This design comes from an exercise in tuning for small area and a short achievable clock period on the open sky130 flow, not from production work. In this exercise RTL edits were held to simulation tests only and were not proved equivalent to the original. The series may have gaps, and a smaller design here may also do less where the tests do not look.

## design/flow/design.v

```verilog
`timescale 1ns / 1ps
module PE_int8( input  wire         clk, 
                input  wire         rst,
                input  wire signed [7: 0] x_in, 
                input  wire signed [7: 0] y_in, 
                output reg  signed [7: 0] x_out,  
                output reg  signed [7: 0] y_out,
                output reg  signed [15:0] result 
    ); 
    wire signed [15:0] mult;
    reg  signed [15:0] result_reg; 
    assign mult = x_in*y_in;  
    always@(posedge clk) begin 
        if(rst) begin 
            result     <= 16'b0; 
            x_out      <= 8'b0; 
            y_out      <= 8'b0; 
        end 
        else begin 
            y_out      <= y_in; 
            x_out      <= x_in; 
            result     <= result + mult; 
        end 
    end 
endmodule
`timescale 1ns / 1ps
module systolic_4x4(    input  wire clk, 
                        input  wire rst, 
                        input  wire [31: 0] x_flat,    
                        input  wire [31: 0] y_flat,    
                        output wire [255:0] out_flat,  
                        output wire done
        );
    wire signed [7 : 0] x_i [3: 0]; 
    wire signed [7 : 0] y_i [3: 0];
    reg  signed [15: 0] out [15: 0];
    genvar g;
    generate
        for (g = 0; g < 4; g = g + 1) begin : g_in
            assign x_i[g] = x_flat[8*g +: 8];
            assign y_i[g] = y_flat[8*g +: 8];
        end
        for (g = 0; g < 16; g = g + 1) begin : g_out
            assign out_flat[16*g +: 16] = out[g];
        end
    endgenerate
    integer i;
    integer k;
    reg  signed [7 : 0] x_o [15: 0]; 
    reg  signed [7 : 0] y_o [15: 0]; 
    reg  signed [15: 0] r_o [15: 0]; 
    reg  [3: 0] counter;
    reg  done_r; 
    assign done = done_r;
    PE_int8 Pe_00 (.clk(clk), .rst(rst), .x_in(x_i[0]), .y_in(y_i[0]), .x_out(x_o[0]), .y_out(y_o[0]), .result(r_o[0]));
    PE_int8 Pe_01 (.clk(clk), .rst(rst), .x_in(x_o[0]), .y_in(y_i[1]), .x_out(x_o[1]), .y_out(y_o[1]), .result(r_o[1]));
    PE_int8 Pe_02 (.clk(clk), .rst(rst), .x_in(x_o[1]), .y_in(y_i[2]), .x_out(x_o[2]), .y_out(y_o[2]), .result(r_o[2]));
    PE_int8 Pe_03 (.clk(clk), .rst(rst), .x_in(x_o[2]), .y_in(y_i[3]), .x_out(x_o[3]), .y_out(y_o[3]), .result(r_o[3]));
    PE_int8 Pe_10 (.clk(clk), .rst(rst), .x_in(x_i[1]), .y_in(y_o[0]), .x_out(x_o[4]), .y_out(y_o[4]), .result(r_o[4]));
    PE_int8 Pe_11 (.clk(clk), .rst(rst), .x_in(x_o[4]), .y_in(y_o[1]), .x_out(x_o[5]), .y_out(y_o[5]), .result(r_o[5]));
    PE_int8 Pe_12 (.clk(clk), .rst(rst), .x_in(x_o[5]), .y_in(y_o[2]), .x_out(x_o[6]), .y_out(y_o[6]), .result(r_o[6]));
    PE_int8 Pe_13 (.clk(clk), .rst(rst), .x_in(x_o[6]), .y_in(y_o[3]), .x_out(x_o[7]), .y_out(y_o[7]), .result(r_o[7]));
    PE_int8 Pe_20 (.clk(clk), .rst(rst), .x_in(x_i[2]) , .y_in(y_o[4]), .x_out(x_o[8]),  .y_out(y_o[8]),   .result(r_o[8]));
    PE_int8 Pe_21 (.clk(clk), .rst(rst), .x_in(x_o[8]) , .y_in(y_o[5]), .x_out(x_o[9]),  .y_out(y_o[9]),   .result(r_o[9]));
    PE_int8 Pe_22 (.clk(clk), .rst(rst), .x_in(x_o[9]) , .y_in(y_o[6]), .x_out(x_o[10]), .y_out(y_o[10]),  .result(r_o[10]));
    PE_int8 Pe_23 (.clk(clk), .rst(rst), .x_in(x_o[10]), .y_in(y_o[7]), .x_out(x_o[11]), .y_out(y_o[11]),  .result(r_o[11]));
    PE_int8 Pe_30 (.clk(clk), .rst(rst), .x_in(x_i[3]),  .y_in(y_o[8]),  .x_out(x_o[12]), .y_out(y_o[12]), .result(r_o[12]));
    PE_int8 Pe_31 (.clk(clk), .rst(rst), .x_in(x_o[12]), .y_in(y_o[9]),  .x_out(x_o[13]), .y_out(y_o[13]), .result(r_o[13]));
    PE_int8 Pe_32 (.clk(clk), .rst(rst), .x_in(x_o[13]), .y_in(y_o[10]), .x_out(x_o[14]), .y_out(y_o[14]), .result(r_o[14]));
    PE_int8 Pe_33 (.clk(clk), .rst(rst), .x_in(x_o[14]), .y_in(y_o[11]), .x_out(x_o[15]), .y_out(y_o[15]), .result(r_o[15]));
    always @(posedge clk) begin
        if(rst) begin 
            for (i = 0; i < 16; i = i + 1) begin 
                out[i] <= 16'b0; 
            end 
                done_r    <= 1'b0;
                counter   <= 4'd0;
        end 
        else begin 
            if(counter == 4'd10) begin 
                for (k = 0; k < 16; k = k + 1) begin 
                    out[k] <= r_o[k]; 
                end 
                done_r  <= 1'b1; 
                counter <= 4'd0;   
            end 
            else begin 
                done_r  <= 1'b0; 
                counter <= counter + 1'b1; 
            end 
        end 
    end 
endmodule    
```

## design/flow/config.mk

```make
export PLATFORM = sky130hd
export DESIGN_NAME = systolic_4x4
export DESIGN_NICKNAME = systolic_4x4
export VERILOG_FILES = /design/flow/design.v
export SDC_FILE = /design/flow/constraint.sdc
export NUM_CORES = 4
export LEC_CHECK = 0
export CAP_MARGIN = 20
export CORE_MARGIN = 2
export CORE_UTILIZATION = 40
export SLEW_MARGIN = 20
```

## design/flow/constraint.sdc

```tcl
create_clock -name core_clock -period 5.5 [get_ports {clk}]
set_input_delay 1.1000 -clock core_clock [delete_from_list [all_inputs] [get_ports {clk}]]
set_output_delay 1.1000 -clock core_clock [all_outputs]
set_load 0.01 [all_outputs]
```

## design/flow/run.sh

```bash
#!/bin/bash
# synth_recipe.tcl (not shown) runs the flow's synth.tcl, then flattens the netlist and writes it again
# the make line also repeats each setting of config.mk as NAME=value (left out here)
make -C /OpenROAD-flow-scripts/flow DESIGN_CONFIG=/design/flow/config.mk WORK_HOME=/design/flow/orfs CLKGATE_MAP_FILE= SYNTH_SCRIPT=/design/flow/synth_recipe.tcl finish
```

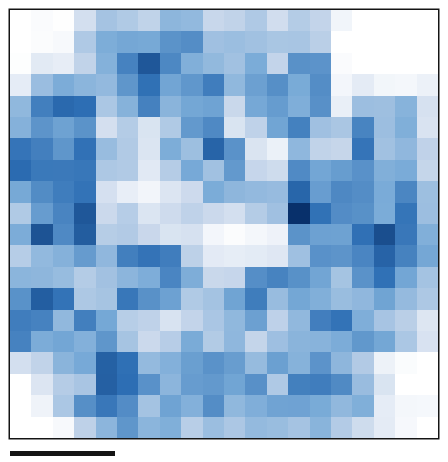
*Routed metal per tile, run 1*
Scale bar: 100 um. The die is cut into 20 by 20 equal tiles; white is low, dark blue is high, scaled to the fullest tile. Values are wire area over tile area, all layers added.
nearly empty tiles = 6.8%
emptiest ninth of the die = north-east
densest ninth of the die = east
mean over tiles = 0.14
tiles over half the peak = 36%
fullest tile = 0.35
average wire per cell in the routed design: 16.7 um
DRT Wirelength: 152000 um
global-route total usage across every layer: 19.1%

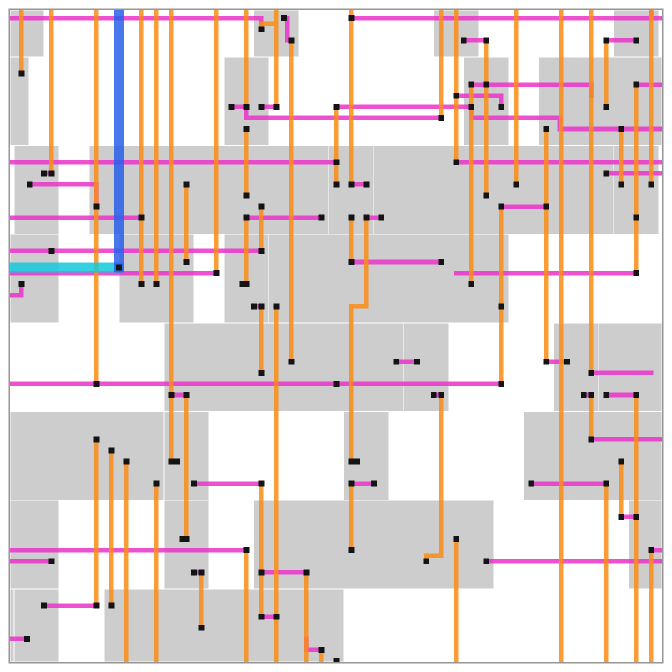
*Layout detail, run 1*
Window x 194 to 214, y 112 to 132 um. Cells in grey, sequential cells in the stronger grey; small squares are vias.
magenta -> metal 1
blue -> metal 4
orange -> metal 2
cyan -> metal 3
most frequent = inv_1 (11), fa_1 (9), nand2_1 (4)
sequential cells in the window = 0
cells with their middle in the window = 27

==> flow_metrics.py, run 1 <==
metrics = {
    "outcome": {
        "status": "no timing/DRC/antenna violations",
    },
    "yosys": {
        "ys_seq_elements": 709,
        "synth.top_cells.by_count": "fa_1 (1136), inv_1 (1126), dfxtp_1 (709)",
        "ys.warnings.count": 55,
        "ys_types": 48,
        "synth_cells": 6324,
        "avgSynthCellArea_um2": 10.3,
        "synth_top_area_cell": "fa_1",
        "netlist_area_um2": 65200,
        "most_frequently_used_flop_master_after_synthesis": "dfxtp_1",
        "synth_seq_area_share_pct": 21.8,
        "post_synth_edffs": 0,
        "synthDominantCellAreaShare_pct": 34.9,
        "async_flop_share_pct": 0,
        "synth.net_count": 8120,
        "most_numerous_cell_in_the_yosys_netlist": "fa_1",
        "post_synth_main_area_contributors": "fa_1 (35%), dfxtp_1 (22%), ha_1 (11%)",
    },
    "drt": {
        "route.detailed.vias_per_inst": 4.74,
        "vias": 43300,
        "drt_iter0_drc": 1550,
        "drtPass1Iterations": 6,
        "remaining_drc_errors": 0,
    },
    "final_layout": {
        "sequential_cell_area_um2": 14200,
        "largest_register_ff_count": 256,
        "antenna-diode-count": 0,
        "multi_input_comb_area_um2": 46100,
        "fill_cell_instance_count_of_the_final_layout": 15300,
        "final_net_count": 8677,
        "area_delta_synth_final_pct": 16.6,
        "top_register": "out",
    },
    "clock_network": {
        "clkLatencyLatePin_ns": 0.72,
        "cts.hold.buffers_added": 0,
        "htree_levels": 3,
        "cts_made_buffers": 92,
        "clock-root-buffer": "clkbuf_16",
        "cts_buffer_depth": 3,
        "post_cts_resize_count": 0,
        "clkSlewWorstSetupHoldPaths_ns": 0.06,
        "cts.repair_timing.setup_buffer_count": 0,
        "clock_sink_count": 709,
    },
    "place": {
        "place_ws_ns": -0.450,
        "dp_hpwl_um": 123000,
        "gp_congestion": 0.868,
    },
    "sta": {
        "setup_repair_after_global_routing_missed_its_margin": "no",
        "clock_skew_ns": 0.0325,
        "tightest_pin_transition_ns": 1.09,
        "period_utilization_pct": 94.6,
        "final-max-slew-violation-count": 0,
        "fmax_mhz": 192,
        "report.final.setup_viol": 0,
        "layout_min_cycle_time_ns": 5.20,
    },
    "critical_path": {
        "worstPathArrival_ns": 5.78,
        "cp.buffers_inverters": 5,
        "critical_path.top_delay_family": "adder cells",
        "crit_path_max_fanout": 6,
        "cp-start-kind": "input pin",
        "cp-end-kind": "register",
        "timing.critical_path.required_ns": 6.07,
        "worstPathCellList": "clkdlybuf4s50_1 > buf_4 > nand2_1 > fa_1 > inv_1 > fa_1 > ha_1 > inv_1 > fa_1 > inv_1 > ha_1 > ha_1 > fa_1 > a21o_1 > a21oi_1 > o21ai_0 > a41oi_1 > xor2_1 > nor2_1",
        "cpMostUsedCell": "fa_1",
        "worst_path_slowest_cell": "clkdlybuf4s50_1",
        "critical-path-max-stage-delay_ns": 0.61,
    },
    "min_path": {
        "hold_class": "register to register",
    },
    "floorplanning": {
        "core_area_um2": 162000,
        "die_height_um": 408,
        "die_area_um2": 166000,
        "die_w_um": 408,
        "placement_rows": 148,
    },
    "global_route": {
        "gr-total-overflow": 0,
        "vias_in_the_first_global_route": 47600,
        "antenna_violations_before_repair": 2,
        "grt_start_max_net_pins": 200,
        "wire_length_of_the_first_global_routing_pass_um": 256000,
    },
    "job": {
        "timing.max_cap.violations": 0,
    },
}
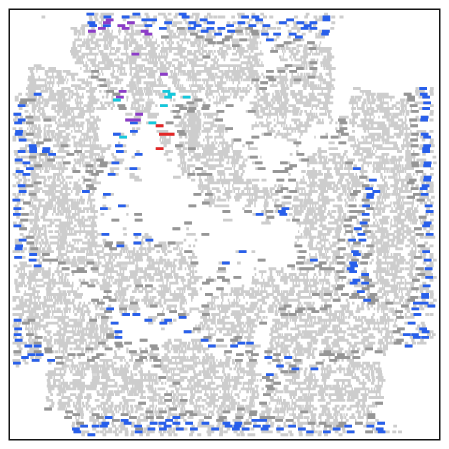
*Where the registers sit, run 1*
Other sequential cells in the stronger grey, the rest of the logic in the fainter grey.
red -> counter  # flops 4
purple -> Pe_03.result  # flops 16, where north-west
cyan -> Pe_02.y_out  # flops 8
blue -> out  # flops 256, where widely spread
not coloured = 425

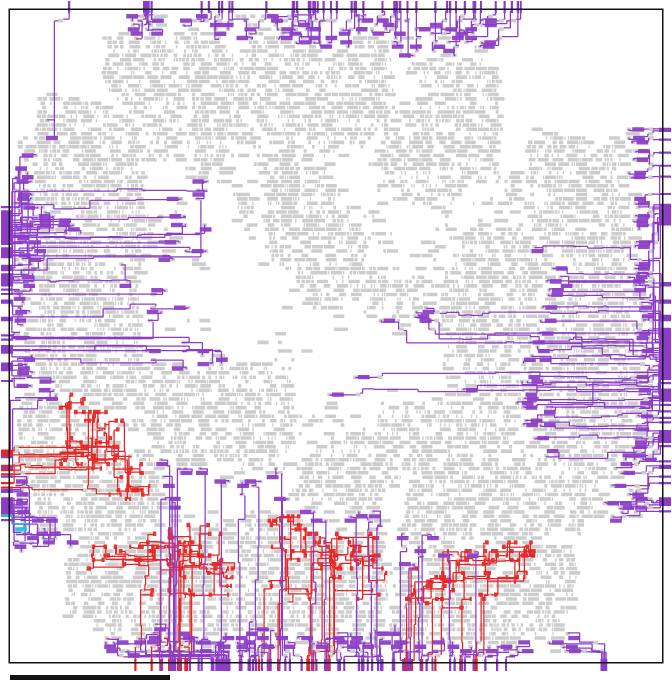
*Port wiring, run 1*
Scale bar: 100 um.
cyan -> done  # bits 1, direction output, end cells 1, buffers 1, wire 19.7 um
purple -> out_flat  # bits 256, direction output, end cells 256, buffers 256, wire 13900 um
red -> x_flat  # bits 32, direction input, end cells 288, buffers 77, wire 4950 um
Boundary Pins: 323
PortBufs: 322

run 1: worst reg2reg max path: stages (launching register included):
cell and delay (ns):
dfxtp_1 0.61, and2_1 0.23, inv_1 0.06, fa_1 0.48, inv_1 0.05, fa_1 0.48, fa_1 0.59, fa_1 0.44
fa_1 0.45, ha_1 0.34, o21ai_0 0.10, nor2_1 0.09, o41ai_1 0.52, o31ai_1 0.22, xnor2_1 0.18, nor2_1 0.06
run 1: final cells by class:
| cell class | instances | share of cell area, % |
|---|---|---|
| tap | 2175 | 3.58 |
| multi-input combinational | 4314 | 60.7 |
| sequential | 709 | 18.7 |
| timing repair buffer | 623 | 7.30 |
| clock buffer | 121 | 3.40 |
| clock inverter | 50 | 0.783 |
| inverter | 1141 | 5.63 |
run 1: through the flow:
| stage | setup TNS [ns] | util (%) | cells | area (um^2) | hold WS, ns |
|---|---|---|---|---|---|
| 3_3_place_gp | -9.16 | 44.9 | 8962 | 72900 | 0.443 |
| 6_report | 0 | 46.8 | 9133 | 76100 | 0.464 |
| 2_1_floorplan | -0.0213 | - | 6324 | 65200 | 0.430 |
| 4_1_cts | 0 | 46.8 | 9133 | 76100 | 0.458 |
| 5_1_grt | 0 | 46.8 | 9133 | 76100 | 0.475 |
| 3_5_place_dp | -11.98 | 44.9 | 8962 | 72900 | 0.455 |
run 1: layout by cell type (no fill, tap or decap), types with 50 or more instances in the layout:
master / n
ha_1: 594
inv_1: 1126
xnor2_1: 234
o21ai_0: 63
a21oi_1: 103
clkbuf_16: 93
o21a_1: 50
nor2_1: 297
a22o_1: 256
fa_1: 1136
nor2b_1: 283
nand2_1: 430
buf_4: 296
and2_1: 521
clkdlybuf4s50_1: 321
xor2_1: 85
dfxtp_1: 709
run 1: metal layers:
metal	global-route usage [%]	vias up	routed length, um
met5	0	-	25
met4	5.10	4	3610
met3	3.21	173	6690
met2	31.8	642	72700
met1	25.8	21800	69100
li1	-	20700	-
run 1: logic make-up after synthesis:
group                    share of synthesized area, %
buffers and inverters                            7.56
AO/OA/AOI/OAI                                    7.44
adder cells (fa/ha/maj)                          46.3
flip-flops                                       21.8
XOR/XNOR                                         4.28
AND/OR/NAND/NOR                                  12.7
run 1: final timing paths:
path                              startpoint                          end  slack [ns]  cells past startpoint
hold reg to reg   Pe_21.result[1]$_SDFF_PP0_       out[9][1]$_SDFFE_PP0P_        0.46                      1
setup reg to reg   Pe_21.x_out[7]$_SDFF_PP0_  Pe_22.result[15]$_SDFF_PP0_        0.44                     15
setup / recovery                  y_flat[24]  Pe_03.result[14]$_SDFF_PP0_        0.30                     19
hold / removal    Pe_21.result[1]$_SDFF_PP0_       out[9][1]$_SDFFE_PP0P_        0.46                      1
### Routing congestion, run 1

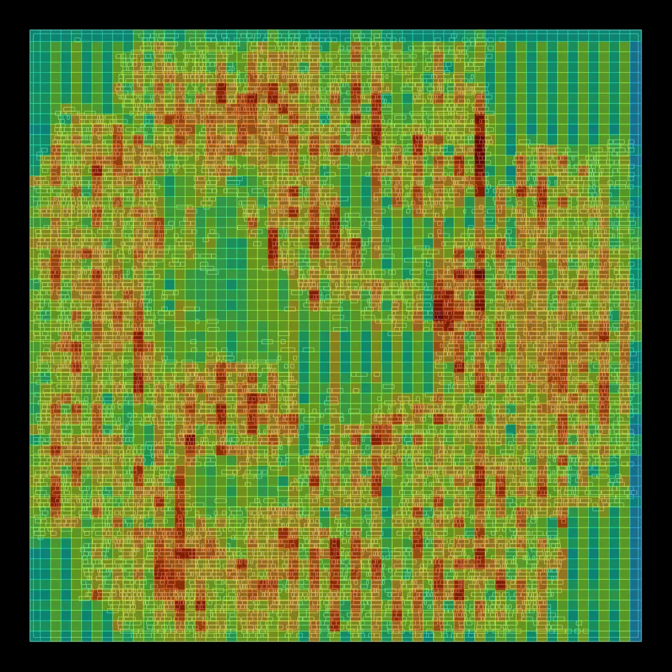

==> run 1 -> run 2 <==
==> design/flow/design.v (replaced) <==
module PE_int8( input  wire               clk,
                input  wire               rst,
                input  wire signed [7: 0] x_in,
                input  wire signed [7: 0] y_in,
                output reg  signed [7: 0] x_out,
                output reg  signed [7: 0] y_out,
                output wire signed [15:0] result    
    );
    reg  signed [15:0] acc;
    wire signed [15:0] sum = acc + x_out * y_out;
    assign result = sum;
    always @(posedge clk) begin
        if (rst) begin
            acc   <= 16'b0;
            x_out <= 8'b0;
            y_out <= 8'b0;
        end else begin
            x_out <= x_in;
            y_out <= y_in;
            acc   <= sum;
        end
    end
endmodule
module systolic_4x4(    input  wire clk,
                        input  wire rst,
                        input  wire [31: 0] x_flat,    
                        input  wire [31: 0] y_flat,    
                        output wire [255:0] out_flat,  
                        output wire done
        );
    wire [7:0]  xo [15:0];
    wire [7:0]  yo [15:0];
    wire [15:0] r_o [15:0];
    reg  [15:0] out [15:0];
    reg  [3:0]  counter;
    reg         done_r;
    assign done = done_r;
    genvar gi, gj;
    generate
        for (gi = 0; gi < 4; gi = gi + 1) begin : g_row
            for (gj = 0; gj < 4; gj = gj + 1) begin : g_col
                wire [7:0] xin = (gj == 0) ? x_flat[8*gi +: 8] : xo[4*gi + gj - 1];
                wire [7:0] yin = (gi == 0) ? y_flat[8*gj +: 8] : yo[4*(gi-1) + gj];
                PE_int8 pe (.clk(clk), .rst(rst), .x_in(xin), .y_in(yin),
                            .x_out(xo[4*gi+gj]), .y_out(yo[4*gi+gj]), .result(r_o[4*gi+gj]));
            end
        end
        for (gi = 0; gi < 16; gi = gi + 1) begin : g_out
            assign out_flat[16*gi +: 16] = out[gi];
        end
    endgenerate
    integer k;
    always @(posedge clk) begin
        if (rst) begin
            for (k = 0; k < 16; k = k + 1) out[k] <= 16'b0;
            done_r  <= 1'b0;
            counter <= 4'd0;
        end else if (counter == 4'd10) begin
            for (k = 0; k < 16; k = k + 1) out[k] <= r_o[k];
            done_r  <= 1'b1;
            counter <= 4'd0;
        end else begin
            done_r  <= 1'b0;
            counter <= counter + 1'b1;
        end
    end
endmodule
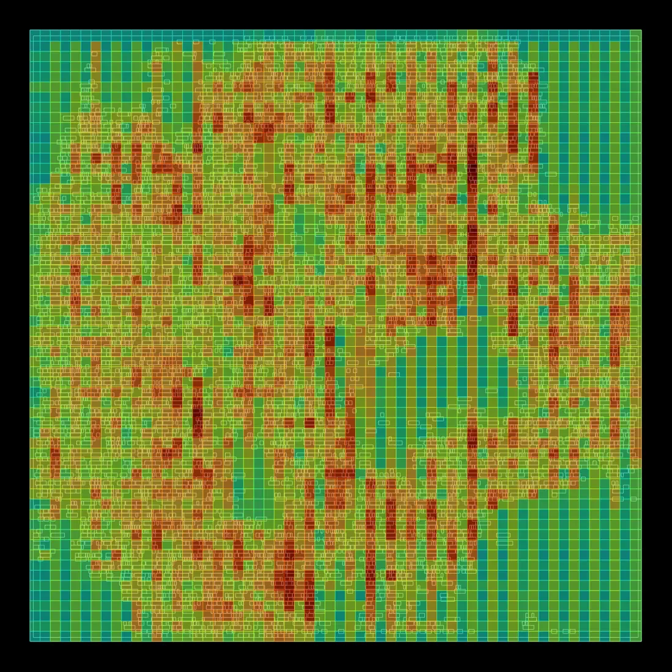
*Routing congestion, run 2*
busiest grt layer: met2
average wire per cell in the routed design: 18.1 um
met1 GRT Util: 25.8%
GRT met2 Usage: 35.4%
global-route total usage across every layer: 20.1%

==> flow_metrics.py, run 2 <==
metrics = {
    "yosys": {
        "post_synth_main_area_contributors": "fa_1 (34%), dfxtp_1 (23%), ha_1 (11%)",
        "ys.warnings.count": 4,
        "avgSynthCellArea_um2": 10.2,
        "post_synth_edffs": 0,
        "synth.net_count": 8392,
        "synth_seq_area_share_pct": 22.9,
        "most_frequently_used_flop_master_after_synthesis": "dfxtp_1",
        "synthDominantCellAreaShare_pct": 33.7,
        "most_numerous_cell_in_the_yosys_netlist": "inv_1",
        "ys_types": 54,
        "synth.top_cells.by_count": "inv_1 (1151), fa_1 (1136), dfxtp_1 (773)",
        "async_flop_share_pct": 0,
        "synth_top_area_cell": "fa_1",
        "ys_seq_elements": 773,
        "netlist_area_um2": 67500,
        "synth_cells": 6596,
    },
    "place": {
        "placement.io_buffers": 322,
        "gp_congestion": 0.861,
        "placed_cell_count": 9035,
        "dp_hpwl_um": 132000,
    },
    "drt": {
        "vias": 44400,
        "routed_wirelength_um": 167000,
        "drt_iter0_drc": 1646,
        "drtPass1Iterations": 7,
        "route.detailed.vias_per_inst": 4.81,
        "drt.antenna.violating_nets": 0,
        "remaining_drc_errors": 0,
    },
    "clock_network": {
        "tritoncts": "built",
        "cts.repair_timing.setup_buffer_count": 0,
        "clock-root-buffer": "clkbuf_16",
        "cts.hold.buffers_added": 0,
        "cts_made_buffers": 98,
        "post_cts_resize_count": 0,
        "cts_buffer_depth": 3,
        "clkLatencyLatePin_ns": 0.73,
        "htree_levels": 3,
        "clock_sink_count": 773,
        "clkSlewWorstSetupHoldPaths_ns": 0.06,
    },
    "sta": {
        "setup_repair_after_global_routing_missed_its_margin": "no",
        "clock_skew_ns": 0.0419,
        "period_utilization_pct": 94.4,
        "fmax_mhz": 193,
        "worst_case_hold_slack_ns": 0.448,
        "report.final.hold_viol_count": 0,
        "report.final.setup_viol": 0,
        "slew_headroom_pct": 21.4,
        "layout_min_cycle_time_ns": 5.19,
        "fin_setup_tns_ns": 0,
        "tightest_pin_transition_ns": 1.18,
        "final-max-slew-violation-count": 0,
    },
    "critical_path": {
        "timing.critical_path.required_ns": 6.09,
        "cp-start-kind": "register",
        "crit_path_max_fanout": 9,
        "critical-path-max-stage-delay_ns": 0.57,
        "path_depth": 13,
        "critical_path.top_delay_family": "adder cells",
        "worst_path_slowest_cell": "dfxtp_1",
        "cpMostUsedCell": "fa_1",
        "cp.buffers_inverters": 0,
        "cp-end-kind": "register",
        "worstPathCellList": "and2_1 > fa_1 > fa_1 > fa_1 > fa_1 > ha_1 > ha_1 > a2111o_1 > o21bai_1 > a21oi_1 > o21bai_1 > xnor2_1 > o21ai_0",
        "r2r.worst_path.cells": 13,
        "worstPathArrival_ns": 5.78,
    },
    "floorplanning": {
        "initial_utilization_pct": 40.3,
        "top_level_ports": 323,
        "core_area_um2": 167000,
        "placement_rows": 150,
        "die_height_um": 415,
        "die_area_um2": 172000,
        "die_w_um": 415,
    },
    "final_layout": {
        "post-route-util_pct": 46.0,
        "final_common_cell": "inv_1",
        "layout.cells.non_filler": 9218,
        "final_layout_size_suffix_gt1_share_pct": 4.42,
        "area_delta_synth_final_pct": 14.1,
        "commonest_cells_after_routing_fill_and_taps_aside": "inv_1 (1150), fa_1 (1136), dfxtp_1 (771)",
        "antenna-diode-count": 0,
        "final_net_count": 8727,
        "largestRegisters": "g_row.g_col.pe.acc: 256 flops, out: 256 flops",
    },
    "global_route": {
        "gr-total-overflow": 0,
        "wire_length_of_the_first_global_routing_pass_um": 274000,
        "antenna_violations_before_repair": 3,
        "grt_start_max_net_pins": 148,
        "vias_in_the_first_global_route": 49500,
    },
    "outcome": {
        "status": "no timing/DRC/antenna violations",
    },
    "min_path": {
        "hold_class": "register to register",
        "hold_path_cells": 2,
    },
    "job": {
        "timing.max_cap.violations": 0,
    },
}
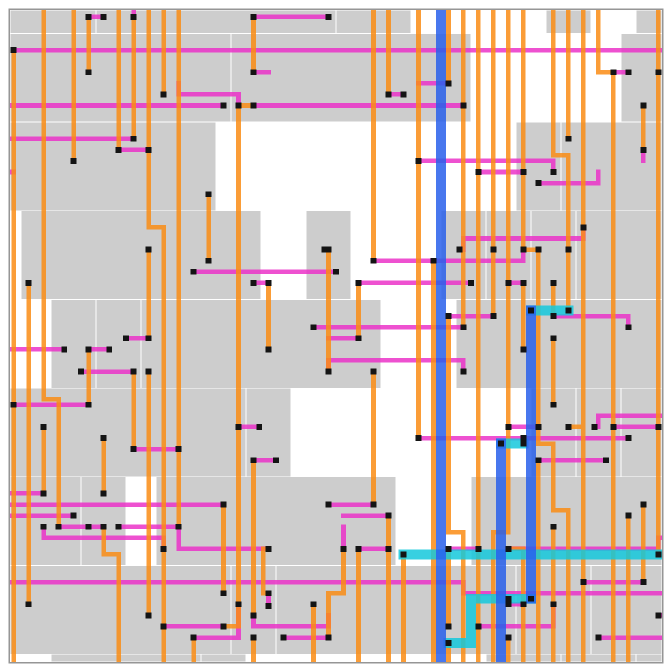
*Layout detail, run 2*
Window x 197 to 217, y 114 to 134 um. Cells in grey, sequential cells in the stronger grey; small squares are vias.
cyan -> metal 3
magenta -> metal 1
blue -> metal 4
orange -> metal 2
most frequent = fa_1 (11), nand2_1 (7), inv_1 (6)
cells with their middle in the window = 26
sequential cells in the window = 0

[run 2: cell count changes in the layout (fill, tap and decap cells not counted), moves of 24 or more]
cell / delta
a22o_1: -130
o21ai_0: +99
dfxtp_1: +62
nor2_1: -151
buf_4: -234
nand2_1: +133
nor2b_1: +197
inv_1: +24
[run 2: cell families after synthesis]
| family | synth area share (%) |
|---|---|
| adders and majority gates | 44.7 |
| DFF | 22.9 |
| xor gates and xnor gates | 4.08 |
| muxes | 0.297 |
| AOI/OAI and AO/OA | 6.51 |
| and+or+nand+nor | 14.2 |
| buffers and inverters | 7.31 |
[run 2: path summary, 6_finish.rpt]
path,end,slack [ns],from
max,out[7][13]$_SDFFE_PP0P_,0.31,g_row[1].g_col[3].pe.y_out[1]$_SDFF_PP0_
min,out[14][10]$_SDFFE_PP0P_,0.45,out[14][10]$_SDFFE_PP0P_
max reg2reg,out[7][13]$_SDFFE_PP0P_,0.31,g_row[1].g_col[3].pe.y_out[1]$_SDFF_PP0_
min reg2reg,out[14][10]$_SDFFE_PP0P_,0.45,out[14][10]$_SDFFE_PP0P_
[run 2: stage by stage]
step / setup WS (ns) / cell area, um^2
after global placement: 0.292 / 73500
after global routing: 0.0190 / 77000
after floorplan: 0.418 / 67500
final: 0.309 / 77000
after detailed placement: 0.232 / 73500
after CTS: 0.209 / 77000
[run 2: per-layer routing]
layer  up-vias  track usage, %  part of all wire (%)
li1      21000               -                     -
met2       653            35.4                    50
met5         -               0                     0
met1     22500            25.8                    44
met3       202            2.27                   3.1
met4         0            6.33                   3.1
[run 2: layout make-up]
cell class	count	area, um^2
Clock buffer	127	2790
Clock inverter	56	757
Fill cell	15800	90400
Inverter	1151	4330
Multi-Input combinational cell	4517	47100
Sequential cell	773	15500
Tap cell	2204	2760
Timing Repair Buffer	390	3810
[run 2: worst reg2reg max path: stages, from the launching register on]
cell and delay (ns):
dfxtp_1 0.57, and2_1 0.50, fa_1 0.52, fa_1 0.49
fa_1 0.56, fa_1 0.42, ha_1 0.29, ha_1 0.37
a2111o_1 0.41, o21bai_1 0.19, a21oi_1 0.23, o21bai_1 0.10
xnor2_1 0.26, o21ai_0 0.13
==> run 3: a larger rewrite; changed files in full <==
==> design/flow/design.v <==
module PE_int8(input wire [15:0] acc, input wire [7:0] x, input wire [7:0] y, output wire [15:0] s);
    wire n0 = x[0] & y[0];
    wire n1 = x[0] & y[1];
    wire n2 = x[0] & y[2];
    wire n3 = x[0] & y[3];
    wire n4 = x[0] & y[4];
    wire n5 = x[0] & y[5];
    wire n6 = x[0] & y[6];
    wire n7 = ~(x[0] & y[7]);
    wire n8 = x[1] & y[0];
    wire n9 = x[1] & y[1];
    wire n10 = x[1] & y[2];
    wire n11 = x[1] & y[3];
    wire n12 = x[1] & y[4];
    wire n13 = x[1] & y[5];
    wire n14 = x[1] & y[6];
    wire n15 = ~(x[1] & y[7]);
    wire n16 = x[2] & y[0];
    wire n17 = x[2] & y[1];
    wire n18 = x[2] & y[2];
    wire n19 = x[2] & y[3];
    wire n20 = x[2] & y[4];
    wire n21 = x[2] & y[5];
    wire n22 = x[2] & y[6];
    wire n23 = ~(x[2] & y[7]);
    wire n24 = x[3] & y[0];
    wire n25 = x[3] & y[1];
    wire n26 = x[3] & y[2];
    wire n27 = x[3] & y[3];
    wire n28 = x[3] & y[4];
    wire n29 = x[3] & y[5];
    wire n30 = x[3] & y[6];
    wire n31 = ~(x[3] & y[7]);
    wire n32 = x[4] & y[0];
    wire n33 = x[4] & y[1];
    wire n34 = x[4] & y[2];
    wire n35 = x[4] & y[3];
    wire n36 = x[4] & y[4];
    wire n37 = x[4] & y[5];
    wire n38 = x[4] & y[6];
    wire n39 = ~(x[4] & y[7]);
    wire n40 = x[5] & y[0];
    wire n41 = x[5] & y[1];
    wire n42 = x[5] & y[2];
    wire n43 = x[5] & y[3];
    wire n44 = x[5] & y[4];
    wire n45 = x[5] & y[5];
    wire n46 = x[5] & y[6];
    wire n47 = ~(x[5] & y[7]);
    wire n48 = x[6] & y[0];
    wire n49 = x[6] & y[1];
    wire n50 = x[6] & y[2];
    wire n51 = x[6] & y[3];
    wire n52 = x[6] & y[4];
    wire n53 = x[6] & y[5];
    wire n54 = x[6] & y[6];
    wire n55 = ~(x[6] & y[7]);
    wire n56 = ~(x[7] & y[0]);
    wire n57 = ~(x[7] & y[1]);
    wire n58 = ~(x[7] & y[2]);
    wire n59 = ~(x[7] & y[3]);
    wire n60 = ~(x[7] & y[4]);
    wire n61 = ~(x[7] & y[5]);
    wire n62 = ~(x[7] & y[6]);
    wire n63 = x[7] & y[7];
    wire n64 = ~acc[8];
    wire n65, n66;
    HA un65 (.a(acc[5]), .b(n12), .s(n65), .co(n66));
    wire n67, n68;
    FA un67 (.a(acc[6]), .b(n13), .c(n20), .s(n67), .co(n68));
    wire n69, n70;
    HA un69 (.a(n27), .b(n34), .s(n69), .co(n70));
    wire n71, n72;
    FA un71 (.a(acc[7]), .b(n14), .c(n21), .s(n71), .co(n72));
    wire n73, n74;
    FA un73 (.a(n28), .b(n35), .c(n42), .s(n73), .co(n74));
    wire n75, n76;
    HA un75 (.a(n49), .b(n56), .s(n75), .co(n76));
    wire n77, n78;
    FA un77 (.a(n64), .b(n15), .c(n22), .s(n77), .co(n78));
    wire n79, n80;
    FA un79 (.a(n29), .b(n36), .c(n43), .s(n79), .co(n80));
    wire n81, n82;
    HA un81 (.a(n50), .b(n57), .s(n81), .co(n82));
    wire n83, n84;
    FA un83 (.a(acc[8]), .b(acc[9]), .c(n23), .s(n83), .co(n84));
    wire n85, n86;
    FA un85 (.a(n30), .b(n37), .c(n44), .s(n85), .co(n86));
    wire n87, n88;
    HA un87 (.a(n51), .b(n58), .s(n87), .co(n88));
    wire n89, n90;
    FA un89 (.a(acc[10]), .b(n31), .c(n38), .s(n89), .co(n90));
    wire n91, n92;
    HA un91 (.a(n45), .b(n52), .s(n91), .co(n92));
    wire n93, n94;
    HA un93 (.a(acc[11]), .b(n39), .s(n93), .co(n94));
    wire n95, n96;
    HA un95 (.a(acc[3]), .b(n10), .s(n95), .co(n96));
    wire n97, n98;
    FA un97 (.a(acc[4]), .b(n11), .c(n18), .s(n97), .co(n98));
    wire n99, n100;
    HA un99 (.a(n25), .b(n32), .s(n99), .co(n100));
    wire n101, n102;
    FA un101 (.a(n19), .b(n26), .c(n33), .s(n101), .co(n102));
    wire n103, n104;
    FA un103 (.a(n40), .b(n5), .c(n65), .s(n103), .co(n104));
    wire n105, n106;
    FA un105 (.a(n41), .b(n48), .c(n6), .s(n105), .co(n106));
    wire n107, n108;
    FA un107 (.a(n66), .b(n69), .c(n67), .s(n107), .co(n108));
    wire n109, n110;
    FA un109 (.a(n7), .b(n70), .c(n75), .s(n109), .co(n110));
    wire n111, n112;
    FA un111 (.a(n68), .b(n71), .c(n73), .s(n111), .co(n112));
    wire n113, n114;
    FA un113 (.a(n76), .b(n81), .c(n72), .s(n113), .co(n114));
    wire n115, n116;
    FA un115 (.a(n74), .b(n77), .c(n79), .s(n115), .co(n116));
    wire n117, n118;
    FA un117 (.a(n82), .b(n87), .c(n78), .s(n117), .co(n118));
    wire n119, n120;
    FA un119 (.a(n80), .b(n83), .c(n85), .s(n119), .co(n120));
    wire n121, n122;
    FA un121 (.a(n59), .b(n88), .c(n91), .s(n121), .co(n122));
    wire n123, n124;
    FA un123 (.a(n84), .b(n86), .c(n89), .s(n123), .co(n124));
    wire n125, n126;
    FA un125 (.a(n46), .b(n53), .c(n60), .s(n125), .co(n126));
    wire n127, n128;
    FA un127 (.a(n92), .b(n93), .c(n90), .s(n127), .co(n128));
    wire n129, n130;
    FA un129 (.a(acc[12]), .b(n47), .c(n54), .s(n129), .co(n130));
    wire n131, n132;
    HA un131 (.a(n61), .b(n94), .s(n131), .co(n132));
    wire n133, n134;
    HA un133 (.a(acc[13]), .b(n55), .s(n133), .co(n134));
    wire n135, n136;
    HA un135 (.a(acc[2]), .b(n16), .s(n135), .co(n136));
    wire n137, n138;
    FA un137 (.a(n17), .b(n24), .c(n3), .s(n137), .co(n138));
    wire n139, n140;
    FA un139 (.a(n4), .b(n96), .c(n99), .s(n139), .co(n140));
    wire n141, n142;
    FA un141 (.a(n100), .b(n98), .c(n101), .s(n141), .co(n142));
    wire n143, n144;
    FA un143 (.a(n102), .b(n105), .c(n104), .s(n143), .co(n144));
    wire n145, n146;
    FA un145 (.a(n106), .b(n109), .c(n108), .s(n145), .co(n146));
    wire n147, n148;
    FA un147 (.a(n110), .b(n112), .c(n113), .s(n147), .co(n148));
    wire n149, n150;
    FA un149 (.a(n114), .b(n116), .c(n117), .s(n149), .co(n150));
    wire n151, n152;
    FA un151 (.a(n121), .b(n118), .c(n120), .s(n151), .co(n152));
    wire n153, n154;
    FA un153 (.a(n125), .b(n122), .c(n124), .s(n153), .co(n154));
    wire n155, n156;
    FA un155 (.a(n126), .b(n129), .c(n131), .s(n155), .co(n156));
    wire n157, n158;
    FA un157 (.a(n62), .b(n133), .c(n130), .s(n157), .co(n158));
    wire n159, n160;
    HA un159 (.a(acc[14]), .b(n63), .s(n159), .co(n160));
    wire n161, n162;
    HA un161 (.a(acc[1]), .b(n1), .s(n161), .co(n162));
    wire n163, n164;
    FA un163 (.a(n2), .b(n9), .c(n135), .s(n163), .co(n164));
    wire n165, n166;
    FA un165 (.a(n136), .b(n95), .c(n137), .s(n165), .co(n166));
    wire n167, n168;
    FA un167 (.a(n138), .b(n97), .c(n139), .s(n167), .co(n168));
    wire n169, n170;
    FA un169 (.a(n140), .b(n103), .c(n141), .s(n169), .co(n170));
    wire n171, n172;
    FA un171 (.a(n142), .b(n107), .c(n143), .s(n171), .co(n172));
    wire n173, n174;
    FA un173 (.a(n111), .b(n144), .c(n145), .s(n173), .co(n174));
    wire n175, n176;
    FA un175 (.a(n115), .b(n146), .c(n147), .s(n175), .co(n176));
    wire n177, n178;
    FA un177 (.a(n119), .b(n148), .c(n149), .s(n177), .co(n178));
    wire n179, n180;
    FA un179 (.a(n123), .b(n150), .c(n151), .s(n179), .co(n180));
    wire n181, n182;
    FA un181 (.a(n127), .b(n152), .c(n153), .s(n181), .co(n182));
    wire n183, n184;
    FA un183 (.a(n128), .b(n155), .c(n154), .s(n183), .co(n184));
    wire n185, n186;
    FA un185 (.a(n132), .b(n157), .c(n156), .s(n185), .co(n186));
    wire n187, n188;
    FA un187 (.a(n134), .b(n159), .c(n158), .s(n187), .co(n188));
    wire n189 = 1'b1 ^ acc[15] ^ n160;
    wire [15:0] ra = {n188, n186, n184, n182, n180, n178, n176, n174, n172, n170, n168, n166, n164, n162, n161, acc[0]};
    wire [15:0] rb = {n189, n187, n185, n183, n181, n179, n177, n175, n173, n171, n169, n167, n165, n163, n8, n0};
    assign s = ra + rb;
endmodule
module FA(input wire a, input wire b, input wire c, output wire s, output wire co);
    assign s = a ^ b ^ c;
    assign co = (a & b) | (a & c) | (b & c);
endmodule
module HA(input wire a, input wire b, output wire s, output wire co);
    assign s = a ^ b;
    assign co = a & b;
endmodule
module systolic_4x4(    input  wire clk,
                        input  wire rst,
                        input  wire [31: 0] x_flat,    
                        input  wire [31: 0] y_flat,    
                        output wire [255:0] out_flat,  
                        output wire done
        );
    reg  [7:0]  xo  [15:0];
    reg  [7:0]  yo  [15:0];
    reg  [15:0] acc [15:0];
    reg  [15:0] out [15:0];
    wire [15:0] sum [15:0];
    reg  [3:0]  counter;
    reg         done_r;
    assign done = done_r;
    genvar g;
    generate
        for (g = 0; g < 16; g = g + 1) begin : g_pe
            PE_int8 pe (.acc(acc[g]), .x(xo[g]), .y(yo[g]), .s(sum[g]));
            assign out_flat[16*g +: 16] = out[g];
        end
    endgenerate
    integer i, j;
    always @(posedge clk) begin
        for (i = 0; i < 4; i = i + 1)
            for (j = 0; j < 4; j = j + 1) begin
                if (rst) begin
                    xo[4*i+j]  <= 8'd0;
                    yo[4*i+j]  <= 8'd0;
                    acc[4*i+j] <= 16'd0;
                end else begin
                    xo[4*i+j]  <= (j == 0) ? x_flat[8*i +: 8] : xo[4*i+j-1];
                    yo[4*i+j]  <= (i == 0) ? y_flat[8*j +: 8] : yo[4*i+j-4];
                    acc[4*i+j] <= sum[4*i+j];
                end
            end
        if (rst) begin
            for (i = 0; i < 16; i = i + 1) out[i] <= 16'd0;
            done_r  <= 1'b0;
            counter <= 4'd0;
        end else if (counter == 4'd10) begin
            for (i = 0; i < 16; i = i + 1) out[i] <= sum[i];
            done_r  <= 1'b1;
            counter <= 4'd0;
        end else begin
            done_r  <= 1'b0;
            counter <= counter + 1'b1;
        end
    end
endmodule
==> design/flow/config.mk <==
export PLATFORM = sky130hd
export DESIGN_NAME = systolic_4x4
export DESIGN_NICKNAME = systolic_4x4
export VERILOG_FILES = /design/flow/design.v
export SDC_FILE = /design/flow/constraint.sdc
export NUM_CORES = 4
export LEC_CHECK = 0
export CAP_MARGIN = 20
export CORE_MARGIN = 2
export CORE_UTILIZATION = 40
export SLEW_MARGIN = 20
export SYNTH_HIERARCHICAL = 1
export SYNTH_MINIMUM_KEEP_SIZE = 0
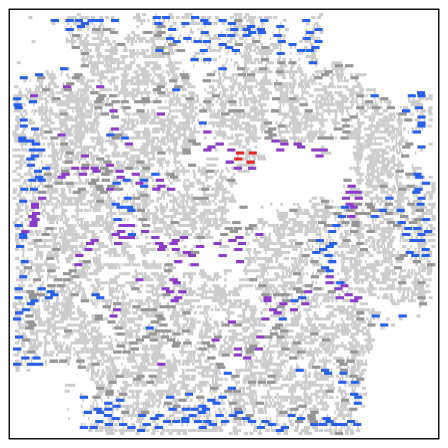
*Where the registers sit, run 3*
Other sequential cells in the stronger grey, the rest of the logic in the fainter grey.
red -> counter  # flops 4
purple -> yo  # flops 128
blue -> out  # flops 256, where widely spread
not coloured = 385
share of the core filled with cells: 45.9%

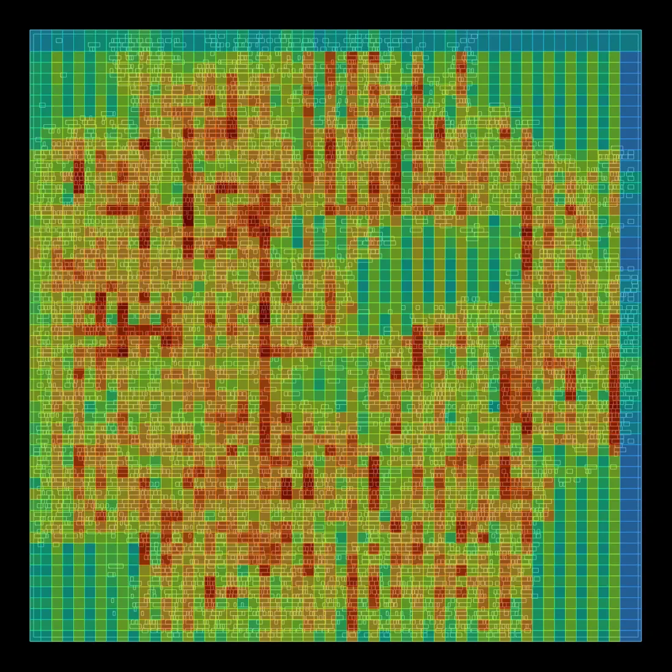
*Routing congestion, run 3*
average wire per cell in the routed design: 19.8 um
routing usage on met3: 4.02%

==> flow_metrics.py, run 3 <==
metrics = {
    "yosys": {
        "synth_cells": 5718,
        "post_synth_edffs": 0,
        "netlist_area_um2": 58400,
        "synth_seq_area_share_pct": 26.5,
        "avgSynthCellArea_um2": 10.2,
        "most_numerous_cell_in_the_yosys_netlist": "nand2_1",
        "post_synth_main_area_contributors": "fa_1 (27%), dfxtp_1 (26%), ha_1 (10%)",
        "ys.warnings.count": 15,
        "ys_seq_elements": 773,
        "async_flop_share_pct": 0,
        "synthDominantCellAreaShare_pct": 26.9,
        "most_frequently_used_flop_master_after_synthesis": "dfxtp_1",
    },
    "critical_path": {
        "regToRegSetupSlack_ns": 0.89,
        "cp-start-kind": "register",
        "r2r.worst_path.cells": 13,
        "worst_r2r_endpoint": "out[4][13]$_SDFFE_PP0N_",
        "worst_r2r_start": "yo[4][5]$_SDFF_PP0_",
        "crit_path_max_fanout": 9,
        "timing.critical_path.required_ns": 6.14,
    },
    "global_route": {
        "grt_start_max_net_pins": 151,
        "gr-total-overflow": 0,
        "antenna_violations_before_repair": 8,
        "wire_length_of_the_first_global_routing_pass_um": 252000,
        "vias_in_the_first_global_route": 44200,
    },
    "min_path": {
        "min_from": "out[9][10]$_SDFFE_PP0N_",
        "hold_path_cells": 2,
    },
    "final_layout": {
        "fill_cell_instance_count_of_the_final_layout": 13800,
        "post-route-cell-area_um2": 66700,
        "largestRegisters": "acc: 256 flops, out: 256 flops",
        "final_common_cell": "nand2_1",
        "layout.cells.non_filler": 7950,
        "final_net_count": 7270,
        "final_layout_size_suffix_gt1_share_pct": 4.09,
        "commonest_cells_after_routing_fill_and_taps_aside": "nand2_1 (867), and2_1 (816), fa_1 (784)",
    },
    "sta": {
        "fin_setup_tns_ns": 0,
        "report.final.hold_viol_count": 0,
        "fmax_mhz": 217,
        "report.final.setup_viol": 0,
        "layout_min_cycle_time_ns": 4.61,
        "timing.final.ws_setup_ns": 0.889,
        "slew_headroom_pct": 44.1,
        "period_utilization_pct": 83.8,
        "clock_skew_ns": 0.0249,
        "setup_repair_after_global_routing_missed_its_margin": "no",
        "final-max-slew-violation-count": 0,
        "worst_case_hold_slack_ns": 0.452,
    },
    "clock_network": {
        "post_cts_resize_count": 0,
        "clock-root-buffer": "clkbuf_16",
        "tritoncts": "built",
        "cts.hold.buffers_added": 0,
        "cts_made_buffers": 93,
        "clkSlewWorstSetupHoldPaths_ns": 0.06,
        "cts_buffer_depth": 3,
        "clock_sink_count": 773,
        "htree_levels": 3,
        "clkLatencyLatePin_ns": 0.73,
    },
    "floorplanning": {
        "placement_rows": 140,
        "initial_utilization_pct": 40.2,
        "die_height_um": 386,
        "die_area_um2": 149000,
        "die_w_um": 386,
    },
    "outcome": {
        "status": "no timing/DRC/antenna violations",
    },
    "drt": {
        "remaining_drc_errors": 0,
        "vias": 41200,
        "drt_iter0_drc": 1971,
        "drt.antenna.violating_nets": 0,
    },
    "place": {
        "placed_cell_count": 7776,
        "dp_hpwl_um": 121000,
        "place_ws_ns": 0.918,
        "gp_congestion": 0.871,
        "placed_area_um2": 63300,
    },
    "job": {
        "timing.max_cap.violations": 0,
    },
}
## run 3: kinds of logic after synthesis
kind of cell,Yosys count,synth area share [%]
flip-flops,773,26.5
AO/OA/AOI/OAI,722,8.42
AND/OR/NAND/NOR,2493,22.7
XOR/XNOR,240,3.60
buffers and inverters,240,1.89
adder cells (fa/ha/maj),1250,36.9
## run 3: worst max path at each step
stage / start / to / cells past startpoint
2_1_floorplan: yo[0][7]$_SDFF_PP0_ / acc[0][14]$_SDFF_PP0_ / 13
3_3_place_gp: yo[4][5]$_SDFF_PP0_ / out[4][13]$_SDFFE_PP0N_ / 13
3_5_place_dp: yo[4][5]$_SDFF_PP0_ / out[4][13]$_SDFFE_PP0N_ / 13
4_1_cts: yo[4][5]$_SDFF_PP0_ / out[4][13]$_SDFFE_PP0N_ / 13
5_1_grt: yo[4][5]$_SDFF_PP0_ / out[4][13]$_SDFFE_PP0N_ / 13
6_report: yo[4][5]$_SDFF_PP0_ / out[4][13]$_SDFFE_PP0N_ / 13
## run 3: stage by stage
stage	util (%)
detailed placement	43.6
finish	45.9
global route	45.9
global placement	43.6
floorplan	-
CTS	45.9
## run 3: worst max-delay path, cell delays in order, from the launching register on
cell and delay (ns):
dfxtp_1 0.74, and2_1 0.24, fa_1 0.44, fa_1 0.43
fa_1 0.54, fa_1 0.42, ha_1 0.39, a21oi_1 0.29
nor3_1 0.09, a2111oi_0 0.29, o31ai_1 0.16, xor2_1 0.30
nand2_1 0.09, a21oi_1 0.13
## run 3: metal layers
metal | global-route usage [%] | vias up | routed length, um
li1 | - | 19400 | -
met1 | 28.6 | 20700 | 70300
met2 | 35.5 | 847 | 74600
met3 | 4.02 | 239 | 7420
met4 | 6.90 | 10 | 5110
met5 | 0 | - | 70
## run 3: layout make-up
type | count | area, um^2 | area share, %
multi-input combinational | 4705 | 41800 | 62.7
antenna | 1 | 2.50 | 0.00375
timing repair buffer | 348 | 3510 | 5.26
clock buffer | 127 | 2640 | 3.96
clock inverter | 46 | 703 | 1.05
tap | 1917 | 2400 | 3.60
sequential | 773 | 15500 | 23.2
inverter | 33 | 124 | 0.186
## run 3: Yosys stat by module (local to each module, per instance)
module / flip-flops and latches / times used
PE_int8: 0 / 16
systolic_4x4: 773 / 1
FA: 0 / 768
HA: 0 / 224
==> run 3 -> run 4 <==
--- a/design/flow/design.v
+++ b/design/flow/design.v
@@ -213,36 +213,48 @@
     reg  [15:0] acc [15:0];
     reg  [15:0] out [15:0];
     wire [15:0] sum [15:0];
+    wire [15:0] res [15:0];      
+    wire [15:0] clr;
     reg  [3:0]  counter;
     reg         done_r;
+    reg  [4:1]  warm;            
     assign done = done_r;
-    genvar g;
+    genvar gi, gj;
     generate
-        for (g = 0; g < 16; g = g + 1) begin : g_pe
-            PE_int8 pe (.acc(acc[g]), .x(xo[g]), .y(yo[g]), .s(sum[g]));
-            assign out_flat[16*g +: 16] = out[g];
+        for (gi = 0; gi < 4; gi = gi + 1) begin : g_row
+            for (gj = 0; gj < 4; gj = gj + 1) begin : g_col
+                localparam integer N   = 4*gi + gj;
+                localparam integer LAG = (gi == 0 || gj == 0);
+                localparam integer K   = (gi > gj) ? gi : gj;
+                localparam integer M   = LAG ? K + 1 : K;
+                if (LAG) begin : g_lag
+                    PE_int8 pe (.acc(acc[N]), .x(xo[N]), .y(yo[N]), .s(sum[N]));
+                    assign res[N] = sum[N];
+                end else begin : g_nolag
+                    PE_int8 pe (.acc(acc[N]), .x(xo[N-1]), .y(yo[N-4]), .s(sum[N]));
+                    assign res[N] = acc[N];
+                end
+                assign clr[N] = rst | ~warm[M];
+                assign out_flat[16*N +: 16] = out[N];
+            end
         end
     endgenerate
     integer i, j;
     always @(posedge clk) begin
         for (i = 0; i < 4; i = i + 1)
             for (j = 0; j < 4; j = j + 1) begin
-                if (rst) begin
-                    xo[4*i+j]  <= 8'd0;
-                    yo[4*i+j]  <= 8'd0;
-                    acc[4*i+j] <= 16'd0;
-                end else begin
-                    xo[4*i+j]  <= (j == 0) ? x_flat[8*i +: 8] : xo[4*i+j-1];
-                    yo[4*i+j]  <= (i == 0) ? y_flat[8*j +: 8] : yo[4*i+j-4];
-                    acc[4*i+j] <= sum[4*i+j];
-                end
+                if (j < 3 || i == 0) xo[4*i+j] <= (j == 0) ? x_flat[8*i +: 8] : xo[4*i+j-1];
+                if (i < 3 || j == 0) yo[4*i+j] <= (i == 0) ? y_flat[8*j +: 8] : yo[4*i+j-4];
             end
+        for (i = 0; i < 16; i = i + 1)
+            acc[i] <= clr[i] ? 16'd0 : sum[i];
+        warm <= rst ? 4'd0 : {warm[3:1], 1'b1};
         if (rst) begin
             for (i = 0; i < 16; i = i + 1) out[i] <= 16'd0;
             done_r  <= 1'b0;
             counter <= 4'd0;
         end else if (counter == 4'd10) begin
-            for (i = 0; i < 16; i = i + 1) out[i] <= sum[i];
+            for (i = 0; i < 16; i = i + 1) out[i] <= res[i];
             done_r  <= 1'b1;
             counter <= 4'd0;
         end else begin
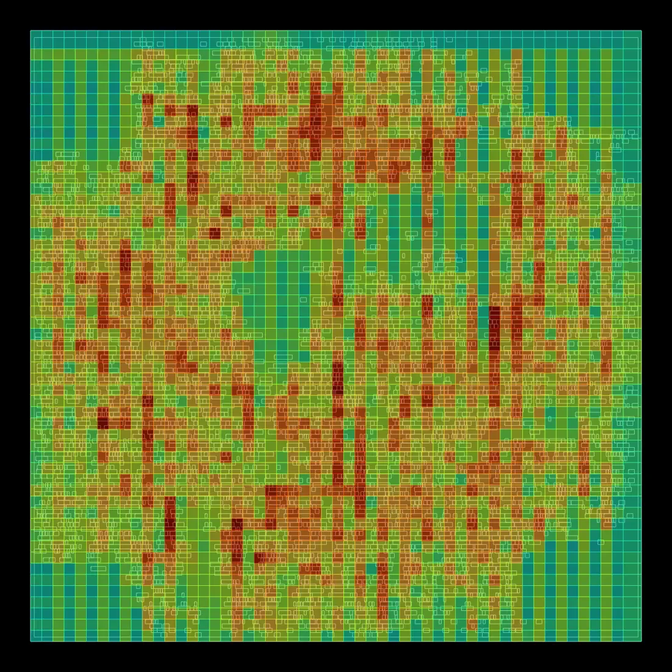
*Routing congestion, run 4*
GRT met2 Usage: 34.7%
routing usage on met3: 3.65%
share of the core filled with cells: 46.2%
average wire per cell in the routed design: 19.4 um
global-route total usage across every layer: 21.1%

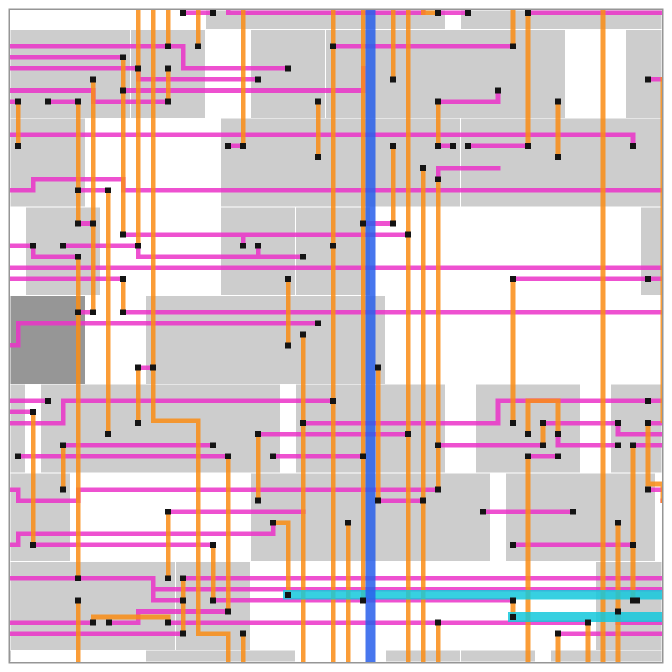
*Layout detail, run 4*
Window x 178 to 198, y 103 to 123 um. Cells in grey, sequential cells in the stronger grey; small squares are vias.
orange -> metal 2
cyan -> metal 3
magenta -> metal 1
blue -> metal 4
cells with their middle in the window = 19
sequential cells in the window = 0
most frequent = fa_1 (7), and2_1 (6), ha_1 (3)

==> flow_metrics.py, run 4 <==
metrics = {
    "final_layout": {
        "area_delta_synth_final_pct": 14.4,
        "final_layout_size_suffix_gt1_share_pct": 4.82,
        "commonest_cells_after_routing_fill_and_taps_aside": "and2_1 (1056), fa_1 (784), nand2_1 (771)",
        "antenna-diode-count": 0,
        "final_common_cell": "and2_1",
        "final_net_count": 6988,
        "post-route-cell-area_um2": 63600,
        "largestRegisters": "acc: 256 flops, out: 256 flops",
    },
    "sta": {
        "setup_repair_after_global_routing_missed_its_margin": "no",
        "fin_setup_tns_ns": 0,
        "period_utilization_pct": 87.2,
        "worst_case_hold_slack_ns": 0.451,
        "slew_headroom_pct": 32.1,
        "fmax_mhz": 208,
        "tightest_pin_transition_ns": 1.02,
        "report.final.setup_viol": 0,
        "report.final.hold_viol_count": 0,
        "layout_min_cycle_time_ns": 4.80,
        "final-max-slew-violation-count": 0,
        "clock_skew_ns": 0.0337,
    },
    "critical_path": {
        "crit_path_max_fanout": 17,
        "cp-start-kind": "register",
        "cp-end-kind": "register",
        "setup.worst_path.class": "register to register",
        "regToRegSetupSlack_ns": 0.70,
        "timing.critical_path.required_ns": 6.06,
        "worst_r2r_endpoint": "out[2][11]$_SDFFE_PP0N_",
        "worst_r2r_start": "yo[2][5]$_DFF_P_",
        "r2r.worst_path.cells": 14,
        "worstPathArrival_ns": 5.35,
    },
    "yosys": {
        "async_flop_share_pct": 0,
        "synth.top_cells.by_count": "and2_1 (1056), fa_1 (784), nand2_1 (771)",
        "most_frequently_used_flop_master_after_synthesis": "dfxtp_1",
        "avgSynthCellArea_um2": 10.3,
        "synth_seq_area_share_pct": 26.2,
        "most_numerous_cell_in_the_yosys_netlist": "and2_1",
        "ys.warnings.count": 15,
        "synth_top_area_cell": "fa_1",
        "ys_types": 43,
        "post_synth_edffs": 0,
        "netlist_area_um2": 55600,
        "ys_seq_elements": 729,
        "post_synth_main_area_contributors": "fa_1 (28%), dfxtp_1 (26%), and2_1 (12%)",
        "synthDominantCellAreaShare_pct": 28.2,
        "synth_cells": 5393,
        "synth.net_count": 6709,
    },
    "outcome": {
        "status": "no timing/DRC/antenna violations",
    },
    "min_path": {
        "hold_class": "register to register",
        "min_from": "out[14][3]$_SDFFE_PP0N_",
        "endpoint_of_the_worst_hold_timing_path": "out[14][3]$_SDFFE_PP0N_",
        "hold_path_cells": 2,
    },
    "place": {
        "dp_hpwl_um": 112000,
        "placed_area_um2": 60500,
        "placement.io_buffers": 322,
        "gp_congestion": 0.892,
    },
    "clock_network": {
        "cts.hold.buffers_added": 0,
        "post_cts_resize_count": 0,
        "htree_levels": 3,
        "cts.repair_timing.setup_buffer_count": 0,
        "cts_buffer_depth": 3,
        "cts_made_buffers": 89,
        "clock_sink_count": 729,
        "clkLatencyLatePin_ns": 0.72,
        "clock-root-buffer": "clkbuf_16",
        "tritoncts": "built",
        "clkSlewWorstSetupHoldPaths_ns": 0.06,
    },
    "floorplanning": {
        "die_w_um": 377,
        "initial_utilization_pct": 40.4,
        "die_height_um": 377,
        "top_level_ports": 323,
        "core_area_um2": 138000,
        "placement_rows": 136,
        "die_area_um2": 142000,
    },
    "global_route": {
        "wire_length_of_the_first_global_routing_pass_um": 236000,
        "busiest_layer": "met2",
        "antenna_violations_before_repair": 5,
        "globalRouteMet1Util_pct": 28.2,
        "grt_start_max_net_pins": 191,
        "vias_in_the_first_global_route": 41700,
        "gr-total-overflow": 0,
    },
    "drt": {
        "route.detailed.vias_per_inst": 5.21,
        "routed_wirelength_um": 146000,
        "remaining_drc_errors": 0,
        "drtPass1Iterations": 5,
        "drt.antenna.violating_nets": 0,
        "drt_iter0_drc": 2056,
        "vias": 39200,
    },
    "job": {
        "timing.max_cap.violations": 0,
    },
}
## run 4: logic make-up (layout without fill, tap and decap cells)
family,Yosys count,count (layout),synth area share [%]
AND/OR/NAND/NOR,2097,2097,19.5
adder cells (fa/ha/maj),1250,1250,38.7
AO/OA/AOI/OAI,866,866,10.2
flip-flops,729,729,26.2
buffers and inverters,243,594,2.06
XOR/XNOR,208,208,3.27
## run 4: Yosys stat by module, one instance, submodules excluded
module | area (um^2) | copies in the design | cells inside
HA | 12.5 | 224 | 1
FA | 20.0 | 768 | 1
PE_int8 | 1080 | 16 | 157
systolic_4x4 | 20100 | 1 | 1889
## run 4: through the flow
stage	cells	utilization, %	setup WS (ns)
2_1_floorplan	5393	-	1.59
3_3_place_gp	7375	43.9	0.677
3_5_place_dp	7375	43.9	0.703
4_1_cts	7538	46.2	0.656
5_1_grt	7538	46.2	0.451
6_report	7538	46.2	0.703
## run 4: cell type report
class	count	area (um^2)
Fill cell	12900	74200
Multi-Input combinational cell	4421	39900
Sequential cell	729	14600
Timing Repair Buffer	349	3480
Clock buffer	120	2520
Tap cell	1794	2240
Clock inverter	43	569
Inverter	82	308
## run 4: routing by layer
| layer | vias up | routed length [um] | share of wire (%) |
|---|---|---|---|
| met4 | 8 | 4590 | 3.1 |
| met1 | 19700 | 65600 | 45 |
| li1 | 18500 | - | - |
| met3 | 203 | 6950 | 4.7 |
| met2 | 817 | 69200 | 47 |
| met5 | - | 62 | 0.042 |
## run 4: how the worst max path moves through the flow
stage | from | end | cells after the start
after floorplan | yo[1][7]$_DFF_P_ | out[1][14]$_SDFFE_PP0N_ | 15
after global placement | yo[2][3]$_DFF_P_ | out[2][15]$_SDFFE_PP0N_ | 14
after detailed placement | yo[2][5]$_DFF_P_ | out[2][11]$_SDFFE_PP0N_ | 14
after CTS | yo[2][3]$_DFF_P_ | out[2][15]$_SDFFE_PP0N_ | 14
after global routing | yo[2][5]$_DFF_P_ | out[2][11]$_SDFFE_PP0N_ | 14
final | yo[2][5]$_DFF_P_ | out[2][11]$_SDFFE_PP0N_ | 14
## run 4: worst max-delay path, cell delays in order (launching register included)
cell,delay [ns]
dfxtp_1,0.97
and2_1,0.26
fa_1,0.43
fa_1,0.40
fa_1,0.53
fa_1,0.43
ha_1,0.34
inv_1,0.12
a211oi_2,0.07
o41ai_2,0.43
a21boi_1,0.16
o41ai_1,0.26
nor2_1,0.10
nand2_1,0.07
a21oi_1,0.07
==> run 4 -> run 5 <==
--- a/design/flow/config.mk
+++ b/design/flow/config.mk
@@ -7,7 +7,9 @@
 export LEC_CHECK = 0
 export CAP_MARGIN = 20
 export CORE_MARGIN = 2
-export CORE_UTILIZATION = 40
+export CORE_UTILIZATION = 65
+export CTS_BUF_LIST = sky130_fd_sc_hd__clkbuf_4 sky130_fd_sc_hd__clkbuf_8
+export PLACE_DENSITY = 0.75
 export SLEW_MARGIN = 20
 export SYNTH_HIERARCHICAL = 1
 export SYNTH_MINIMUM_KEEP_SIZE = 0
==> flow_metrics.py, run 5 <==
metrics = {
    "clock_network": {
        "cts.repair_timing.setup_buffer_count": 0,
        "post_cts_resize_count": 0,
        "clock-root-buffer": "clkbuf_8",
        "cts_made_buffers": 131,
        "clock_sink_count": 729,
        "tritoncts": "built",
        "cts_buffer_depth": 3,
        "cts.hold.buffers_added": 0,
        "clkSlewWorstSetupHoldPaths_ns": 0.06,
        "clkLatencyLatePin_ns": 0.85,
        "htree_levels": 4,
    },
    "final_layout": {
        "layout.cells.non_filler": 6953,
        "largestRegisters": "acc: 256 flops, out: 256 flops",
        "final_layout_size_suffix_gt1_share_pct": 6.00,
        "final_net_count": 7021,
        "multi_input_comb_area_um2": 39900,
        "sequential_cell_area_um2": 14600,
        "post-route-cell-area_um2": 62500,
        "final_common_cell": "and2_1",
        "commonest_cells_after_routing_fill_and_taps_aside": "and2_1 (1056), fa_1 (784), nand2_1 (771)",
        "area_delta_synth_final_pct": 12.3,
        "fill_cell_instance_count_of_the_final_layout": 6352,
    },
    "critical_path": {
        "worstPathCellList": "and2_1 > fa_1 > fa_1 > fa_1 > fa_1 > ha_1 > inv_1 > a211oi_2 > o41ai_2 > a21boi_1 > o41ai_1 > nor2_1 > nand2_1 > a21oi_1",
        "cpMostUsedCell": "fa_1",
        "worstPathArrival_ns": 5.42,
        "critical-path-max-stage-delay_ns": 0.75,
        "cp-end-kind": "register",
        "cp-start-kind": "register",
        "timing.critical_path.required_ns": 6.20,
        "r2r.worst_path.cells": 14,
        "setup.worst_path.class": "register to register",
        "crit_path_max_fanout": 17,
        "worst_path_slowest_cell": "dfxtp_1",
    },
    "global_route": {
        "vias_in_the_first_global_route": 41800,
        "grt_start_max_net_pins": 184,
        "wire_length_of_the_first_global_routing_pass_um": 221000,
        "gr-total-overflow": 0,
        "antenna_violations_before_repair": 8,
    },
    "drt": {
        "routed_wirelength_um": 136000,
        "route.detailed.vias_per_inst": 5.74,
        "post_drt_wl_per_cell_um": 19.5,
        "vias": 39900,
        "drt-met1-wl_um": 56300,
        "drtPass1Iterations": 6,
        "drt.antenna.violating_nets": 0,
        "met3RoutedLength_um": 8010,
        "drt_iter0_drc": 2009,
        "dr_wl_met2_um": 66300,
        "highest-signal-layer": "met5",
        "remaining_drc_errors": 0,
    },
    "yosys": {
        "post_synth_main_area_contributors": "fa_1 (28%), dfxtp_1 (26%), and2_1 (12%)",
        "most_frequently_used_flop_master_after_synthesis": "dfxtp_1",
        "synth_cells": 5393,
        "async_flop_share_pct": 0,
        "ys_seq_elements": 729,
        "most_numerous_cell_in_the_yosys_netlist": "and2_1",
        "netlist_area_um2": 55600,
        "synth.top_cells.by_count": "and2_1 (1056), fa_1 (784), nand2_1 (771)",
        "avgSynthCellArea_um2": 10.3,
        "ys.warnings.count": 15,
        "synth.net_count": 6709,
        "post_synth_edffs": 0,
        "synthDominantCellAreaShare_pct": 28.2,
        "synth_top_area_cell": "fa_1",
        "synth_seq_area_share_pct": 26.2,
        "ys_types": 43,
    },
    "sta": {
        "layout_min_cycle_time_ns": 4.72,
        "slew_headroom_pct": 22.5,
        "clock_skew_ns": 0.0440,
        "tightest_pin_transition_ns": 1.16,
        "period_utilization_pct": 85.8,
        "final-max-slew-violation-count": 0,
        "report.final.hold_viol_count": 0,
        "setup_repair_after_global_routing_missed_its_margin": "no",
        "fin_setup_tns_ns": 0,
        "fmax_mhz": 212,
        "report.final.setup_viol": 0,
        "worst_case_hold_slack_ns": 0.450,
    },
    "floorplanning": {
        "core_area_um2": 85000,
        "top_level_ports": 323,
        "die_area_um2": 87900,
        "die_w_um": 297,
        "initial_utilization_pct": 65.4,
        "placement_rows": 107,
        "die_height_um": 297,
    },
    "place": {
        "placement.io_buffers": 322,
        "dp_hpwl_um": 103000,
        "gp_congestion": 0.912,
        "placed_area_um2": 59600,
        "placed_cell_count": 6716,
    },
    "outcome": {
        "status": "no timing/DRC/antenna violations",
    },
    "min_path": {
        "hold_class": "register to register",
        "hold_path_cells": 2,
    },
    "job": {
        "timing.max_cap.violations": 0,
    },
}
-- run 5: changes by cell type in the layout (fill, tap and decap cells not counted), moves of 5 or more --
cell	previous run	this run
buf_4	23	16
clkbuf_8	16	155
diode_2	0	7
bufinv_16	11	6
clkbuf_1	14	0
clkbuf_4	0	32
clkbuf_16	90	0
-- run 5: layer usage --
layer / up-vias / GRT usage (%)
li1: 18600 / -
met1: 20000 / 41.2
met2: 1106 / 53.6
met3: 272 / 6.06
met4: 4 / 12.7
met5: - / 0
-- run 5: logic make-up (layout without fill, tap and decap cells) --
kind of cell / count (synthesis) / in the layout / synth area share [%]
flip-flops: 729 / 729 / 26.2
other: 0 / 7 / 0
adder cells (fa/ha/maj): 1250 / 1250 / 38.7
AND/OR/NAND/NOR: 2097 / 2097 / 19.5
buffers and inverters: 243 / 652 / 2.06
XOR/XNOR: 208 / 208 / 3.27
AO/OA/AOI/OAI: 866 / 866 / 10.2
-- run 5: final timing paths --
path / slack (ns) / startpoint / end
worst max-delay path: 0.78 / xo[4][1]$_DFF_P_ / out[4][11]$_SDFFE_PP0N_
worst min-delay path: 0.45 / out[11][12]$_SDFFE_PP0N_ / out[11][12]$_SDFFE_PP0N_
worst max register to register: 0.78 / xo[4][1]$_DFF_P_ / out[4][11]$_SDFFE_PP0N_
worst min register to register: 0.45 / out[11][12]$_SDFFE_PP0N_ / out[11][12]$_SDFFE_PP0N_
-- run 5: critical path, delay by kind of cell (launching register included) --
family,cells,cell delay [ns]
buffers and inverters,1,0.13
AOI/OAI and AO/OA,5,1.07
and+or+nand+nor,3,0.43
DFF,1,0.75
adders and majority gates,5,2.23
-- run 5: layout make-up --
type / instances / area share (%)
Antenna cell: 7 / 0.0280
Clock buffer: 187 / 3.80
Clock inverter: 43 / 0.707
Inverter: 82 / 0.493
Multi-Input combinational cell: 4421 / 63.9
Sequential cell: 729 / 23.4
Tap cell: 1144 / 2.29
Timing Repair Buffer: 340 / 5.42
-- run 5: per-stage QoR --
stage | setup slack, ns | utilization (%)
5_1_grt | 0.501 | 73.5
4_1_cts | 0.830 | 73.5
3_5_place_dp | 0.866 | 70.1
6_report | 0.782 | 73.5
2_1_floorplan | 1.59 | -
3_3_place_gp | 0.935 | 70.1
-- run 5: modules after synthesis (local to each module, per instance) --
module | times used | flip-flops and latches | cells inside
PE_int8 | 16 | 0 | 157
FA | 768 | 0 | 1
systolic_4x4 | 1 | 729 | 1889
HA | 224 | 0 | 1
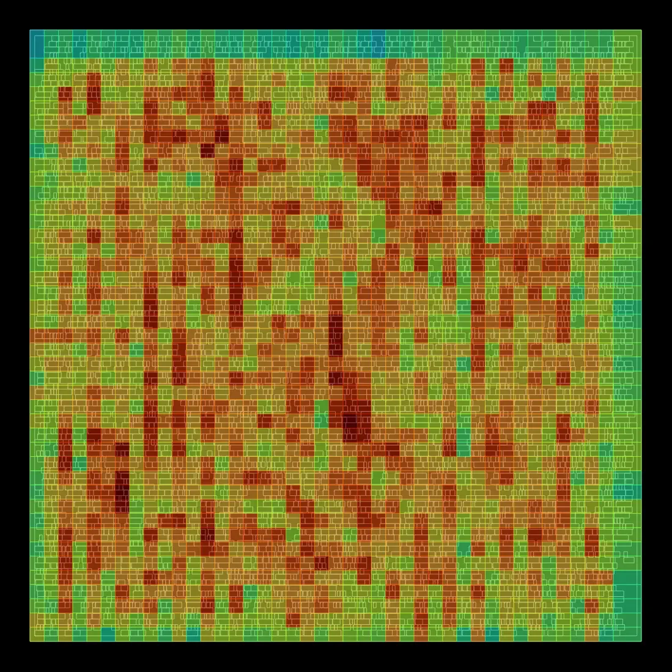
*Routing congestion, run 5*
share of the core filled with cells: 73.5%
GRT met2 Usage: 53.6%
global-route total usage across every layer: 32.0%
routing usage on met3: 6.06%

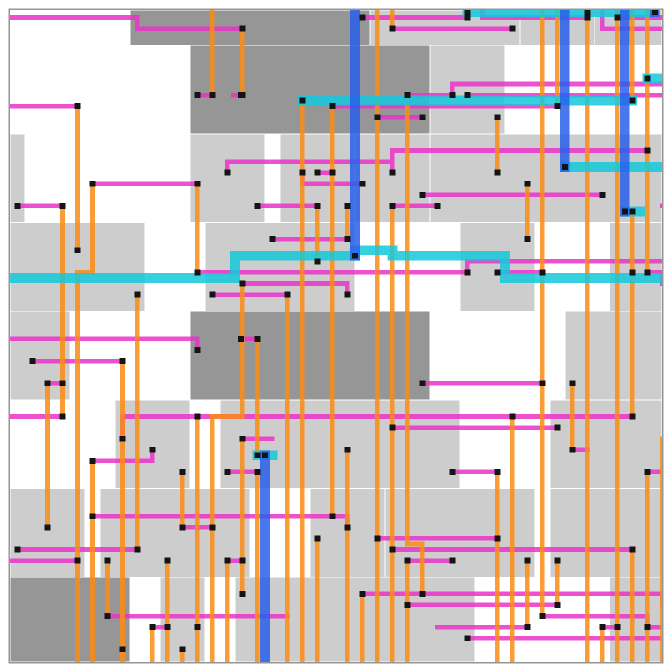
*Layout detail, run 5*
Window x 138 to 158, y 79 to 99 um. Cells in grey, sequential cells in the stronger grey; small squares are vias.
magenta -> metal 1
blue -> metal 4
orange -> metal 2
cyan -> metal 3
sequential cells in the window = 3
cells with their middle in the window = 20
most frequent = and2_1 (9), fa_1 (4)

==> run 5 -> run 6 <==
--- a/design/flow/config.mk
+++ b/design/flow/config.mk
@@ -10,6 +10,7 @@
 export CORE_UTILIZATION = 65
 export CTS_BUF_LIST = sky130_fd_sc_hd__clkbuf_4 sky130_fd_sc_hd__clkbuf_8
 export PLACE_DENSITY = 0.75
+export SETUP_SLACK_MARGIN = 1.5
 export SLEW_MARGIN = 20
 export SYNTH_HIERARCHICAL = 1
 export SYNTH_MINIMUM_KEEP_SIZE = 0
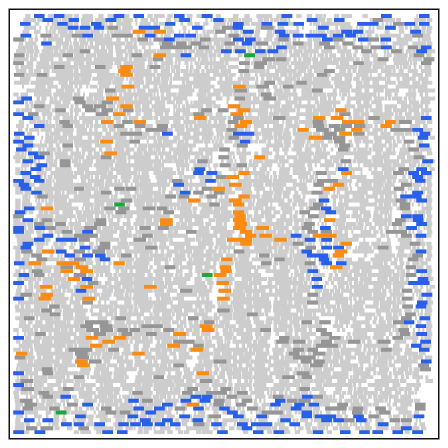
*Where the registers sit, run 6*
Other sequential cells in the stronger grey, the rest of the logic in the fainter grey.
blue -> out  # flops 256, where widely spread
orange -> yo  # flops 104
green -> warm  # flops 4
not coloured = 365

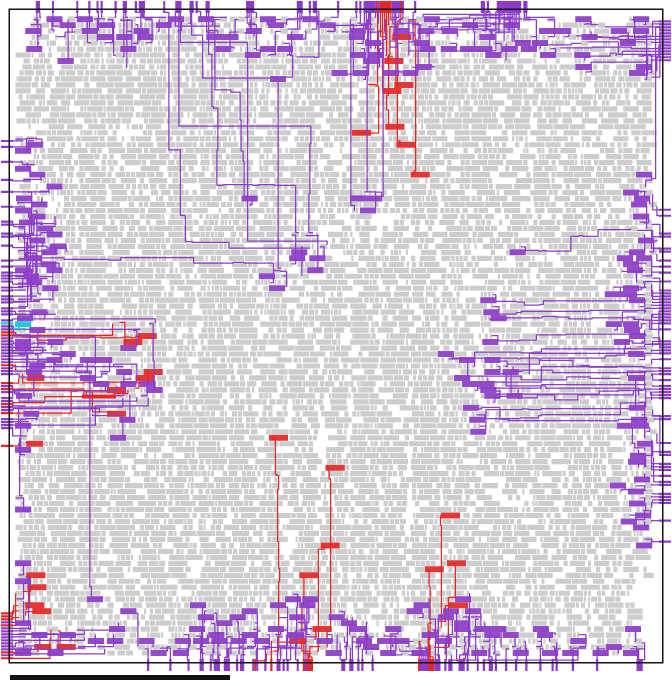
*Port wiring, run 6*
Scale bar: 100 um.
cyan -> done  # bits 1, direction output, end cells 1, buffers 1, wire 16.8 um
purple -> out_flat  # bits 256, direction output, end cells 256, buffers 256, wire 9680 um
red -> x_flat  # bits 32, direction input, end cells 32, buffers 32, wire 1440 um

==> flow_metrics.py, run 6 <==
metrics = {
    "outcome": {
        "status": "no timing/DRC/antenna violations",
    },
    "job": {
        "timing.max_cap.violations": 0,
    },
    "global_route": {
        "antenna_violations_before_repair": 13,
        "gr-total-overflow": 0,
    },
    "drt": {
        "vias": 42100,
        "drt_iter0_drc": 2378,
        "post_drt_wl_per_cell_um": 20.8,
        "remaining_drc_errors": 0,
        "drt.antenna.violating_nets": 0,
    },
    "place": {
        "dp_hpwl_um": 103000,
    },
    "clock_network": {
        "clock-root-buffer": "clkbuf_8",
        "tritoncts": "built",
        "clock_sink_count": 729,
        "clkLatencyLatePin_ns": 0.86,
        "htree_levels": 4,
    },
    "critical_path": {
        "cp-start-kind": "register",
        "setup.worst_path.class": "register to register",
        "worst_r2r_endpoint": "acc[11][11]$_SDFF_PP0_",
        "worst_path_slowest_cell": "fa_1",
        "crit_path_max_fanout": 6,
        "cpMostUsedCell": "fa_1",
        "critical-path-max-stage-delay_ns": 0.61,
        "timing.critical_path.required_ns": 6.21,
        "worstPathArrival_ns": 4.85,
        "worst_r2r_start": "yo[7][4]$_DFF_P_",
    },
    "floorplanning": {
        "die_height_um": 297,
        "placement_rows": 107,
        "initial_utilization_pct": 65.4,
        "top_level_ports": 323,
        "die_area_um2": 87900,
    },
    "sta": {
        "tightest_pin_transition_ns": 1.37,
        "report.final.hold_viol_count": 0,
        "report.final.setup_viol": 0,
        "worst_case_hold_slack_ns": 0.398,
        "final-max-slew-violation-count": 0,
        "layout_min_cycle_time_ns": 4.13,
    },
    "yosys": {
        "post_synth_main_area_contributors": "fa_1 (28%), dfxtp_1 (26%), and2_1 (12%)",
        "most_numerous_cell_in_the_yosys_netlist": "and2_1",
        "netlist_area_um2": 55600,
        "synth_cells": 5393,
        "synthDominantCellAreaShare_pct": 28.2,
        "avgSynthCellArea_um2": 10.3,
        "synth_seq_area_share_pct": 26.2,
        "synth_top_area_cell": "fa_1",
    },
    "final_layout": {
        "final_layout_size_suffix_gt1_share_pct": 20.6,
        "final_net_count": 7271,
        "post-route-util_pct": 80.0,
        "commonest_cells_after_routing_fill_and_taps_aside": "and2_1 (1020), nand2_1 (770), fa_1 (697)",
        "largestRegisters": "acc: 256 flops, out: 256 flops",
    },
    "min_path": {
        "hold_path_cells": 0,
        "min_from": "yo[8][6]$_DFF_P_",
    },
}
-- run 6: kinds of logic after synthesis --
kind of cell | synth area share [%]
and+or+nand+nor | 19.5
adders and majority gates | 38.7
AOI/OAI and AO/OA | 10.2
DFF | 26.2
buffers and inverters | 2.06
xor gates and xnor gates | 3.27
-- run 6: metal layers --
| metal | global-route usage (%) | part of all wire, % | vias to the layer above |
|---|---|---|---|
| met5 | 0 | 0.025 | - |
| met4 | 14.0 | 4.6 | 6 |
| met3 | 5.98 | 6.2 | 412 |
| met2 | 55.0 | 49 | 1390 |
| met1 | 42.2 | 40 | 21200 |
| li1 | - | - | 19100 |
-- run 6: area by class of cell --
cell class / instances / area, um^2
antenna: 9 / 22.5
inverter: 82 / 338
clock inverter: 43 / 442
timing repair buffer: 590 / 5420
fill: 5397 / 17000
multi-input combinational: 4421 / 42800
sequential: 729 / 15200
clock buffer: 187 / 2370
tap: 1144 / 1430
-- run 6: worst max-delay path: cells and delay by family (launching register included) --
kind / cells / cell delay, ns
AO/OA/AOI/OAI: 3 / 0.89
adder cells (fa/ha/maj): 5 / 2.21
buffers and inverters: 1 / 0.09
flip-flops: 1 / 0.38
AND/OR/NAND/NOR: 4 / 0.44
-- run 6: per-module statistics from Yosys (local to each module, per instance) --
| module | cell area [um^2] | cells |
|---|---|---|
| FA | 20.0 | 1 |
| HA | 12.5 | 1 |
| PE_int8 | 1080 | 157 |
| systolic_4x4 | 20100 | 1889 |
-- run 6: timing repair --
action / in CTS / in global routing
resized for setup: 375 / 577
hold buffers: 0 / 0
pin swaps: 42 / 282
buffers inserted: 109 / 141
endpoints found under the setup margin: 180 / 141
-- run 6: worst max-delay path by stage --
stage                      from                       to  slack (ns)  cells past startpoint
4_1_cts        xo[1][2]$_DFF_P_  out[1][11]$_SDFFE_PP0N_        1.47                     14
5_1_grt        yo[7][4]$_DFF_P_   acc[11][11]$_SDFF_PP0_        1.23                     13
6_report       yo[7][4]$_DFF_P_   acc[11][11]$_SDFF_PP0_        1.37                     13
2_1_floorplan  yo[1][7]$_DFF_P_  out[1][14]$_SDFFE_PP0N_        1.59                     15
3_5_place_dp   yo[3][5]$_DFF_P_  out[3][11]$_SDFFE_PP0N_        0.87                     14
3_3_place_gp   yo[3][5]$_DFF_P_  out[3][11]$_SDFFE_PP0N_        0.93                     14
-- run 6: stage by stage --
stage               area, um^2  instances  setup slack, ns
finish                   68000       7205             1.37
global route             68000       7202             1.23
CTS                      64400       7055             1.47
detailed placement       59600       6716            0.866
global placement         59600       6716            0.935
floorplan                55600       5393             1.59
==> run 6 -> run 7 <==
--- a/design/flow/design.v
+++ b/design/flow/design.v
@@ -188,10 +188,138 @@
     FA un185 (.a(n132), .b(n157), .c(n156), .s(n185), .co(n186));
     wire n187, n188;
     FA un187 (.a(n134), .b(n159), .c(n158), .s(n187), .co(n188));
-    wire n189 = 1'b1 ^ acc[15] ^ n160;
-    wire [15:0] ra = {n188, n186, n184, n182, n180, n178, n176, n174, n172, n170, n168, n166, n164, n162, n161, acc[0]};
-    wire [15:0] rb = {n189, n187, n185, n183, n181, n179, n177, n175, n173, n171, n169, n167, n165, n163, n8, n0};
-    assign s = ra + rb;
+    wire n189 = acc[15] ^ n160;
+    wire n190, n191;
+    HA un190 (.a(acc[0]), .b(n0), .s(n190), .co(n191));
+    wire n192, n193;
+    HA un192 (.a(n8), .b(n161), .s(n192), .co(n193));
+    wire n194, n195;
+    HA un194 (.a(n162), .b(n163), .s(n194), .co(n195));
+    wire n196, n197;
+    HA un196 (.a(n164), .b(n165), .s(n196), .co(n197));
+    wire n198, n199;
+    HA un198 (.a(n166), .b(n167), .s(n198), .co(n199));
+    wire n200, n201;
+    HA un200 (.a(n168), .b(n169), .s(n200), .co(n201));
+    wire n202, n203;
+    HA un202 (.a(n170), .b(n171), .s(n202), .co(n203));
+    wire n204, n205;
+    HA un204 (.a(n172), .b(n173), .s(n204), .co(n205));
+    wire n206, n207;
+    HA un206 (.a(n174), .b(n175), .s(n206), .co(n207));
+    wire n208, n209;
+    HA un208 (.a(n176), .b(n177), .s(n208), .co(n209));
+    wire n210, n211;
+    HA un210 (.a(n178), .b(n179), .s(n210), .co(n211));
+    wire n212, n213;
+    HA un212 (.a(n180), .b(n181), .s(n212), .co(n213));
+    wire n214, n215;
+    HA un214 (.a(n183), .b(n182), .s(n214), .co(n215));
+    wire n216, n217;
+    HA un216 (.a(n185), .b(n184), .s(n216), .co(n217));
+    wire n218, n219;
+    HA un218 (.a(n187), .b(n186), .s(n218), .co(n219));
+    wire n220 = n189 ^ n188;
+    wire n221;
+    GC111 un221 (.i0(n193), .i1(n192), .i2(n191), .o(n221));
+    wire n222;
+    GC111 un222 (.i0(n197), .i1(n196), .i2(n195), .o(n222));
+    wire n223;
+    PC11 un223 (.i0(n196), .i1(n194), .o(n223));
+    wire n224;
+    GC111 un224 (.i0(n201), .i1(n200), .i2(n199), .o(n224));
+    wire n225;
+    PC11 un225 (.i0(n200), .i1(n198), .o(n225));
+    wire n226;
+    GC111 un226 (.i0(n205), .i1(n204), .i2(n203), .o(n226));
+    wire n227;
+    PC11 un227 (.i0(n204), .i1(n202), .o(n227));
+    wire n228;
+    GC111 un228 (.i0(n209), .i1(n208), .i2(n207), .o(n228));
+    wire n229;
+    PC11 un229 (.i0(n208), .i1(n206), .o(n229));
+    wire n230;
+    GC111 un230 (.i0(n213), .i1(n212), .i2(n211), .o(n230));
+    wire n231;
+    PC11 un231 (.i0(n212), .i1(n210), .o(n231));
+    wire n232;
+    GC111 un232 (.i0(n217), .i1(n216), .i2(n215), .o(n232));
+    wire n233;
+    PC11 un233 (.i0(n216), .i1(n214), .o(n233));
+    wire n234;
+    GC110 un234 (.i0(n195), .i1(n194), .i2(n221), .o(n234));
+    wire n235;
+    GC000 un235 (.i0(n222), .i1(n223), .i2(n221), .o(n235));
+    wire n236;
+    GC110 un236 (.i0(n203), .i1(n202), .i2(n224), .o(n236));
+    wire n237;
+    PC10 un237 (.i0(n202), .i1(n225), .o(n237));
+    wire n238;
+    GC000 un238 (.i0(n226), .i1(n227), .i2(n224), .o(n238));
+    wire n239;
+    PC00 un239 (.i0(n227), .i1(n225), .o(n239));
+    wire n240;
+    GC110 un240 (.i0(n211), .i1(n210), .i2(n228), .o(n240));
+    wire n241;
+    PC10 un241 (.i0(n210), .i1(n229), .o(n241));
+    wire n242;
+    GC000 un242 (.i0(n230), .i1(n231), .i2(n228), .o(n242));
+    wire n243;
+    PC00 un243 (.i0(n231), .i1(n229), .o(n243));
+    wire n244;
+    GC110 un244 (.i0(n219), .i1(n218), .i2(n232), .o(n244));
+    wire n245;
+    PC10 un245 (.i0(n218), .i1(n233), .o(n245));
+    wire n246;
+    GC110 un246 (.i0(n199), .i1(n198), .i2(n235), .o(n246));
+    wire n247;
+    GC000 un247 (.i0(n224), .i1(n225), .i2(n235), .o(n247));
+    wire n248;
+    GC000 un248 (.i0(n236), .i1(n237), .i2(n235), .o(n248));
+    wire n249;
+    GC000 un249 (.i0(n238), .i1(n239), .i2(n235), .o(n249));
+    wire n250;
+    GC110 un250 (.i0(n215), .i1(n214), .i2(n242), .o(n250));
+    wire n251;
+    PC10 un251 (.i0(n214), .i1(n243), .o(n251));
+    wire n252;
+    GC000 un252 (.i0(n232), .i1(n233), .i2(n242), .o(n252));
+    wire n253;
+    PC00 un253 (.i0(n233), .i1(n243), .o(n253));
+    wire n254;
+    GC000 un254 (.i0(n244), .i1(n245), .i2(n242), .o(n254));
+    wire n255;
+    PC00 un255 (.i0(n245), .i1(n243), .o(n255));
+    wire n256;
+    GC110 un256 (.i0(n207), .i1(n206), .i2(n249), .o(n256));
+    wire n257;
+    GC000 un257 (.i0(n228), .i1(n229), .i2(n249), .o(n257));
+    wire n258;
+    GC000 un258 (.i0(n240), .i1(n241), .i2(n249), .o(n258));
+    wire n259;
+    GC000 un259 (.i0(n242), .i1(n243), .i2(n249), .o(n259));
+    wire n260;
+    GC000 un260 (.i0(n250), .i1(n251), .i2(n249), .o(n260));
+    wire n261;
+    GC000 un261 (.i0(n252), .i1(n253), .i2(n249), .o(n261));
+    wire n262;
+    GC000 un262 (.i0(n254), .i1(n255), .i2(n249), .o(n262));
+    assign s[0] = n190;
+    assign s[1] = n192 ^ n191;
+    assign s[2] = n194 ^ ~n221;
+    assign s[3] = n196 ^ ~n234;
+    assign s[4] = n198 ^ ~n235;
+    assign s[5] = n200 ^ ~n246;
+    assign s[6] = n202 ^ ~n247;
+    assign s[7] = n204 ^ ~n248;
+    assign s[8] = n206 ^ ~n249;
+    assign s[9] = n208 ^ ~n256;
+    assign s[10] = n210 ^ ~n257;
+    assign s[11] = n212 ^ ~n258;
+    assign s[12] = n214 ^ ~n259;
+    assign s[13] = n216 ^ ~n260;
+    assign s[14] = n218 ^ ~n261;
+    assign s[15] = n220 ^ n262;
 endmodule
 module FA(input wire a, input wire b, input wire c, output wire s, output wire co);
     assign s = a ^ b ^ c;
@@ -201,6 +329,24 @@
     assign s = a ^ b;
     assign co = a & b;
 endmodule
+module GC000(input wire i0, input wire i1, input wire i2, output wire o);
+    assign o = ~(~i0 | (~i1 & ~i2));
+endmodule
+module GC110(input wire i0, input wire i1, input wire i2, output wire o);
+    assign o = ~(i0 | (i1 & ~i2));
+endmodule
+module GC111(input wire i0, input wire i1, input wire i2, output wire o);
+    assign o = ~(i0 | (i1 & i2));
+endmodule
+module PC00(input wire i0, input wire i1, output wire o);
+    assign o = ~(~i0 & ~i1);
+endmodule
+module PC10(input wire i0, input wire i1, output wire o);
+    assign o = ~(i0 & ~i1);
+endmodule
+module PC11(input wire i0, input wire i1, output wire o);
+    assign o = ~(i0 & i1);
+endmodule
 module systolic_4x4(    input  wire clk,
                         input  wire rst,
                         input  wire [31: 0] x_flat,    
--- a/design/flow/config.mk
+++ b/design/flow/config.mk
@@ -10,7 +10,7 @@
 export CORE_UTILIZATION = 65
 export CTS_BUF_LIST = sky130_fd_sc_hd__clkbuf_4 sky130_fd_sc_hd__clkbuf_8
 export PLACE_DENSITY = 0.75
-export SETUP_SLACK_MARGIN = 1.5
+export SETUP_SLACK_MARGIN = 2.0
 export SLEW_MARGIN = 20
 export SYNTH_HIERARCHICAL = 1
 export SYNTH_MINIMUM_KEEP_SIZE = 0
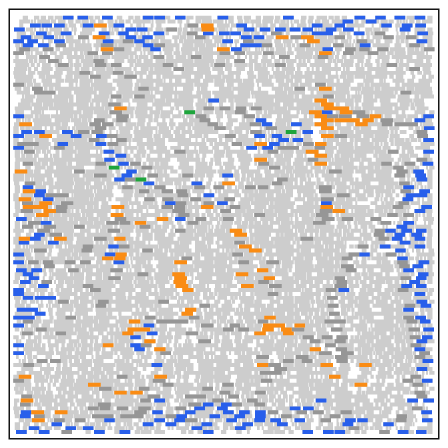
*Where the registers sit, run 7*
Other sequential cells in the stronger grey, the rest of the logic in the fainter grey.
green -> warm  # flops 4
blue -> out  # flops 256, where widely spread
orange -> yo  # flops 104, where widely spread
share of the core filled with cells: 82.6%
sequential fraction of total cell area: 21.9%
area taken by flip-flops and latches: 15200 um^2

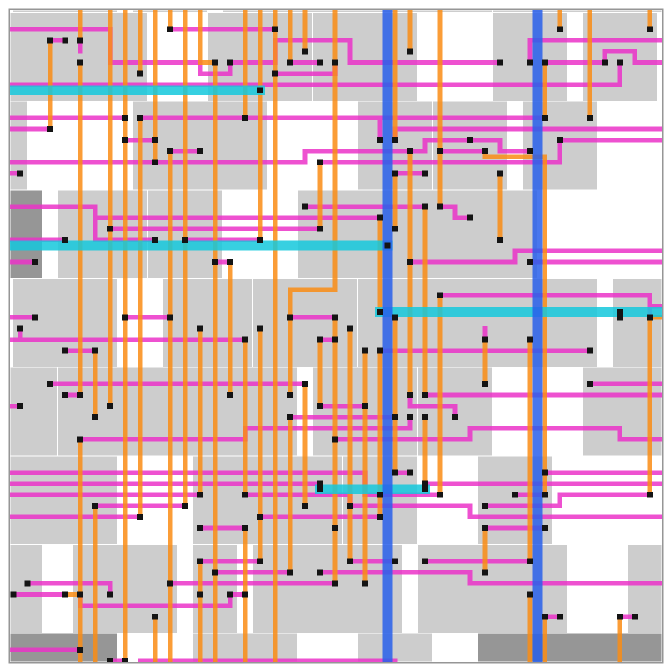
*Layout detail, run 7*
Window x 137 to 157, y 78 to 98 um. Cells in grey, sequential cells in the stronger grey; small squares are vias.

==> flow_metrics.py, run 7 <==
metrics = {
    "outcome": {
        "status": "no timing/DRC/antenna violations",
    },
    "clock_network": {
        "cts.hold.buffers_added": 0,
        "tritoncts": "built",
        "cts_buffer_depth": 3,
        "clkLatencyLatePin_ns": 0.82,
        "htree_levels": 4,
        "clkSlewWorstSetupHoldPaths_ns": 0.06,
        "clock_sink_count": 729,
    },
    "final_layout": {
        "final_layout_size_suffix_gt1_share_pct": 27.7,
        "final_net_count": 7243,
        "largestRegisters": "acc: 256 flops, out: 256 flops",
        "area_delta_synth_final_pct": 25.7,
        "multi_input_comb_area_um2": 42600,
        "final_common_cell": "and2_1",
        "commonest_cells_after_routing_fill_and_taps_aside": "and2_1 (933), nand2_1 (778), fa_1 (589)",
    },
    "job": {
        "timing.max_cap.violations": 0,
    },
    "yosys": {
        "dominant_combinational_cell_family_by_area_after_synthesis": "adder cells",
        "synth.top_cells.by_count": "and2_1 (1056), nand2_1 (835), fa_1 (768)",
        "synth.net_count": 6549,
        "post_synth_main_area_contributors": "fa_1 (28%), dfxtp_1 (27%), and2_1 (12%)",
        "synth-xor-area-share_pct": 4.33,
        "async_flop_share_pct": 0,
        "post_synth_edffs": 0,
        "netlist_area_um2": 55000,
        "post_synthesis_compound_gate_area_fraction_pct": 8.97,
        "most_frequently_used_flop_master_after_synthesis": "dfxtp_1",
        "synth_cells": 5249,
        "synth_seq_area_share_pct": 26.5,
        "synthSimpleGateAreaFrac_pct": 19.3,
        "synthDominantCellAreaShare_pct": 27.9,
        "avgSynthCellArea_um2": 10.5,
        "ys.warnings.count": 15,
        "synth_top_area_cell": "fa_1",
        "ys_seq_elements": 729,
        "most_numerous_cell_in_the_yosys_netlist": "and2_1",
        "synth.area.mux_share_pct": 0,
    },
    "global_route": {
        "grt_start_max_net_pins": 86,
        "grt.total_usage_pct": 32.9,
        "vias_in_the_first_global_route": 42400,
        "antenna_violations_before_repair": 5,
    },
    "sta": {
        "fin_setup_tns_ns": 0,
        "clock_skew_ns": 0.0313,
        "final-max-slew-violation-count": 0,
        "report.final.hold_viol_count": 0,
        "tightest_pin_transition_ns": 1.03,
        "fmax_mhz": 240,
        "report.final.setup_viol": 0,
        "layout_min_cycle_time_ns": 4.16,
        "slew_headroom_pct": 31.5,
        "period_utilization_pct": 75.7,
        "setup_repair_after_global_routing_missed_its_margin": "yes",
    },
    "critical_path": {
        "setup.worst_path.class": "register to register",
        "worstPathArrival_ns": 4.90,
        "regToRegSetupSlack_ns": 1.34,
        "worst_r2r_start": "xo[8][2]$_DFF_P_",
        "r2r.worst_path.cells": 15,
        "crit_path_max_fanout": 7,
        "worst_r2r_endpoint": "out[8][10]$_SDFFE_PP0N_",
        "cp-start-kind": "register",
    },
    "floorplanning": {
        "die_height_um": 295,
        "top_level_ports": 323,
        "die_area_um2": 87000,
        "die_w_um": 295,
        "placement_rows": 106,
        "initial_utilization_pct": 65.7,
        "core_area_um2": 83700,
    },
    "min_path": {
        "hold_path_cells": 0,
        "hold_class": "register to register",
        "min_from": "yo[8][1]$_DFF_P_",
    },
    "place": {
        "gp_congestion": 0.898,
        "placed_area_um2": 60700,
        "dp_hpwl_um": 98800,
    },
    "drt": {
        "post_drt_wl_per_cell_um": 20.2,
        "drt_iter0_drc": 2157,
        "routed_wirelength_um": 145000,
        "drt.antenna.violating_nets": 0,
        "drtPass1Iterations": 7,
        "route.detailed.vias_per_inst": 5.55,
        "remaining_drc_errors": 0,
    },
}
## run 7: changes by cell type after synthesis, moves of 80 or more
cell / change
o21a_1: +224
nor2_1: -80
a21oi_1: -192
xnor2_1: +112
a21oi_2: +208
a21o_1: -112
## run 7: metal layers
layer,share of wire [%],global-route usage (%)
met1,41,41.8
met2,49,55.1
met3,5.8,6.12
met4,4.1,14.1
met5,0.019,0
## run 7: worst max path at each step
stage / cells after the start / slack, ns / from / to
floorplan: 14 / 1.67 / xo[8][2]$_DFF_P_ / out[8][15]$_SDFFE_PP0N_
global placement: 14 / 1.16 / xo[1][1]$_DFF_P_ / out[1][15]$_SDFFE_PP0N_
detailed placement: 14 / 1.14 / yo[2][7]$_DFF_P_ / out[2][15]$_SDFFE_PP0N_
CTS: 14 / 1.40 / yo[1][6]$_DFF_P_ / out[1][15]$_SDFFE_PP0N_
global route: 15 / 1.21 / xo[12][3]$_DFF_P_ / out[12][15]$_SDFFE_PP0N_
finish: 15 / 1.34 / xo[8][2]$_DFF_P_ / out[8][10]$_SDFFE_PP0N_
## run 7: worst max-delay path, cell delays in order, from the launching register on
cell and delay, ns:
dfxtp_4 0.39, buf_6 0.15, buf_6 0.12, and2_4 0.16
fa_1 0.59, fa_1 0.45, fa_1 0.49, ha_4 0.33
nand2_4 0.06, or2_1 0.25, o21a_4 0.24, buf_6 0.13
o21a_1 0.19, xnor2_2 0.23, nand2_2 0.14, a21oi_2 0.18
## run 7: logic make-up (layout without fill, tap and decap cells)
group,after synthesis,in the layout
simple gates,2033,2033
buf+inv,275,1071
fa+ha+maj,1234,1234
xor+xnor,272,272
compound gates,706,706
flops,729,729
other cells,0,7
## run 7: timing repair
| item | 4_1_cts | 5_1_grt |
|---|---|---|
| setup endpoints to repair | 194 | 206 |
| endpoints found under the hold margin | 0 | 0 |
| resized for setup | 433 | 321 |
| buffers inserted | 231 | 136 |
| pin swaps | 207 | 251 |
## run 7: area by class of cell
class	instances	area share, %
antenna	7	0.0253
clock buffer	205	3.71
clock inverter	30	0.376
inverter	130	0.720
multi-input combinational	4245	61.6
sequential	729	21.9
tap	1134	2.05
timing repair buffer	706	9.57
## run 7: per-module statistics from Yosys, one instance, submodules excluded
| module | cells inside | area [um^2] |
|---|---|---|
| systolic_4x4 | 1889 | 20100 |
| PE_int8 | 84 | 531 |
| FA | 1 | 20.0 |
| GC110 | 2 | 12.5 |
| HA | 1 | 12.5 |
| GC111 | 1 | 8.76 |
| GC000 | 1 | 7.51 |
| PC00 | 1 | 6.26 |
| PC10 | 1 | 6.26 |
| PC11 | 1 | 3.75 |
## run 7: stage by stage
| step | hold slack, ns | std cells | worst slack [ns] |
|---|---|---|---|
| 2_1_floorplan | 0.326 | 5249 | 1.67 |
| 3_3_place_gp | 0.426 | 6576 | 1.16 |
| 3_5_place_dp | 0.430 | 6576 | 1.14 |
| 4_1_cts | 0.415 | 7042 | 1.40 |
| 5_1_grt | 0.423 | 7182 | 1.21 |
| 6_report | 0.410 | 7186 | 1.34 |
==> run 7 -> run 8 <==
--- a/design/flow/design.v
+++ b/design/flow/design.v
@@ -271,25 +271,25 @@
     wire n245;
     PC10 un245 (.i0(n218), .i1(n233), .o(n245));
     wire n246;
-    GC110 un246 (.i0(n199), .i1(n198), .i2(n235), .o(n246));
+    GC111 un246 (.i0(n199), .i1(n198), .i2(n235), .o(n246));
     wire n247;
-    GC000 un247 (.i0(n224), .i1(n225), .i2(n235), .o(n247));
+    GC001 un247 (.i0(n224), .i1(n225), .i2(n235), .o(n247));
     wire n248;
-    GC000 un248 (.i0(n236), .i1(n237), .i2(n235), .o(n248));
+    GC001 un248 (.i0(n236), .i1(n237), .i2(n235), .o(n248));
     wire n249;
-    GC000 un249 (.i0(n238), .i1(n239), .i2(n235), .o(n249));
+    GC111 un249 (.i0(n238), .i1(n239), .i2(n235), .o(n249));
     wire n250;
-    GC110 un250 (.i0(n215), .i1(n214), .i2(n242), .o(n250));
+    GC111 un250 (.i0(n215), .i1(n214), .i2(n242), .o(n250));
     wire n251;
-    PC10 un251 (.i0(n214), .i1(n243), .o(n251));
+    PC11 un251 (.i0(n214), .i1(n243), .o(n251));
     wire n252;
-    GC000 un252 (.i0(n232), .i1(n233), .i2(n242), .o(n252));
+    GC001 un252 (.i0(n232), .i1(n233), .i2(n242), .o(n252));
     wire n253;
-    PC00 un253 (.i0(n233), .i1(n243), .o(n253));
+    PC01 un253 (.i0(n233), .i1(n243), .o(n253));
     wire n254;
-    GC000 un254 (.i0(n244), .i1(n245), .i2(n242), .o(n254));
+    GC001 un254 (.i0(n244), .i1(n245), .i2(n242), .o(n254));
     wire n255;
-    PC00 un255 (.i0(n245), .i1(n243), .o(n255));
+    PC01 un255 (.i0(n245), .i1(n243), .o(n255));
     wire n256;
     GC110 un256 (.i0(n207), .i1(n206), .i2(n249), .o(n256));
     wire n257;
@@ -297,7 +297,7 @@
     wire n258;
     GC000 un258 (.i0(n240), .i1(n241), .i2(n249), .o(n258));
     wire n259;
-    GC000 un259 (.i0(n242), .i1(n243), .i2(n249), .o(n259));
+    GC110 un259 (.i0(n242), .i1(n243), .i2(n249), .o(n259));
     wire n260;
     GC000 un260 (.i0(n250), .i1(n251), .i2(n249), .o(n260));
     wire n261;
@@ -308,18 +308,18 @@
     assign s[1] = n192 ^ n191;
     assign s[2] = n194 ^ ~n221;
     assign s[3] = n196 ^ ~n234;
-    assign s[4] = n198 ^ ~n235;
+    assign s[4] = n198 ^ n235;
     assign s[5] = n200 ^ ~n246;
     assign s[6] = n202 ^ ~n247;
     assign s[7] = n204 ^ ~n248;
     assign s[8] = n206 ^ ~n249;
     assign s[9] = n208 ^ ~n256;
-    assign s[10] = n210 ^ ~n257;
-    assign s[11] = n212 ^ ~n258;
+    assign s[10] = n210 ^ n257;
+    assign s[11] = n212 ^ n258;
     assign s[12] = n214 ^ ~n259;
-    assign s[13] = n216 ^ ~n260;
-    assign s[14] = n218 ^ ~n261;
-    assign s[15] = n220 ^ n262;
+    assign s[13] = n216 ^ n260;
+    assign s[14] = n218 ^ n261;
+    assign s[15] = n220 ^ ~n262;
 endmodule
 module FA(input wire a, input wire b, input wire c, output wire s, output wire co);
     assign s = a ^ b ^ c;
@@ -330,7 +330,10 @@
     assign co = a & b;
 endmodule
 module GC000(input wire i0, input wire i1, input wire i2, output wire o);
-    assign o = ~(~i0 | (~i1 & ~i2));
+    assign o = (~i0 | (~i1 & ~i2));
+endmodule
+module GC001(input wire i0, input wire i1, input wire i2, output wire o);
+    assign o = ~(~i0 | (~i1 & i2));
 endmodule
 module GC110(input wire i0, input wire i1, input wire i2, output wire o);
     assign o = ~(i0 | (i1 & ~i2));
@@ -339,7 +342,10 @@
     assign o = ~(i0 | (i1 & i2));
 endmodule
 module PC00(input wire i0, input wire i1, output wire o);
-    assign o = ~(~i0 & ~i1);
+    assign o = (~i0 & ~i1);
+endmodule
+module PC01(input wire i0, input wire i1, output wire o);
+    assign o = ~(~i0 & i1);
 endmodule
 module PC10(input wire i0, input wire i1, output wire o);
     assign o = ~(i0 & ~i1);
--- a/design/flow/config.mk
+++ b/design/flow/config.mk
@@ -10,7 +10,7 @@
 export CORE_UTILIZATION = 65
 export CTS_BUF_LIST = sky130_fd_sc_hd__clkbuf_4 sky130_fd_sc_hd__clkbuf_8
 export PLACE_DENSITY = 0.75
-export SETUP_SLACK_MARGIN = 2.0
+export SETUP_SLACK_MARGIN = 1.5
 export SLEW_MARGIN = 20
 export SYNTH_HIERARCHICAL = 1
 export SYNTH_MINIMUM_KEEP_SIZE = 0
==> flow_metrics.py, run 8 <==
metrics = {
    "critical_path": {
        "worst_r2r_start": "xo[4][4]$_DFF_P_",
        "critical-path-max-stage-delay_ns": 0.55,
        "worstPathArrival_ns": 4.79,
        "cp-end-kind": "register",
        "crit_path_max_fanout": 6,
        "cp-start-kind": "register",
        "critical_path.top_delay_family": "adder cells",
        "worst_r2r_endpoint": "acc[5][15]$_SDFF_PP0_",
        "cp.buffers_inverters": 2,
        "critPathLaunch": "xo[4][4]$_DFF_P_",
        "regToRegSetupSlack_ns": 1.39,
    },
    "sta": {
        "fmax_mhz": 243,
        "period_utilization_pct": 74.7,
        "report.final.setup_viol": 0,
        "report.final.hold_viol_count": 0,
        "worst_case_hold_slack_ns": 0.410,
        "tightest_pin_transition_ns": 0.954,
        "clock_skew_ns": 0.0465,
        "layout_min_cycle_time_ns": 4.11,
        "setup_repair_after_global_routing_missed_its_margin": "yes",
    },
    "yosys": {
        "post_synth_main_area_contributors": "fa_1 (28%), dfxtp_1 (27%), and2_1 (12%)",
        "ys.warnings.count": 15,
        "ys_types": 26,
        "netlist_area_um2": 54800,
        "most_frequently_used_flop_master_after_synthesis": "dfxtp_1",
        "synth_seq_area_share_pct": 26.6,
        "avgSynthCellArea_um2": 10.3,
        "synth.net_count": 6597,
        "synth.top_cells.by_count": "and2_1 (1056), nand2_1 (851), fa_1 (768)",
        "synthDominantCellAreaShare_pct": 28.1,
    },
    "clock_network": {
        "tritoncts": "built",
        "clkLatencyLatePin_ns": 0.81,
        "clock-root-buffer": "clkbuf_8",
        "htree_levels": 3,
        "clock_sink_count": 729,
        "cts.hold.buffers_added": 0,
        "cts_made_buffers": 121,
    },
    "floorplanning": {
        "core_area_um2": 83600,
        "top_level_ports": 323,
        "die_height_um": 294,
        "initial_utilization_pct": 65.6,
        "die_area_um2": 86600,
        "placement_rows": 106,
        "die_w_um": 294,
    },
    "drt": {
        "drtPass1Iterations": 5,
        "remaining_drc_errors": 0,
        "routed_wirelength_um": 140000,
        "vias": 39000,
        "drt_iter0_drc": 2026,
        "route.detailed.vias_per_inst": 5.59,
    },
    "global_route": {
        "grt_start_max_net_pins": 134,
        "antenna_violations_before_repair": 4,
        "wire_length_of_the_first_global_routing_pass_um": 217000,
    },
    "final_layout": {
        "fill_cell_instance_count_of_the_final_layout": 5557,
        "final_common_cell": "and2_1",
        "commonest_cells_after_routing_fill_and_taps_aside": "and2_1 (1048), nand2_1 (835), fa_1 (719)",
        "final_net_count": 7096,
        "final_layout_size_suffix_gt1_share_pct": 19.1,
        "post-route-cell-area_um2": 65600,
    },
    "outcome": {
        "status": "no timing/DRC/antenna violations",
    },
    "place": {
        "placement.io_buffers": 322,
    },
}
==> run 8: Yosys stat by module, one instance, submodules excluded, excerpt <==
module / flops+latches / cell area [um^2]
systolic_4x4: 729 / 20100
PE_int8: 0 / 531
FA: 0 / 20.0
HA: 0 / 12.5
GC110: 0 / 12.5
GC001: 0 / 11.3
GC111: 0 / 8.76
PC01: 0 / 6.26
GC000: 0 / 5.00
PC11: 0 / 3.75
PC00: 0 / 3.75
==> run 8: worst min-delay path by stage <==
stage | to | cells after the start
6_report | yo[12][5]$_DFF_P_ | 0
5_1_grt | yo[12][5]$_DFF_P_ | 0
4_1_cts | yo[12][5]$_DFF_P_ | 0
3_5_place_dp | out[1][3]$_SDFFE_PP0N_ | 2
3_3_place_gp | out[11][3]$_SDFFE_PP0N_ | 2
2_1_floorplan | yo[10][7]$_DFF_P_ | 0
==> run 8: cell families (layout without fill, tap and decap cells) <==
group,after synthesis,count (layout),synth area share (%)
AND/OR/NAND/NOR,2033,2033,19.2
flip-flops,729,729,26.6
other,0,6,0
AO/OA/AOI/OAI,706,706,8.50
buffers and inverters,323,923,2.64
XOR/XNOR,272,272,4.35
adder cells (fa/ha/maj),1234,1234,38.7
==> run 8: metrics by stage <==
stage,instances,util (%),worst slack (ns)
after floorplan,5297,-,1.69
after global placement,6574,70.4,0.991
after detailed placement,6574,70.4,0.900
after CTS,6844,75.0,1.46
after global routing,6979,78.5,1.24
final,6983,78.5,1.39
==> run 8: layout make-up <==
type	instances	area [um^2]	share of cell area (%)
Multi-Input combinational cell	4245	40800	62.2
Sequential cell	729	15100	23.0
Timing Repair Buffer	521	4850	7.40
Clock buffer	182	2340	3.57
Tap cell	1080	1350	2.06
Inverter	178	668	1.02
Clock inverter	42	504	0.769
Antenna cell	6	15.0	0.0229
==> run 8: repair_timing <==
action,4_1_cts,5_1_grt
buffers inserted,46,133
pin swaps,9,139
gates resized for setup,247,392
setup endpoints to repair,167,148
==> run 8: worst reg2reg max path, stage by stage (launching register included) <==
cell	delay (ns)
dfxtp_4	0.39
clkbuf_4	0.23
buf_12	0.13
and2_1	0.15
fa_2	0.45
fa_2	0.37
fa_1	0.55
fa_1	0.47
ha_4	0.32
nand2_1	0.15
nor2_4	0.18
nand2b_1	0.08
o21ai_1	0.16
xnor2_1	0.16
xnor2_1	0.09
and2_1	0.13
==> run 8: metal layers <==
layer | part of all wire (%) | vias up
li1 | - | 18000
met5 | 0.028 | -
met1 | 40 | 19600
met2 | 50 | 1087
met4 | 4.0 | 6
met3 | 5.9 | 336
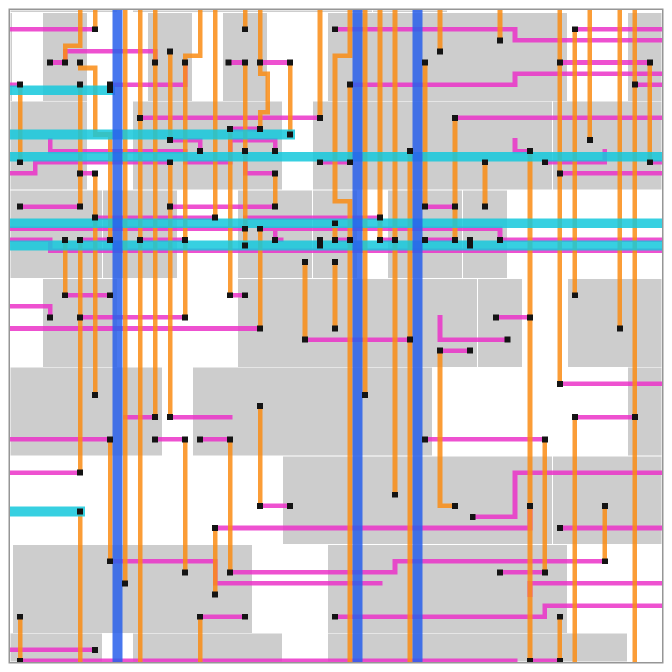
*Layout detail, run 8*
Window x 137 to 157, y 78 to 98 um. Cells in grey, sequential cells in the stronger grey; small squares are vias.
orange -> metal 2
cyan -> metal 3
magenta -> metal 1
blue -> metal 4
cells with their middle in the window = 20
most frequent = fa_1 (7), nand2_1 (5), and2_1 (4)
sequential cells in the window = 0

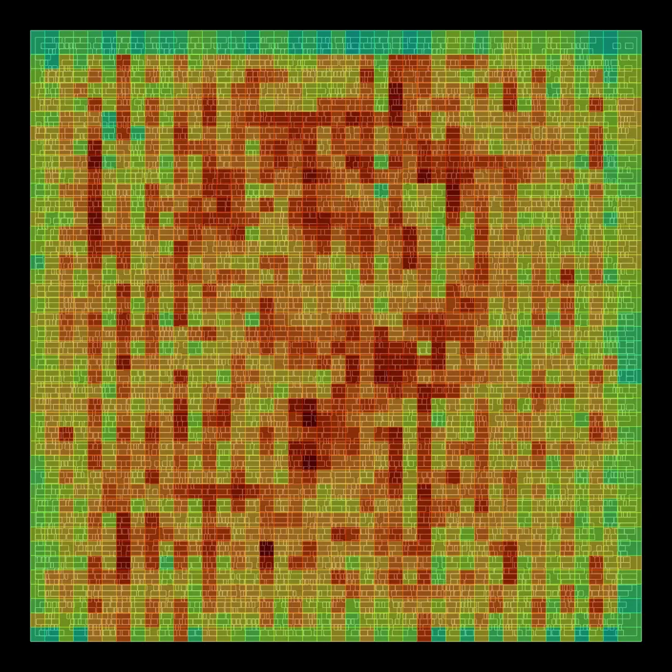
*Routing congestion, run 8*
average wire per cell in the routed design: 20.1 um
global-route total usage across every layer: 31.8%

### Where the registers sit, run 8

Other sequential cells in the stronger grey, the rest of the logic in the fainter grey.
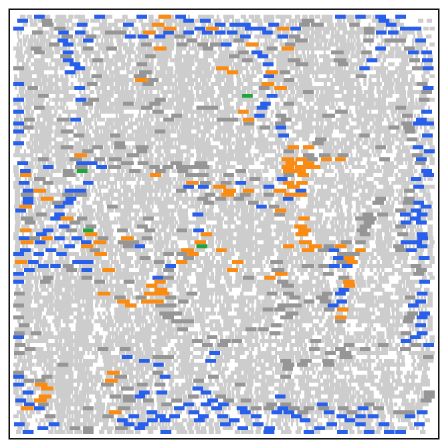

==> run 8 -> run 9 <==
--- a/design/flow/design.v
+++ b/design/flow/design.v
@@ -376,16 +376,10 @@
         for (gi = 0; gi < 4; gi = gi + 1) begin : g_row
             for (gj = 0; gj < 4; gj = gj + 1) begin : g_col
                 localparam integer N   = 4*gi + gj;
-                localparam integer LAG = (gi == 0 || gj == 0);
                 localparam integer K   = (gi > gj) ? gi : gj;
-                localparam integer M   = LAG ? K + 1 : K;
-                if (LAG) begin : g_lag
-                    PE_int8 pe (.acc(acc[N]), .x(xo[N]), .y(yo[N]), .s(sum[N]));
-                    assign res[N] = sum[N];
-                end else begin : g_nolag
-                    PE_int8 pe (.acc(acc[N]), .x(xo[N-1]), .y(yo[N-4]), .s(sum[N]));
-                    assign res[N] = acc[N];
-                end
+                localparam integer M   = K + 1;
+                PE_int8 pe (.acc(acc[N]), .x(xo[N]), .y(yo[N]), .s(sum[N]));
+                assign res[N] = sum[N];
                 assign clr[N] = rst | ~warm[M];
                 assign out_flat[16*N +: 16] = out[N];
             end
@@ -395,8 +389,8 @@
     always @(posedge clk) begin
         for (i = 0; i < 4; i = i + 1)
             for (j = 0; j < 4; j = j + 1) begin
-                if (j < 3 || i == 0) xo[4*i+j] <= (j == 0) ? x_flat[8*i +: 8] : xo[4*i+j-1];
-                if (i < 3 || j == 0) yo[4*i+j] <= (i == 0) ? y_flat[8*j +: 8] : yo[4*i+j-4];
+                xo[4*i+j] <= (j == 0) ? x_flat[8*i +: 8] : xo[4*i+j-1];
+                yo[4*i+j] <= (i == 0) ? y_flat[8*j +: 8] : yo[4*i+j-4];
             end
         for (i = 0; i < 16; i = i + 1)
             acc[i] <= clr[i] ? 16'd0 : sum[i];
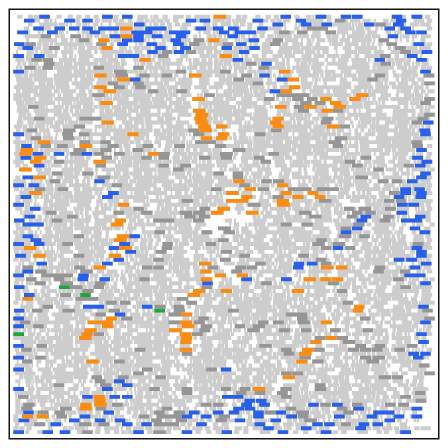
*Where the registers sit, run 9*
Other sequential cells in the stronger grey, the rest of the logic in the fainter grey.
blue -> out  # flops 256, where widely spread
green -> warm  # flops 4
orange -> yo  # flops 128

==> flow_metrics.py, run 9 <==
metrics = {
    "drt": {
        "vias": 39200,
        "route.detailed.vias_per_inst": 5.58,
        "routed_wirelength_um": 138000,
        "drt_iter0_drc": 1959,
        "remaining_drc_errors": 0,
        "drt.antenna.violating_nets": 0,
    },
    "critical_path": {
        "worstPathCellList": "and2_4 > fa_1 > fa_2 > fa_1 > fa_1 > ha_4 > nand2_4 > o21ai_4 > a21oi_4 > buf_12 > o21ai_4 > xor2_2 > nand2_1 > a21oi_1",
        "cp.buffers_inverters": 1,
        "crit_path_max_fanout": 8,
        "setup.worst_path.class": "register to register",
        "worst_r2r_start": "yo[6][4]$_DFF_P_",
        "cp-start-kind": "register",
        "worst_r2r_endpoint": "out[6][13]$_SDFFE_PP0N_",
        "timing.critical_path.required_ns": 6.25,
        "cp-end-kind": "register",
        "cpMostUsedCell": "fa_1",
        "critical-path-max-stage-delay_ns": 0.53,
        "worst_path_slowest_cell": "fa_1",
        "regToRegSetupSlack_ns": 1.49,
        "critical_path.top_delay_family": "adder cells",
        "r2r.worst_path.cells": 14,
    },
    "clock_network": {
        "clock-root-buffer": "clkbuf_8",
        "cts_buffer_depth": 3,
        "cts.hold.buffers_added": 0,
        "clkSlewWorstSetupHoldPaths_ns": 0.06,
        "cts_made_buffers": 136,
        "htree_levels": 4,
        "tritoncts": "built",
        "clkLatencyLatePin_ns": 0.85,
        "clock_sink_count": 777,
    },
    "floorplanning": {
        "placement_rows": 107,
        "die_area_um2": 88300,
        "die_w_um": 297,
        "top_level_ports": 323,
        "initial_utilization_pct": 65.6,
        "die_height_um": 297,
        "core_area_um2": 85100,
    },
    "sta": {
        "slew_headroom_pct": 31.6,
        "fin_setup_tns_ns": 0,
        "report.final.hold_viol_count": 0,
        "report.final.setup_viol": 0,
        "layout_min_cycle_time_ns": 4.01,
        "tightest_pin_transition_ns": 1.03,
        "clock_skew_ns": 0.0407,
        "fmax_mhz": 249,
        "final-max-slew-violation-count": 0,
        "timing.final.ws_setup_ns": 1.49,
        "worst_case_hold_slack_ns": 0.390,
        "period_utilization_pct": 73.0,
        "setup_repair_after_global_routing_missed_its_margin": "yes",
    },
    "place": {
        "placed_cell_count": 6678,
        "gp_congestion": 0.888,
        "dp_hpwl_um": 98900,
        "place_ws_ns": 1.21,
    },
    "global_route": {
        "grtUsageMet2_pct": 51.8,
        "wire_length_of_the_first_global_routing_pass_um": 219000,
        "grt_start_max_net_pins": 172,
        "grt.total_usage_pct": 30.9,
        "gr-total-overflow": 0,
        "busiest_layer": "met2",
        "vias_in_the_first_global_route": 41600,
    },
    "min_path": {
        "min_from": "xo[12][5]$_DFF_P_",
        "hold_class": "register to register",
        "endpoint_of_the_worst_hold_timing_path": "xo[13][5]$_DFF_P_",
        "hold_path_cells": 0,
    },
    "final_layout": {
        "area_delta_synth_final_pct": 19.7,
        "final_common_cell": "and2_1",
        "post-route-util_pct": 78.5,
        "final_layout_size_suffix_gt1_share_pct": 20.2,
        "fill_cell_instance_count_of_the_final_layout": 5593,
        "largestRegisters": "acc: 256 flops, out: 256 flops",
        "final_net_count": 7072,
        "layout.cells.non_filler": 7021,
        "commonest_cells_after_routing_fill_and_taps_aside": "and2_1 (1045), nand2_1 (817), fa_1 (727)",
    },
    "yosys": {
        "synth_seq_area_share_pct": 27.9,
        "ys_seq_elements": 777,
        "ys_types": 25,
        "synth_cells": 5345,
        "ys.warnings.count": 15,
        "post_synth_main_area_contributors": "dfxtp_1 (28%), fa_1 (28%), and2_1 (12%)",
        "async_flop_share_pct": 0,
        "most_frequently_used_flop_master_after_synthesis": "dfxtp_1",
        "synth.net_count": 6645,
        "most_numerous_cell_in_the_yosys_netlist": "and2_1",
        "synth.top_cells.by_count": "and2_1 (1056), nand2_1 (851), dfxtp_1 (777)",
        "synthDominantCellAreaShare_pct": 27.9,
        "post_synth_edffs": 0,
        "avgSynthCellArea_um2": 10.4,
        "synth_top_area_cell": "dfxtp_1",
    },
    "job": {
        "timing.max_cap.violations": 0,
    },
    "outcome": {
        "status": "no timing/DRC/antenna violations",
    },
}
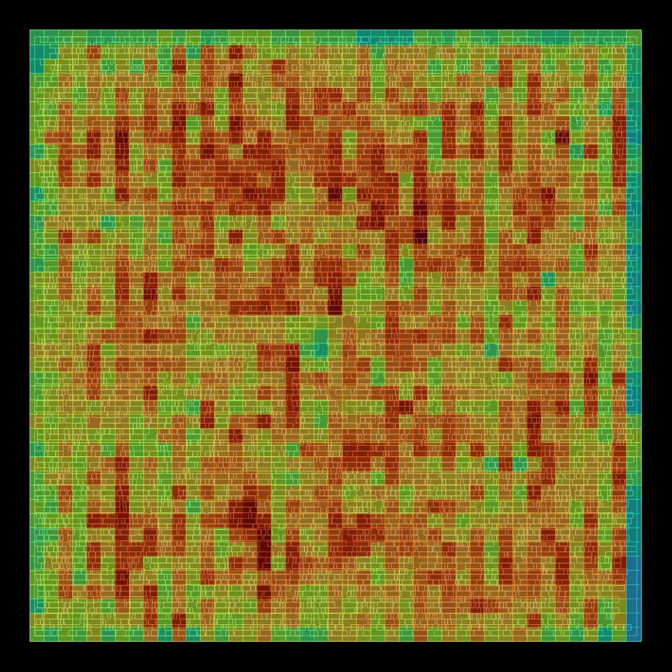
*Routing congestion, run 9*
average wire per cell in the routed design: 19.7 um
routing usage on met3: 5.90%
met1 GRT Util: 40.4%

## run 9: how the worst max path moves through the flow
stage               slack (ns)                  endpoint         startpoint  depth (start not counted)
finish                    1.49   out[6][13]$_SDFFE_PP0N_   yo[6][4]$_DFF_P_                         14
floorplan                 1.75   out[0][15]$_SDFFE_PP0N_   yo[0][7]$_DFF_P_                         15
global placement          1.23   out[6][12]$_SDFFE_PP0N_   yo[6][4]$_DFF_P_                         14
CTS                       1.50  out[11][15]$_SDFFE_PP0N_  yo[11][4]$_DFF_P_                         14
global route              1.34   out[7][15]$_SDFFE_PP0N_   xo[7][2]$_DFF_P_                         14
detailed placement        1.21   out[3][15]$_SDFFE_PP0N_   yo[3][7]$_DFF_P_                         14
## run 9: repair_timing
item	CTS	global route
resized for setup	312	483
pin swaps	28	210
setup buffers	17	82
setup endpoints to repair	210	201
## run 9: worst reg2reg max path, cell delays in order, from the launching register on
cell     delay [ns]
dfxtp_4        0.38
and2_4         0.16
fa_1           0.49
fa_2           0.38
fa_1           0.51
fa_1           0.53
ha_4           0.33
nand2_4        0.07
o21ai_4        0.17
a21oi_4        0.05
buf_12         0.19
o21ai_4        0.17
xor2_2         0.18
nand2_1        0.14
a21oi_1        0.18
## run 9: logic make-up (layout without fill, tap and decap cells)
group / after synthesis / after routing / share of synthesized area, %
AND/OR/NAND/NOR: 2033 / 2033 / 18.8
adder cells (fa/ha/maj): 1234 / 1234 / 38.0
flip-flops: 777 / 777 / 27.9
AO/OA/AOI/OAI: 706 / 706 / 8.34
buffers and inverters: 323 / 853 / 2.73
XOR/XNOR: 272 / 272 / 4.27
other: 0 / 2 / 0
## run 9: modules after synthesis, one instance, submodules excluded, a selection
module / times used / cell area, um^2 / cells inside / flip-flops and latches
FA: 768 / 20.0 / 1 / 0
GC110: 96 / 12.5 / 2 / 0
PC01: 32 / 6.26 / 1 / 0
PC11: 112 / 3.75 / 1 / 0
systolic_4x4: 1 / 21200 / 1937 / 777
GC000: 128 / 5.00 / 1 / 0
HA: 464 / 12.5 / 1 / 0
PE_int8: 16 / 531 / 84 / 0
PC00: 32 / 3.75 / 1 / 0
PC10: 48 / 6.26 / 1 / 0
GC001: 64 / 11.3 / 2 / 0
## run 9: stage by stage
stage	area (um^2)
CTS	63800
finish	66800
detailed placement	59800
floorplan	55800
global route	66800
global placement	59800
## run 9: area by class of cell
| class | instances | area [um^2] | area share, % |
|---|---|---|---|
| clock buffers | 193 | 2450 | 3.67 |
| multi-input cells | 4245 | 41400 | 62.0 |
| well taps | 1144 | 1430 | 2.14 |
| clock inverters | 48 | 581 | 0.869 |
| flip-flops and latches | 777 | 16100 | 24.1 |
| diodes | 2 | 5.00 | 0.00749 |
| inverters | 178 | 678 | 1.01 |
| repair buffers | 434 | 4150 | 6.21 |
## run 9: per-layer routing
metal / vias to the layer above / part of all wire, %
met4: 0 / 2.9
li1: 17900 / -
met3: 273 / 5.6
met5: - / 0
met2: 1031 / 50
met1: 19900 / 42
==> run 9 -> run 10 <==
--- a/design/flow/config.mk
+++ b/design/flow/config.mk
@@ -8,7 +8,9 @@
 export CAP_MARGIN = 20
 export CORE_MARGIN = 2
 export CORE_UTILIZATION = 65
-export CTS_BUF_LIST = sky130_fd_sc_hd__clkbuf_4 sky130_fd_sc_hd__clkbuf_8
+export CTS_BUF_LIST = sky130_fd_sc_hd__clkbuf_8 sky130_fd_sc_hd__clkbuf_16
+export CTS_CLUSTER_DIAMETER = 100
+export CTS_CLUSTER_SIZE = 30
 export PLACE_DENSITY = 0.75
 export SETUP_SLACK_MARGIN = 1.5
 export SLEW_MARGIN = 20
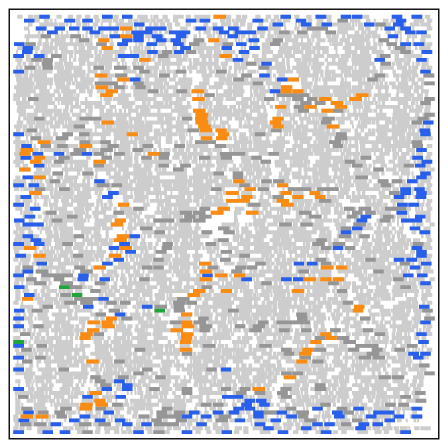
*Where the registers sit, run 10*
Other sequential cells in the stronger grey, the rest of the logic in the fainter grey.
orange -> yo  # flops 128
blue -> out  # flops 256, where widely spread
green -> warm  # flops 4
not coloured = 389
share of the core filled with cells: 76.3%
sequential fraction of total cell area: 24.9%
area taken by flip-flops and latches: 16200 um^2

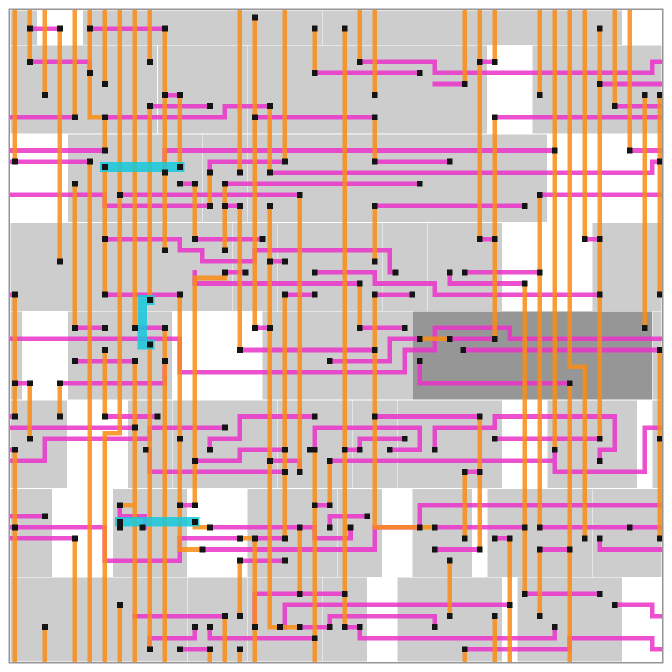
*Layout detail, run 10*
Window x 139 to 159, y 79 to 99 um. Cells in grey, sequential cells in the stronger grey; small squares are vias.
orange -> metal 2
cyan -> metal 3
magenta -> metal 1
sequential cells in the window = 1
most frequent = fa_1 (4), a21oi_2 (4), inv_1 (4)
cells with their middle in the window = 34
netlist names of flops here include = acc (1)

==> flow_metrics.py, run 10 <==
metrics = {
    "outcome": {
        "status": "no timing/DRC/antenna violations",
    },
    "yosys": {
        "synth.net_count": 6645,
        "post_synth_edffs": 0,
        "synth_top_area_cell": "dfxtp_1",
        "async_flop_share_pct": 0,
        "post_synth_main_area_contributors": "dfxtp_1 (28%), fa_1 (28%), and2_1 (12%)",
        "netlist_area_um2": 55800,
        "most_numerous_cell_in_the_yosys_netlist": "and2_1",
        "avgSynthCellArea_um2": 10.4,
        "synth_cells": 5345,
    },
    "clock_network": {
        "clock-root-buffer": "clkbuf_16",
        "clkSlewWorstSetupHoldPaths_ns": 0.11,
        "tritoncts": "built",
        "cts_made_buffers": 37,
        "cts.hold.buffers_added": 0,
    },
    "floorplanning": {
        "die_area_um2": 88300,
        "placement_rows": 107,
        "die_height_um": 297,
        "core_area_um2": 85100,
        "initial_utilization_pct": 65.6,
        "top_level_ports": 323,
    },
    "place": {
        "placement.io_buffers": 322,
        "dp_hpwl_um": 98900,
    },
    "drt": {
        "post_drt_wl_per_cell_um": 19.7,
        "route.detailed.vias_per_inst": 5.58,
        "drt_iter0_drc": 1848,
        "vias": 38200,
        "drt.antenna.violating_nets": 0,
    },
    "final_layout": {
        "area_delta_synth_final_pct": 16.4,
        "layout.cells.non_filler": 6847,
        "fill_cell_instance_count_of_the_final_layout": 5827,
        "commonest_cells_after_routing_fill_and_taps_aside": "and2_1 (1047), nand2_1 (816), fa_1 (722)",
    },
    "critical_path": {
        "cp-end-kind": "register",
        "worstPathArrival_ns": 4.56,
        "regToRegSetupSlack_ns": 1.48,
        "crit_path_max_fanout": 8,
        "cp-start-kind": "register",
    },
    "sta": {
        "period_utilization_pct": 73.2,
        "tightest_pin_transition_ns": 1.09,
        "report.final.hold_viol_count": 0,
        "layout_min_cycle_time_ns": 4.02,
        "fin_setup_tns_ns": 0,
        "setup_repair_after_global_routing_missed_its_margin": "yes",
        "final-max-slew-violation-count": 0,
        "slew_headroom_pct": 27.2,
    },
    "min_path": {
        "hold_class": "register to register",
    },
    "global_route": {
        "grt_start_max_net_pins": 172,
        "antenna_violations_before_repair": 2,
        "vias_in_the_first_global_route": 40400,
        "grt.total_usage_pct": 30.1,
        "wire_length_of_the_first_global_routing_pass_um": 214000,
    },
    "job": {
        "timing.max_cap.violations": 0,
    },
}
## run 10: final timing paths
path / from / endpoint / cells after the start
min: yo[10][5]$_DFF_P_ / yo[14][5]$_DFF_P_ / 0
max: yo[6][5]$_DFF_P_ / out[6][13]$_SDFFE_PP0N_ / 14
min reg2reg: yo[10][5]$_DFF_P_ / yo[14][5]$_DFF_P_ / 0
max reg2reg: yo[6][5]$_DFF_P_ / out[6][13]$_SDFFE_PP0N_ / 14
## run 10: worst max-delay path: stages, from the launching register on
cell	delay [ns]
dfxtp_4	0.40
and2_1	0.19
fa_1	0.46
fa_2	0.36
fa_1	0.49
fa_1	0.55
ha_4	0.34
nand2_4	0.07
o21ai_4	0.17
a21oi_4	0.05
buf_12	0.18
o21ai_2	0.14
xor2_1	0.21
nand2_1	0.17
a21oi_1	0.17
## run 10: cell type report
type	count	area (um^2)	share of cell area (%)
Multi-Input combinational cell	4245	41300	63.6
Sequential cell	777	16200	24.9
Inverter	178	668	1.03
Clock buffer	37	926	1.42
Timing Repair Buffer	446	4220	6.49
Tap cell	1144	1430	2.20
Clock inverter	20	228	0.350
## run 10: kinds of logic (layout without fill, tap and decap cells)
kind of cell / count (synthesis) / in the layout / synth area share (%)
adder cells (fa/ha/maj): 1234 / 1234 / 38.0
flip-flops: 777 / 777 / 27.9
XOR/XNOR: 272 / 272 / 4.27
buffers and inverters: 323 / 681 / 2.73
AND/OR/NAND/NOR: 2033 / 2033 / 18.8
AO/OA/AOI/OAI: 706 / 706 / 8.34
## run 10: per-stage QoR
| step | hold slack, ns | worst slack [ns] | instance area, um^2 |
|---|---|---|---|
| detailed placement | 0.433 | 1.21 | 59800 |
| CTS | 0.410 | 1.50 | 62000 |
| floorplan | 0.326 | 1.75 | 55800 |
| global route | 0.415 | 1.36 | 65000 |
| finish | 0.408 | 1.48 | 65000 |
| global placement | 0.437 | 1.23 | 59800 |
## run 10: routing by layer
| layer | share of wire, % | global-route usage (%) | wire, um |
|---|---|---|---|
| met5 | 0.014 | 0 | 19 |
| met4 | 2.9 | 8.38 | 3890 |
| met3 | 5.1 | 5.01 | 6900 |
| met2 | 50 | 51.3 | 67100 |
| met1 | 42 | 39.9 | 57000 |
## run 10: what timing repair did
item | CTS | global route
setup endpoints to repair | 214 | 191
gates cloned | 0 | 0
gates resized for setup | 331 | 476
buffers inserted | 14 | 97
pin swaps | 19 | 187
## run 10: Yosys stat by module, one instance, submodules excluded, excerpt
module   copies in the design  cell area, um^2  cells  flip-flops and latches
PE_int8                    16              531     84                       0
FA                        768             20.0      1                       0
GC110                      96             12.5      2                       0
GC111                     160             8.76      1                       0
PC01                       32             6.26      1                       0
PC11                      112             3.75      1                       0

-- re-timing with driven ports --
Ports are ideal in the flow. The routed layouts listed here were re-timed in OpenROAD. Step 1 assumes that a clkbuf_16 drives the clock port and a buf_2 every other input. Step 2 moves the port delays by t, midway between the first and last clock arrival at a register: inputs arrive t later, outputs are due t later. That takes back most of the time a late clock gives input paths. Slacks: ideal ports / drivers / drivers and shift; pairs: ideal ports / drivers.
run | t, ns | setup slack, ns | worst hold slack (ns) | worst slew at a driven data input, ns
run 1 | 0.790 | 0.298 / 0.347 / -0.443 | 0.464 / 0.464 / 0.464 | 0.07
run 2 | 0.790 | 0.309 / 0.309 / 0.309 | 0.448 / 0.448 / 0.448 | 0.06
run 3 | 0.798 | 0.889 / 0.889 / 0.889 | 0.452 / 0.452 / 0.452 | 0.10
run 4 | 0.780 | 0.703 / 0.703 / 0.703 | 0.451 / 0.451 / 0.451 | 0.08
run 5 | 0.897 | 0.782 / 0.782 / 0.782 | 0.450 / 0.450 / 0.450 | 0.10
run 6 | 0.913 | 1.367 / 1.367 / 1.367 | 0.398 / 0.398 / 0.398 | 0.11
run 7 | 0.879 | 1.337 / 1.337 / 1.337 | 0.410 / 0.410 / 0.410 | 0.10
run 8 | 0.862 | 1.393 / 1.393 / 1.393 | 0.410 / 0.410 / 0.410 | 0.13
run 9 | 0.896 | 1.487 / 1.487 / 1.487 | 0.390 / 0.390 / 0.390 | 0.09
run 10 | 0.669 | 1.476 / 1.476 / 1.476 | 0.408 / 0.408 / 0.408 | 0.09
Met with ideal ports but missed after step 2: setup timing in run 1. The setup slack of run 1, which loses most, moves by +0.049 ns with the drivers and by -0.741 ns with both steps.
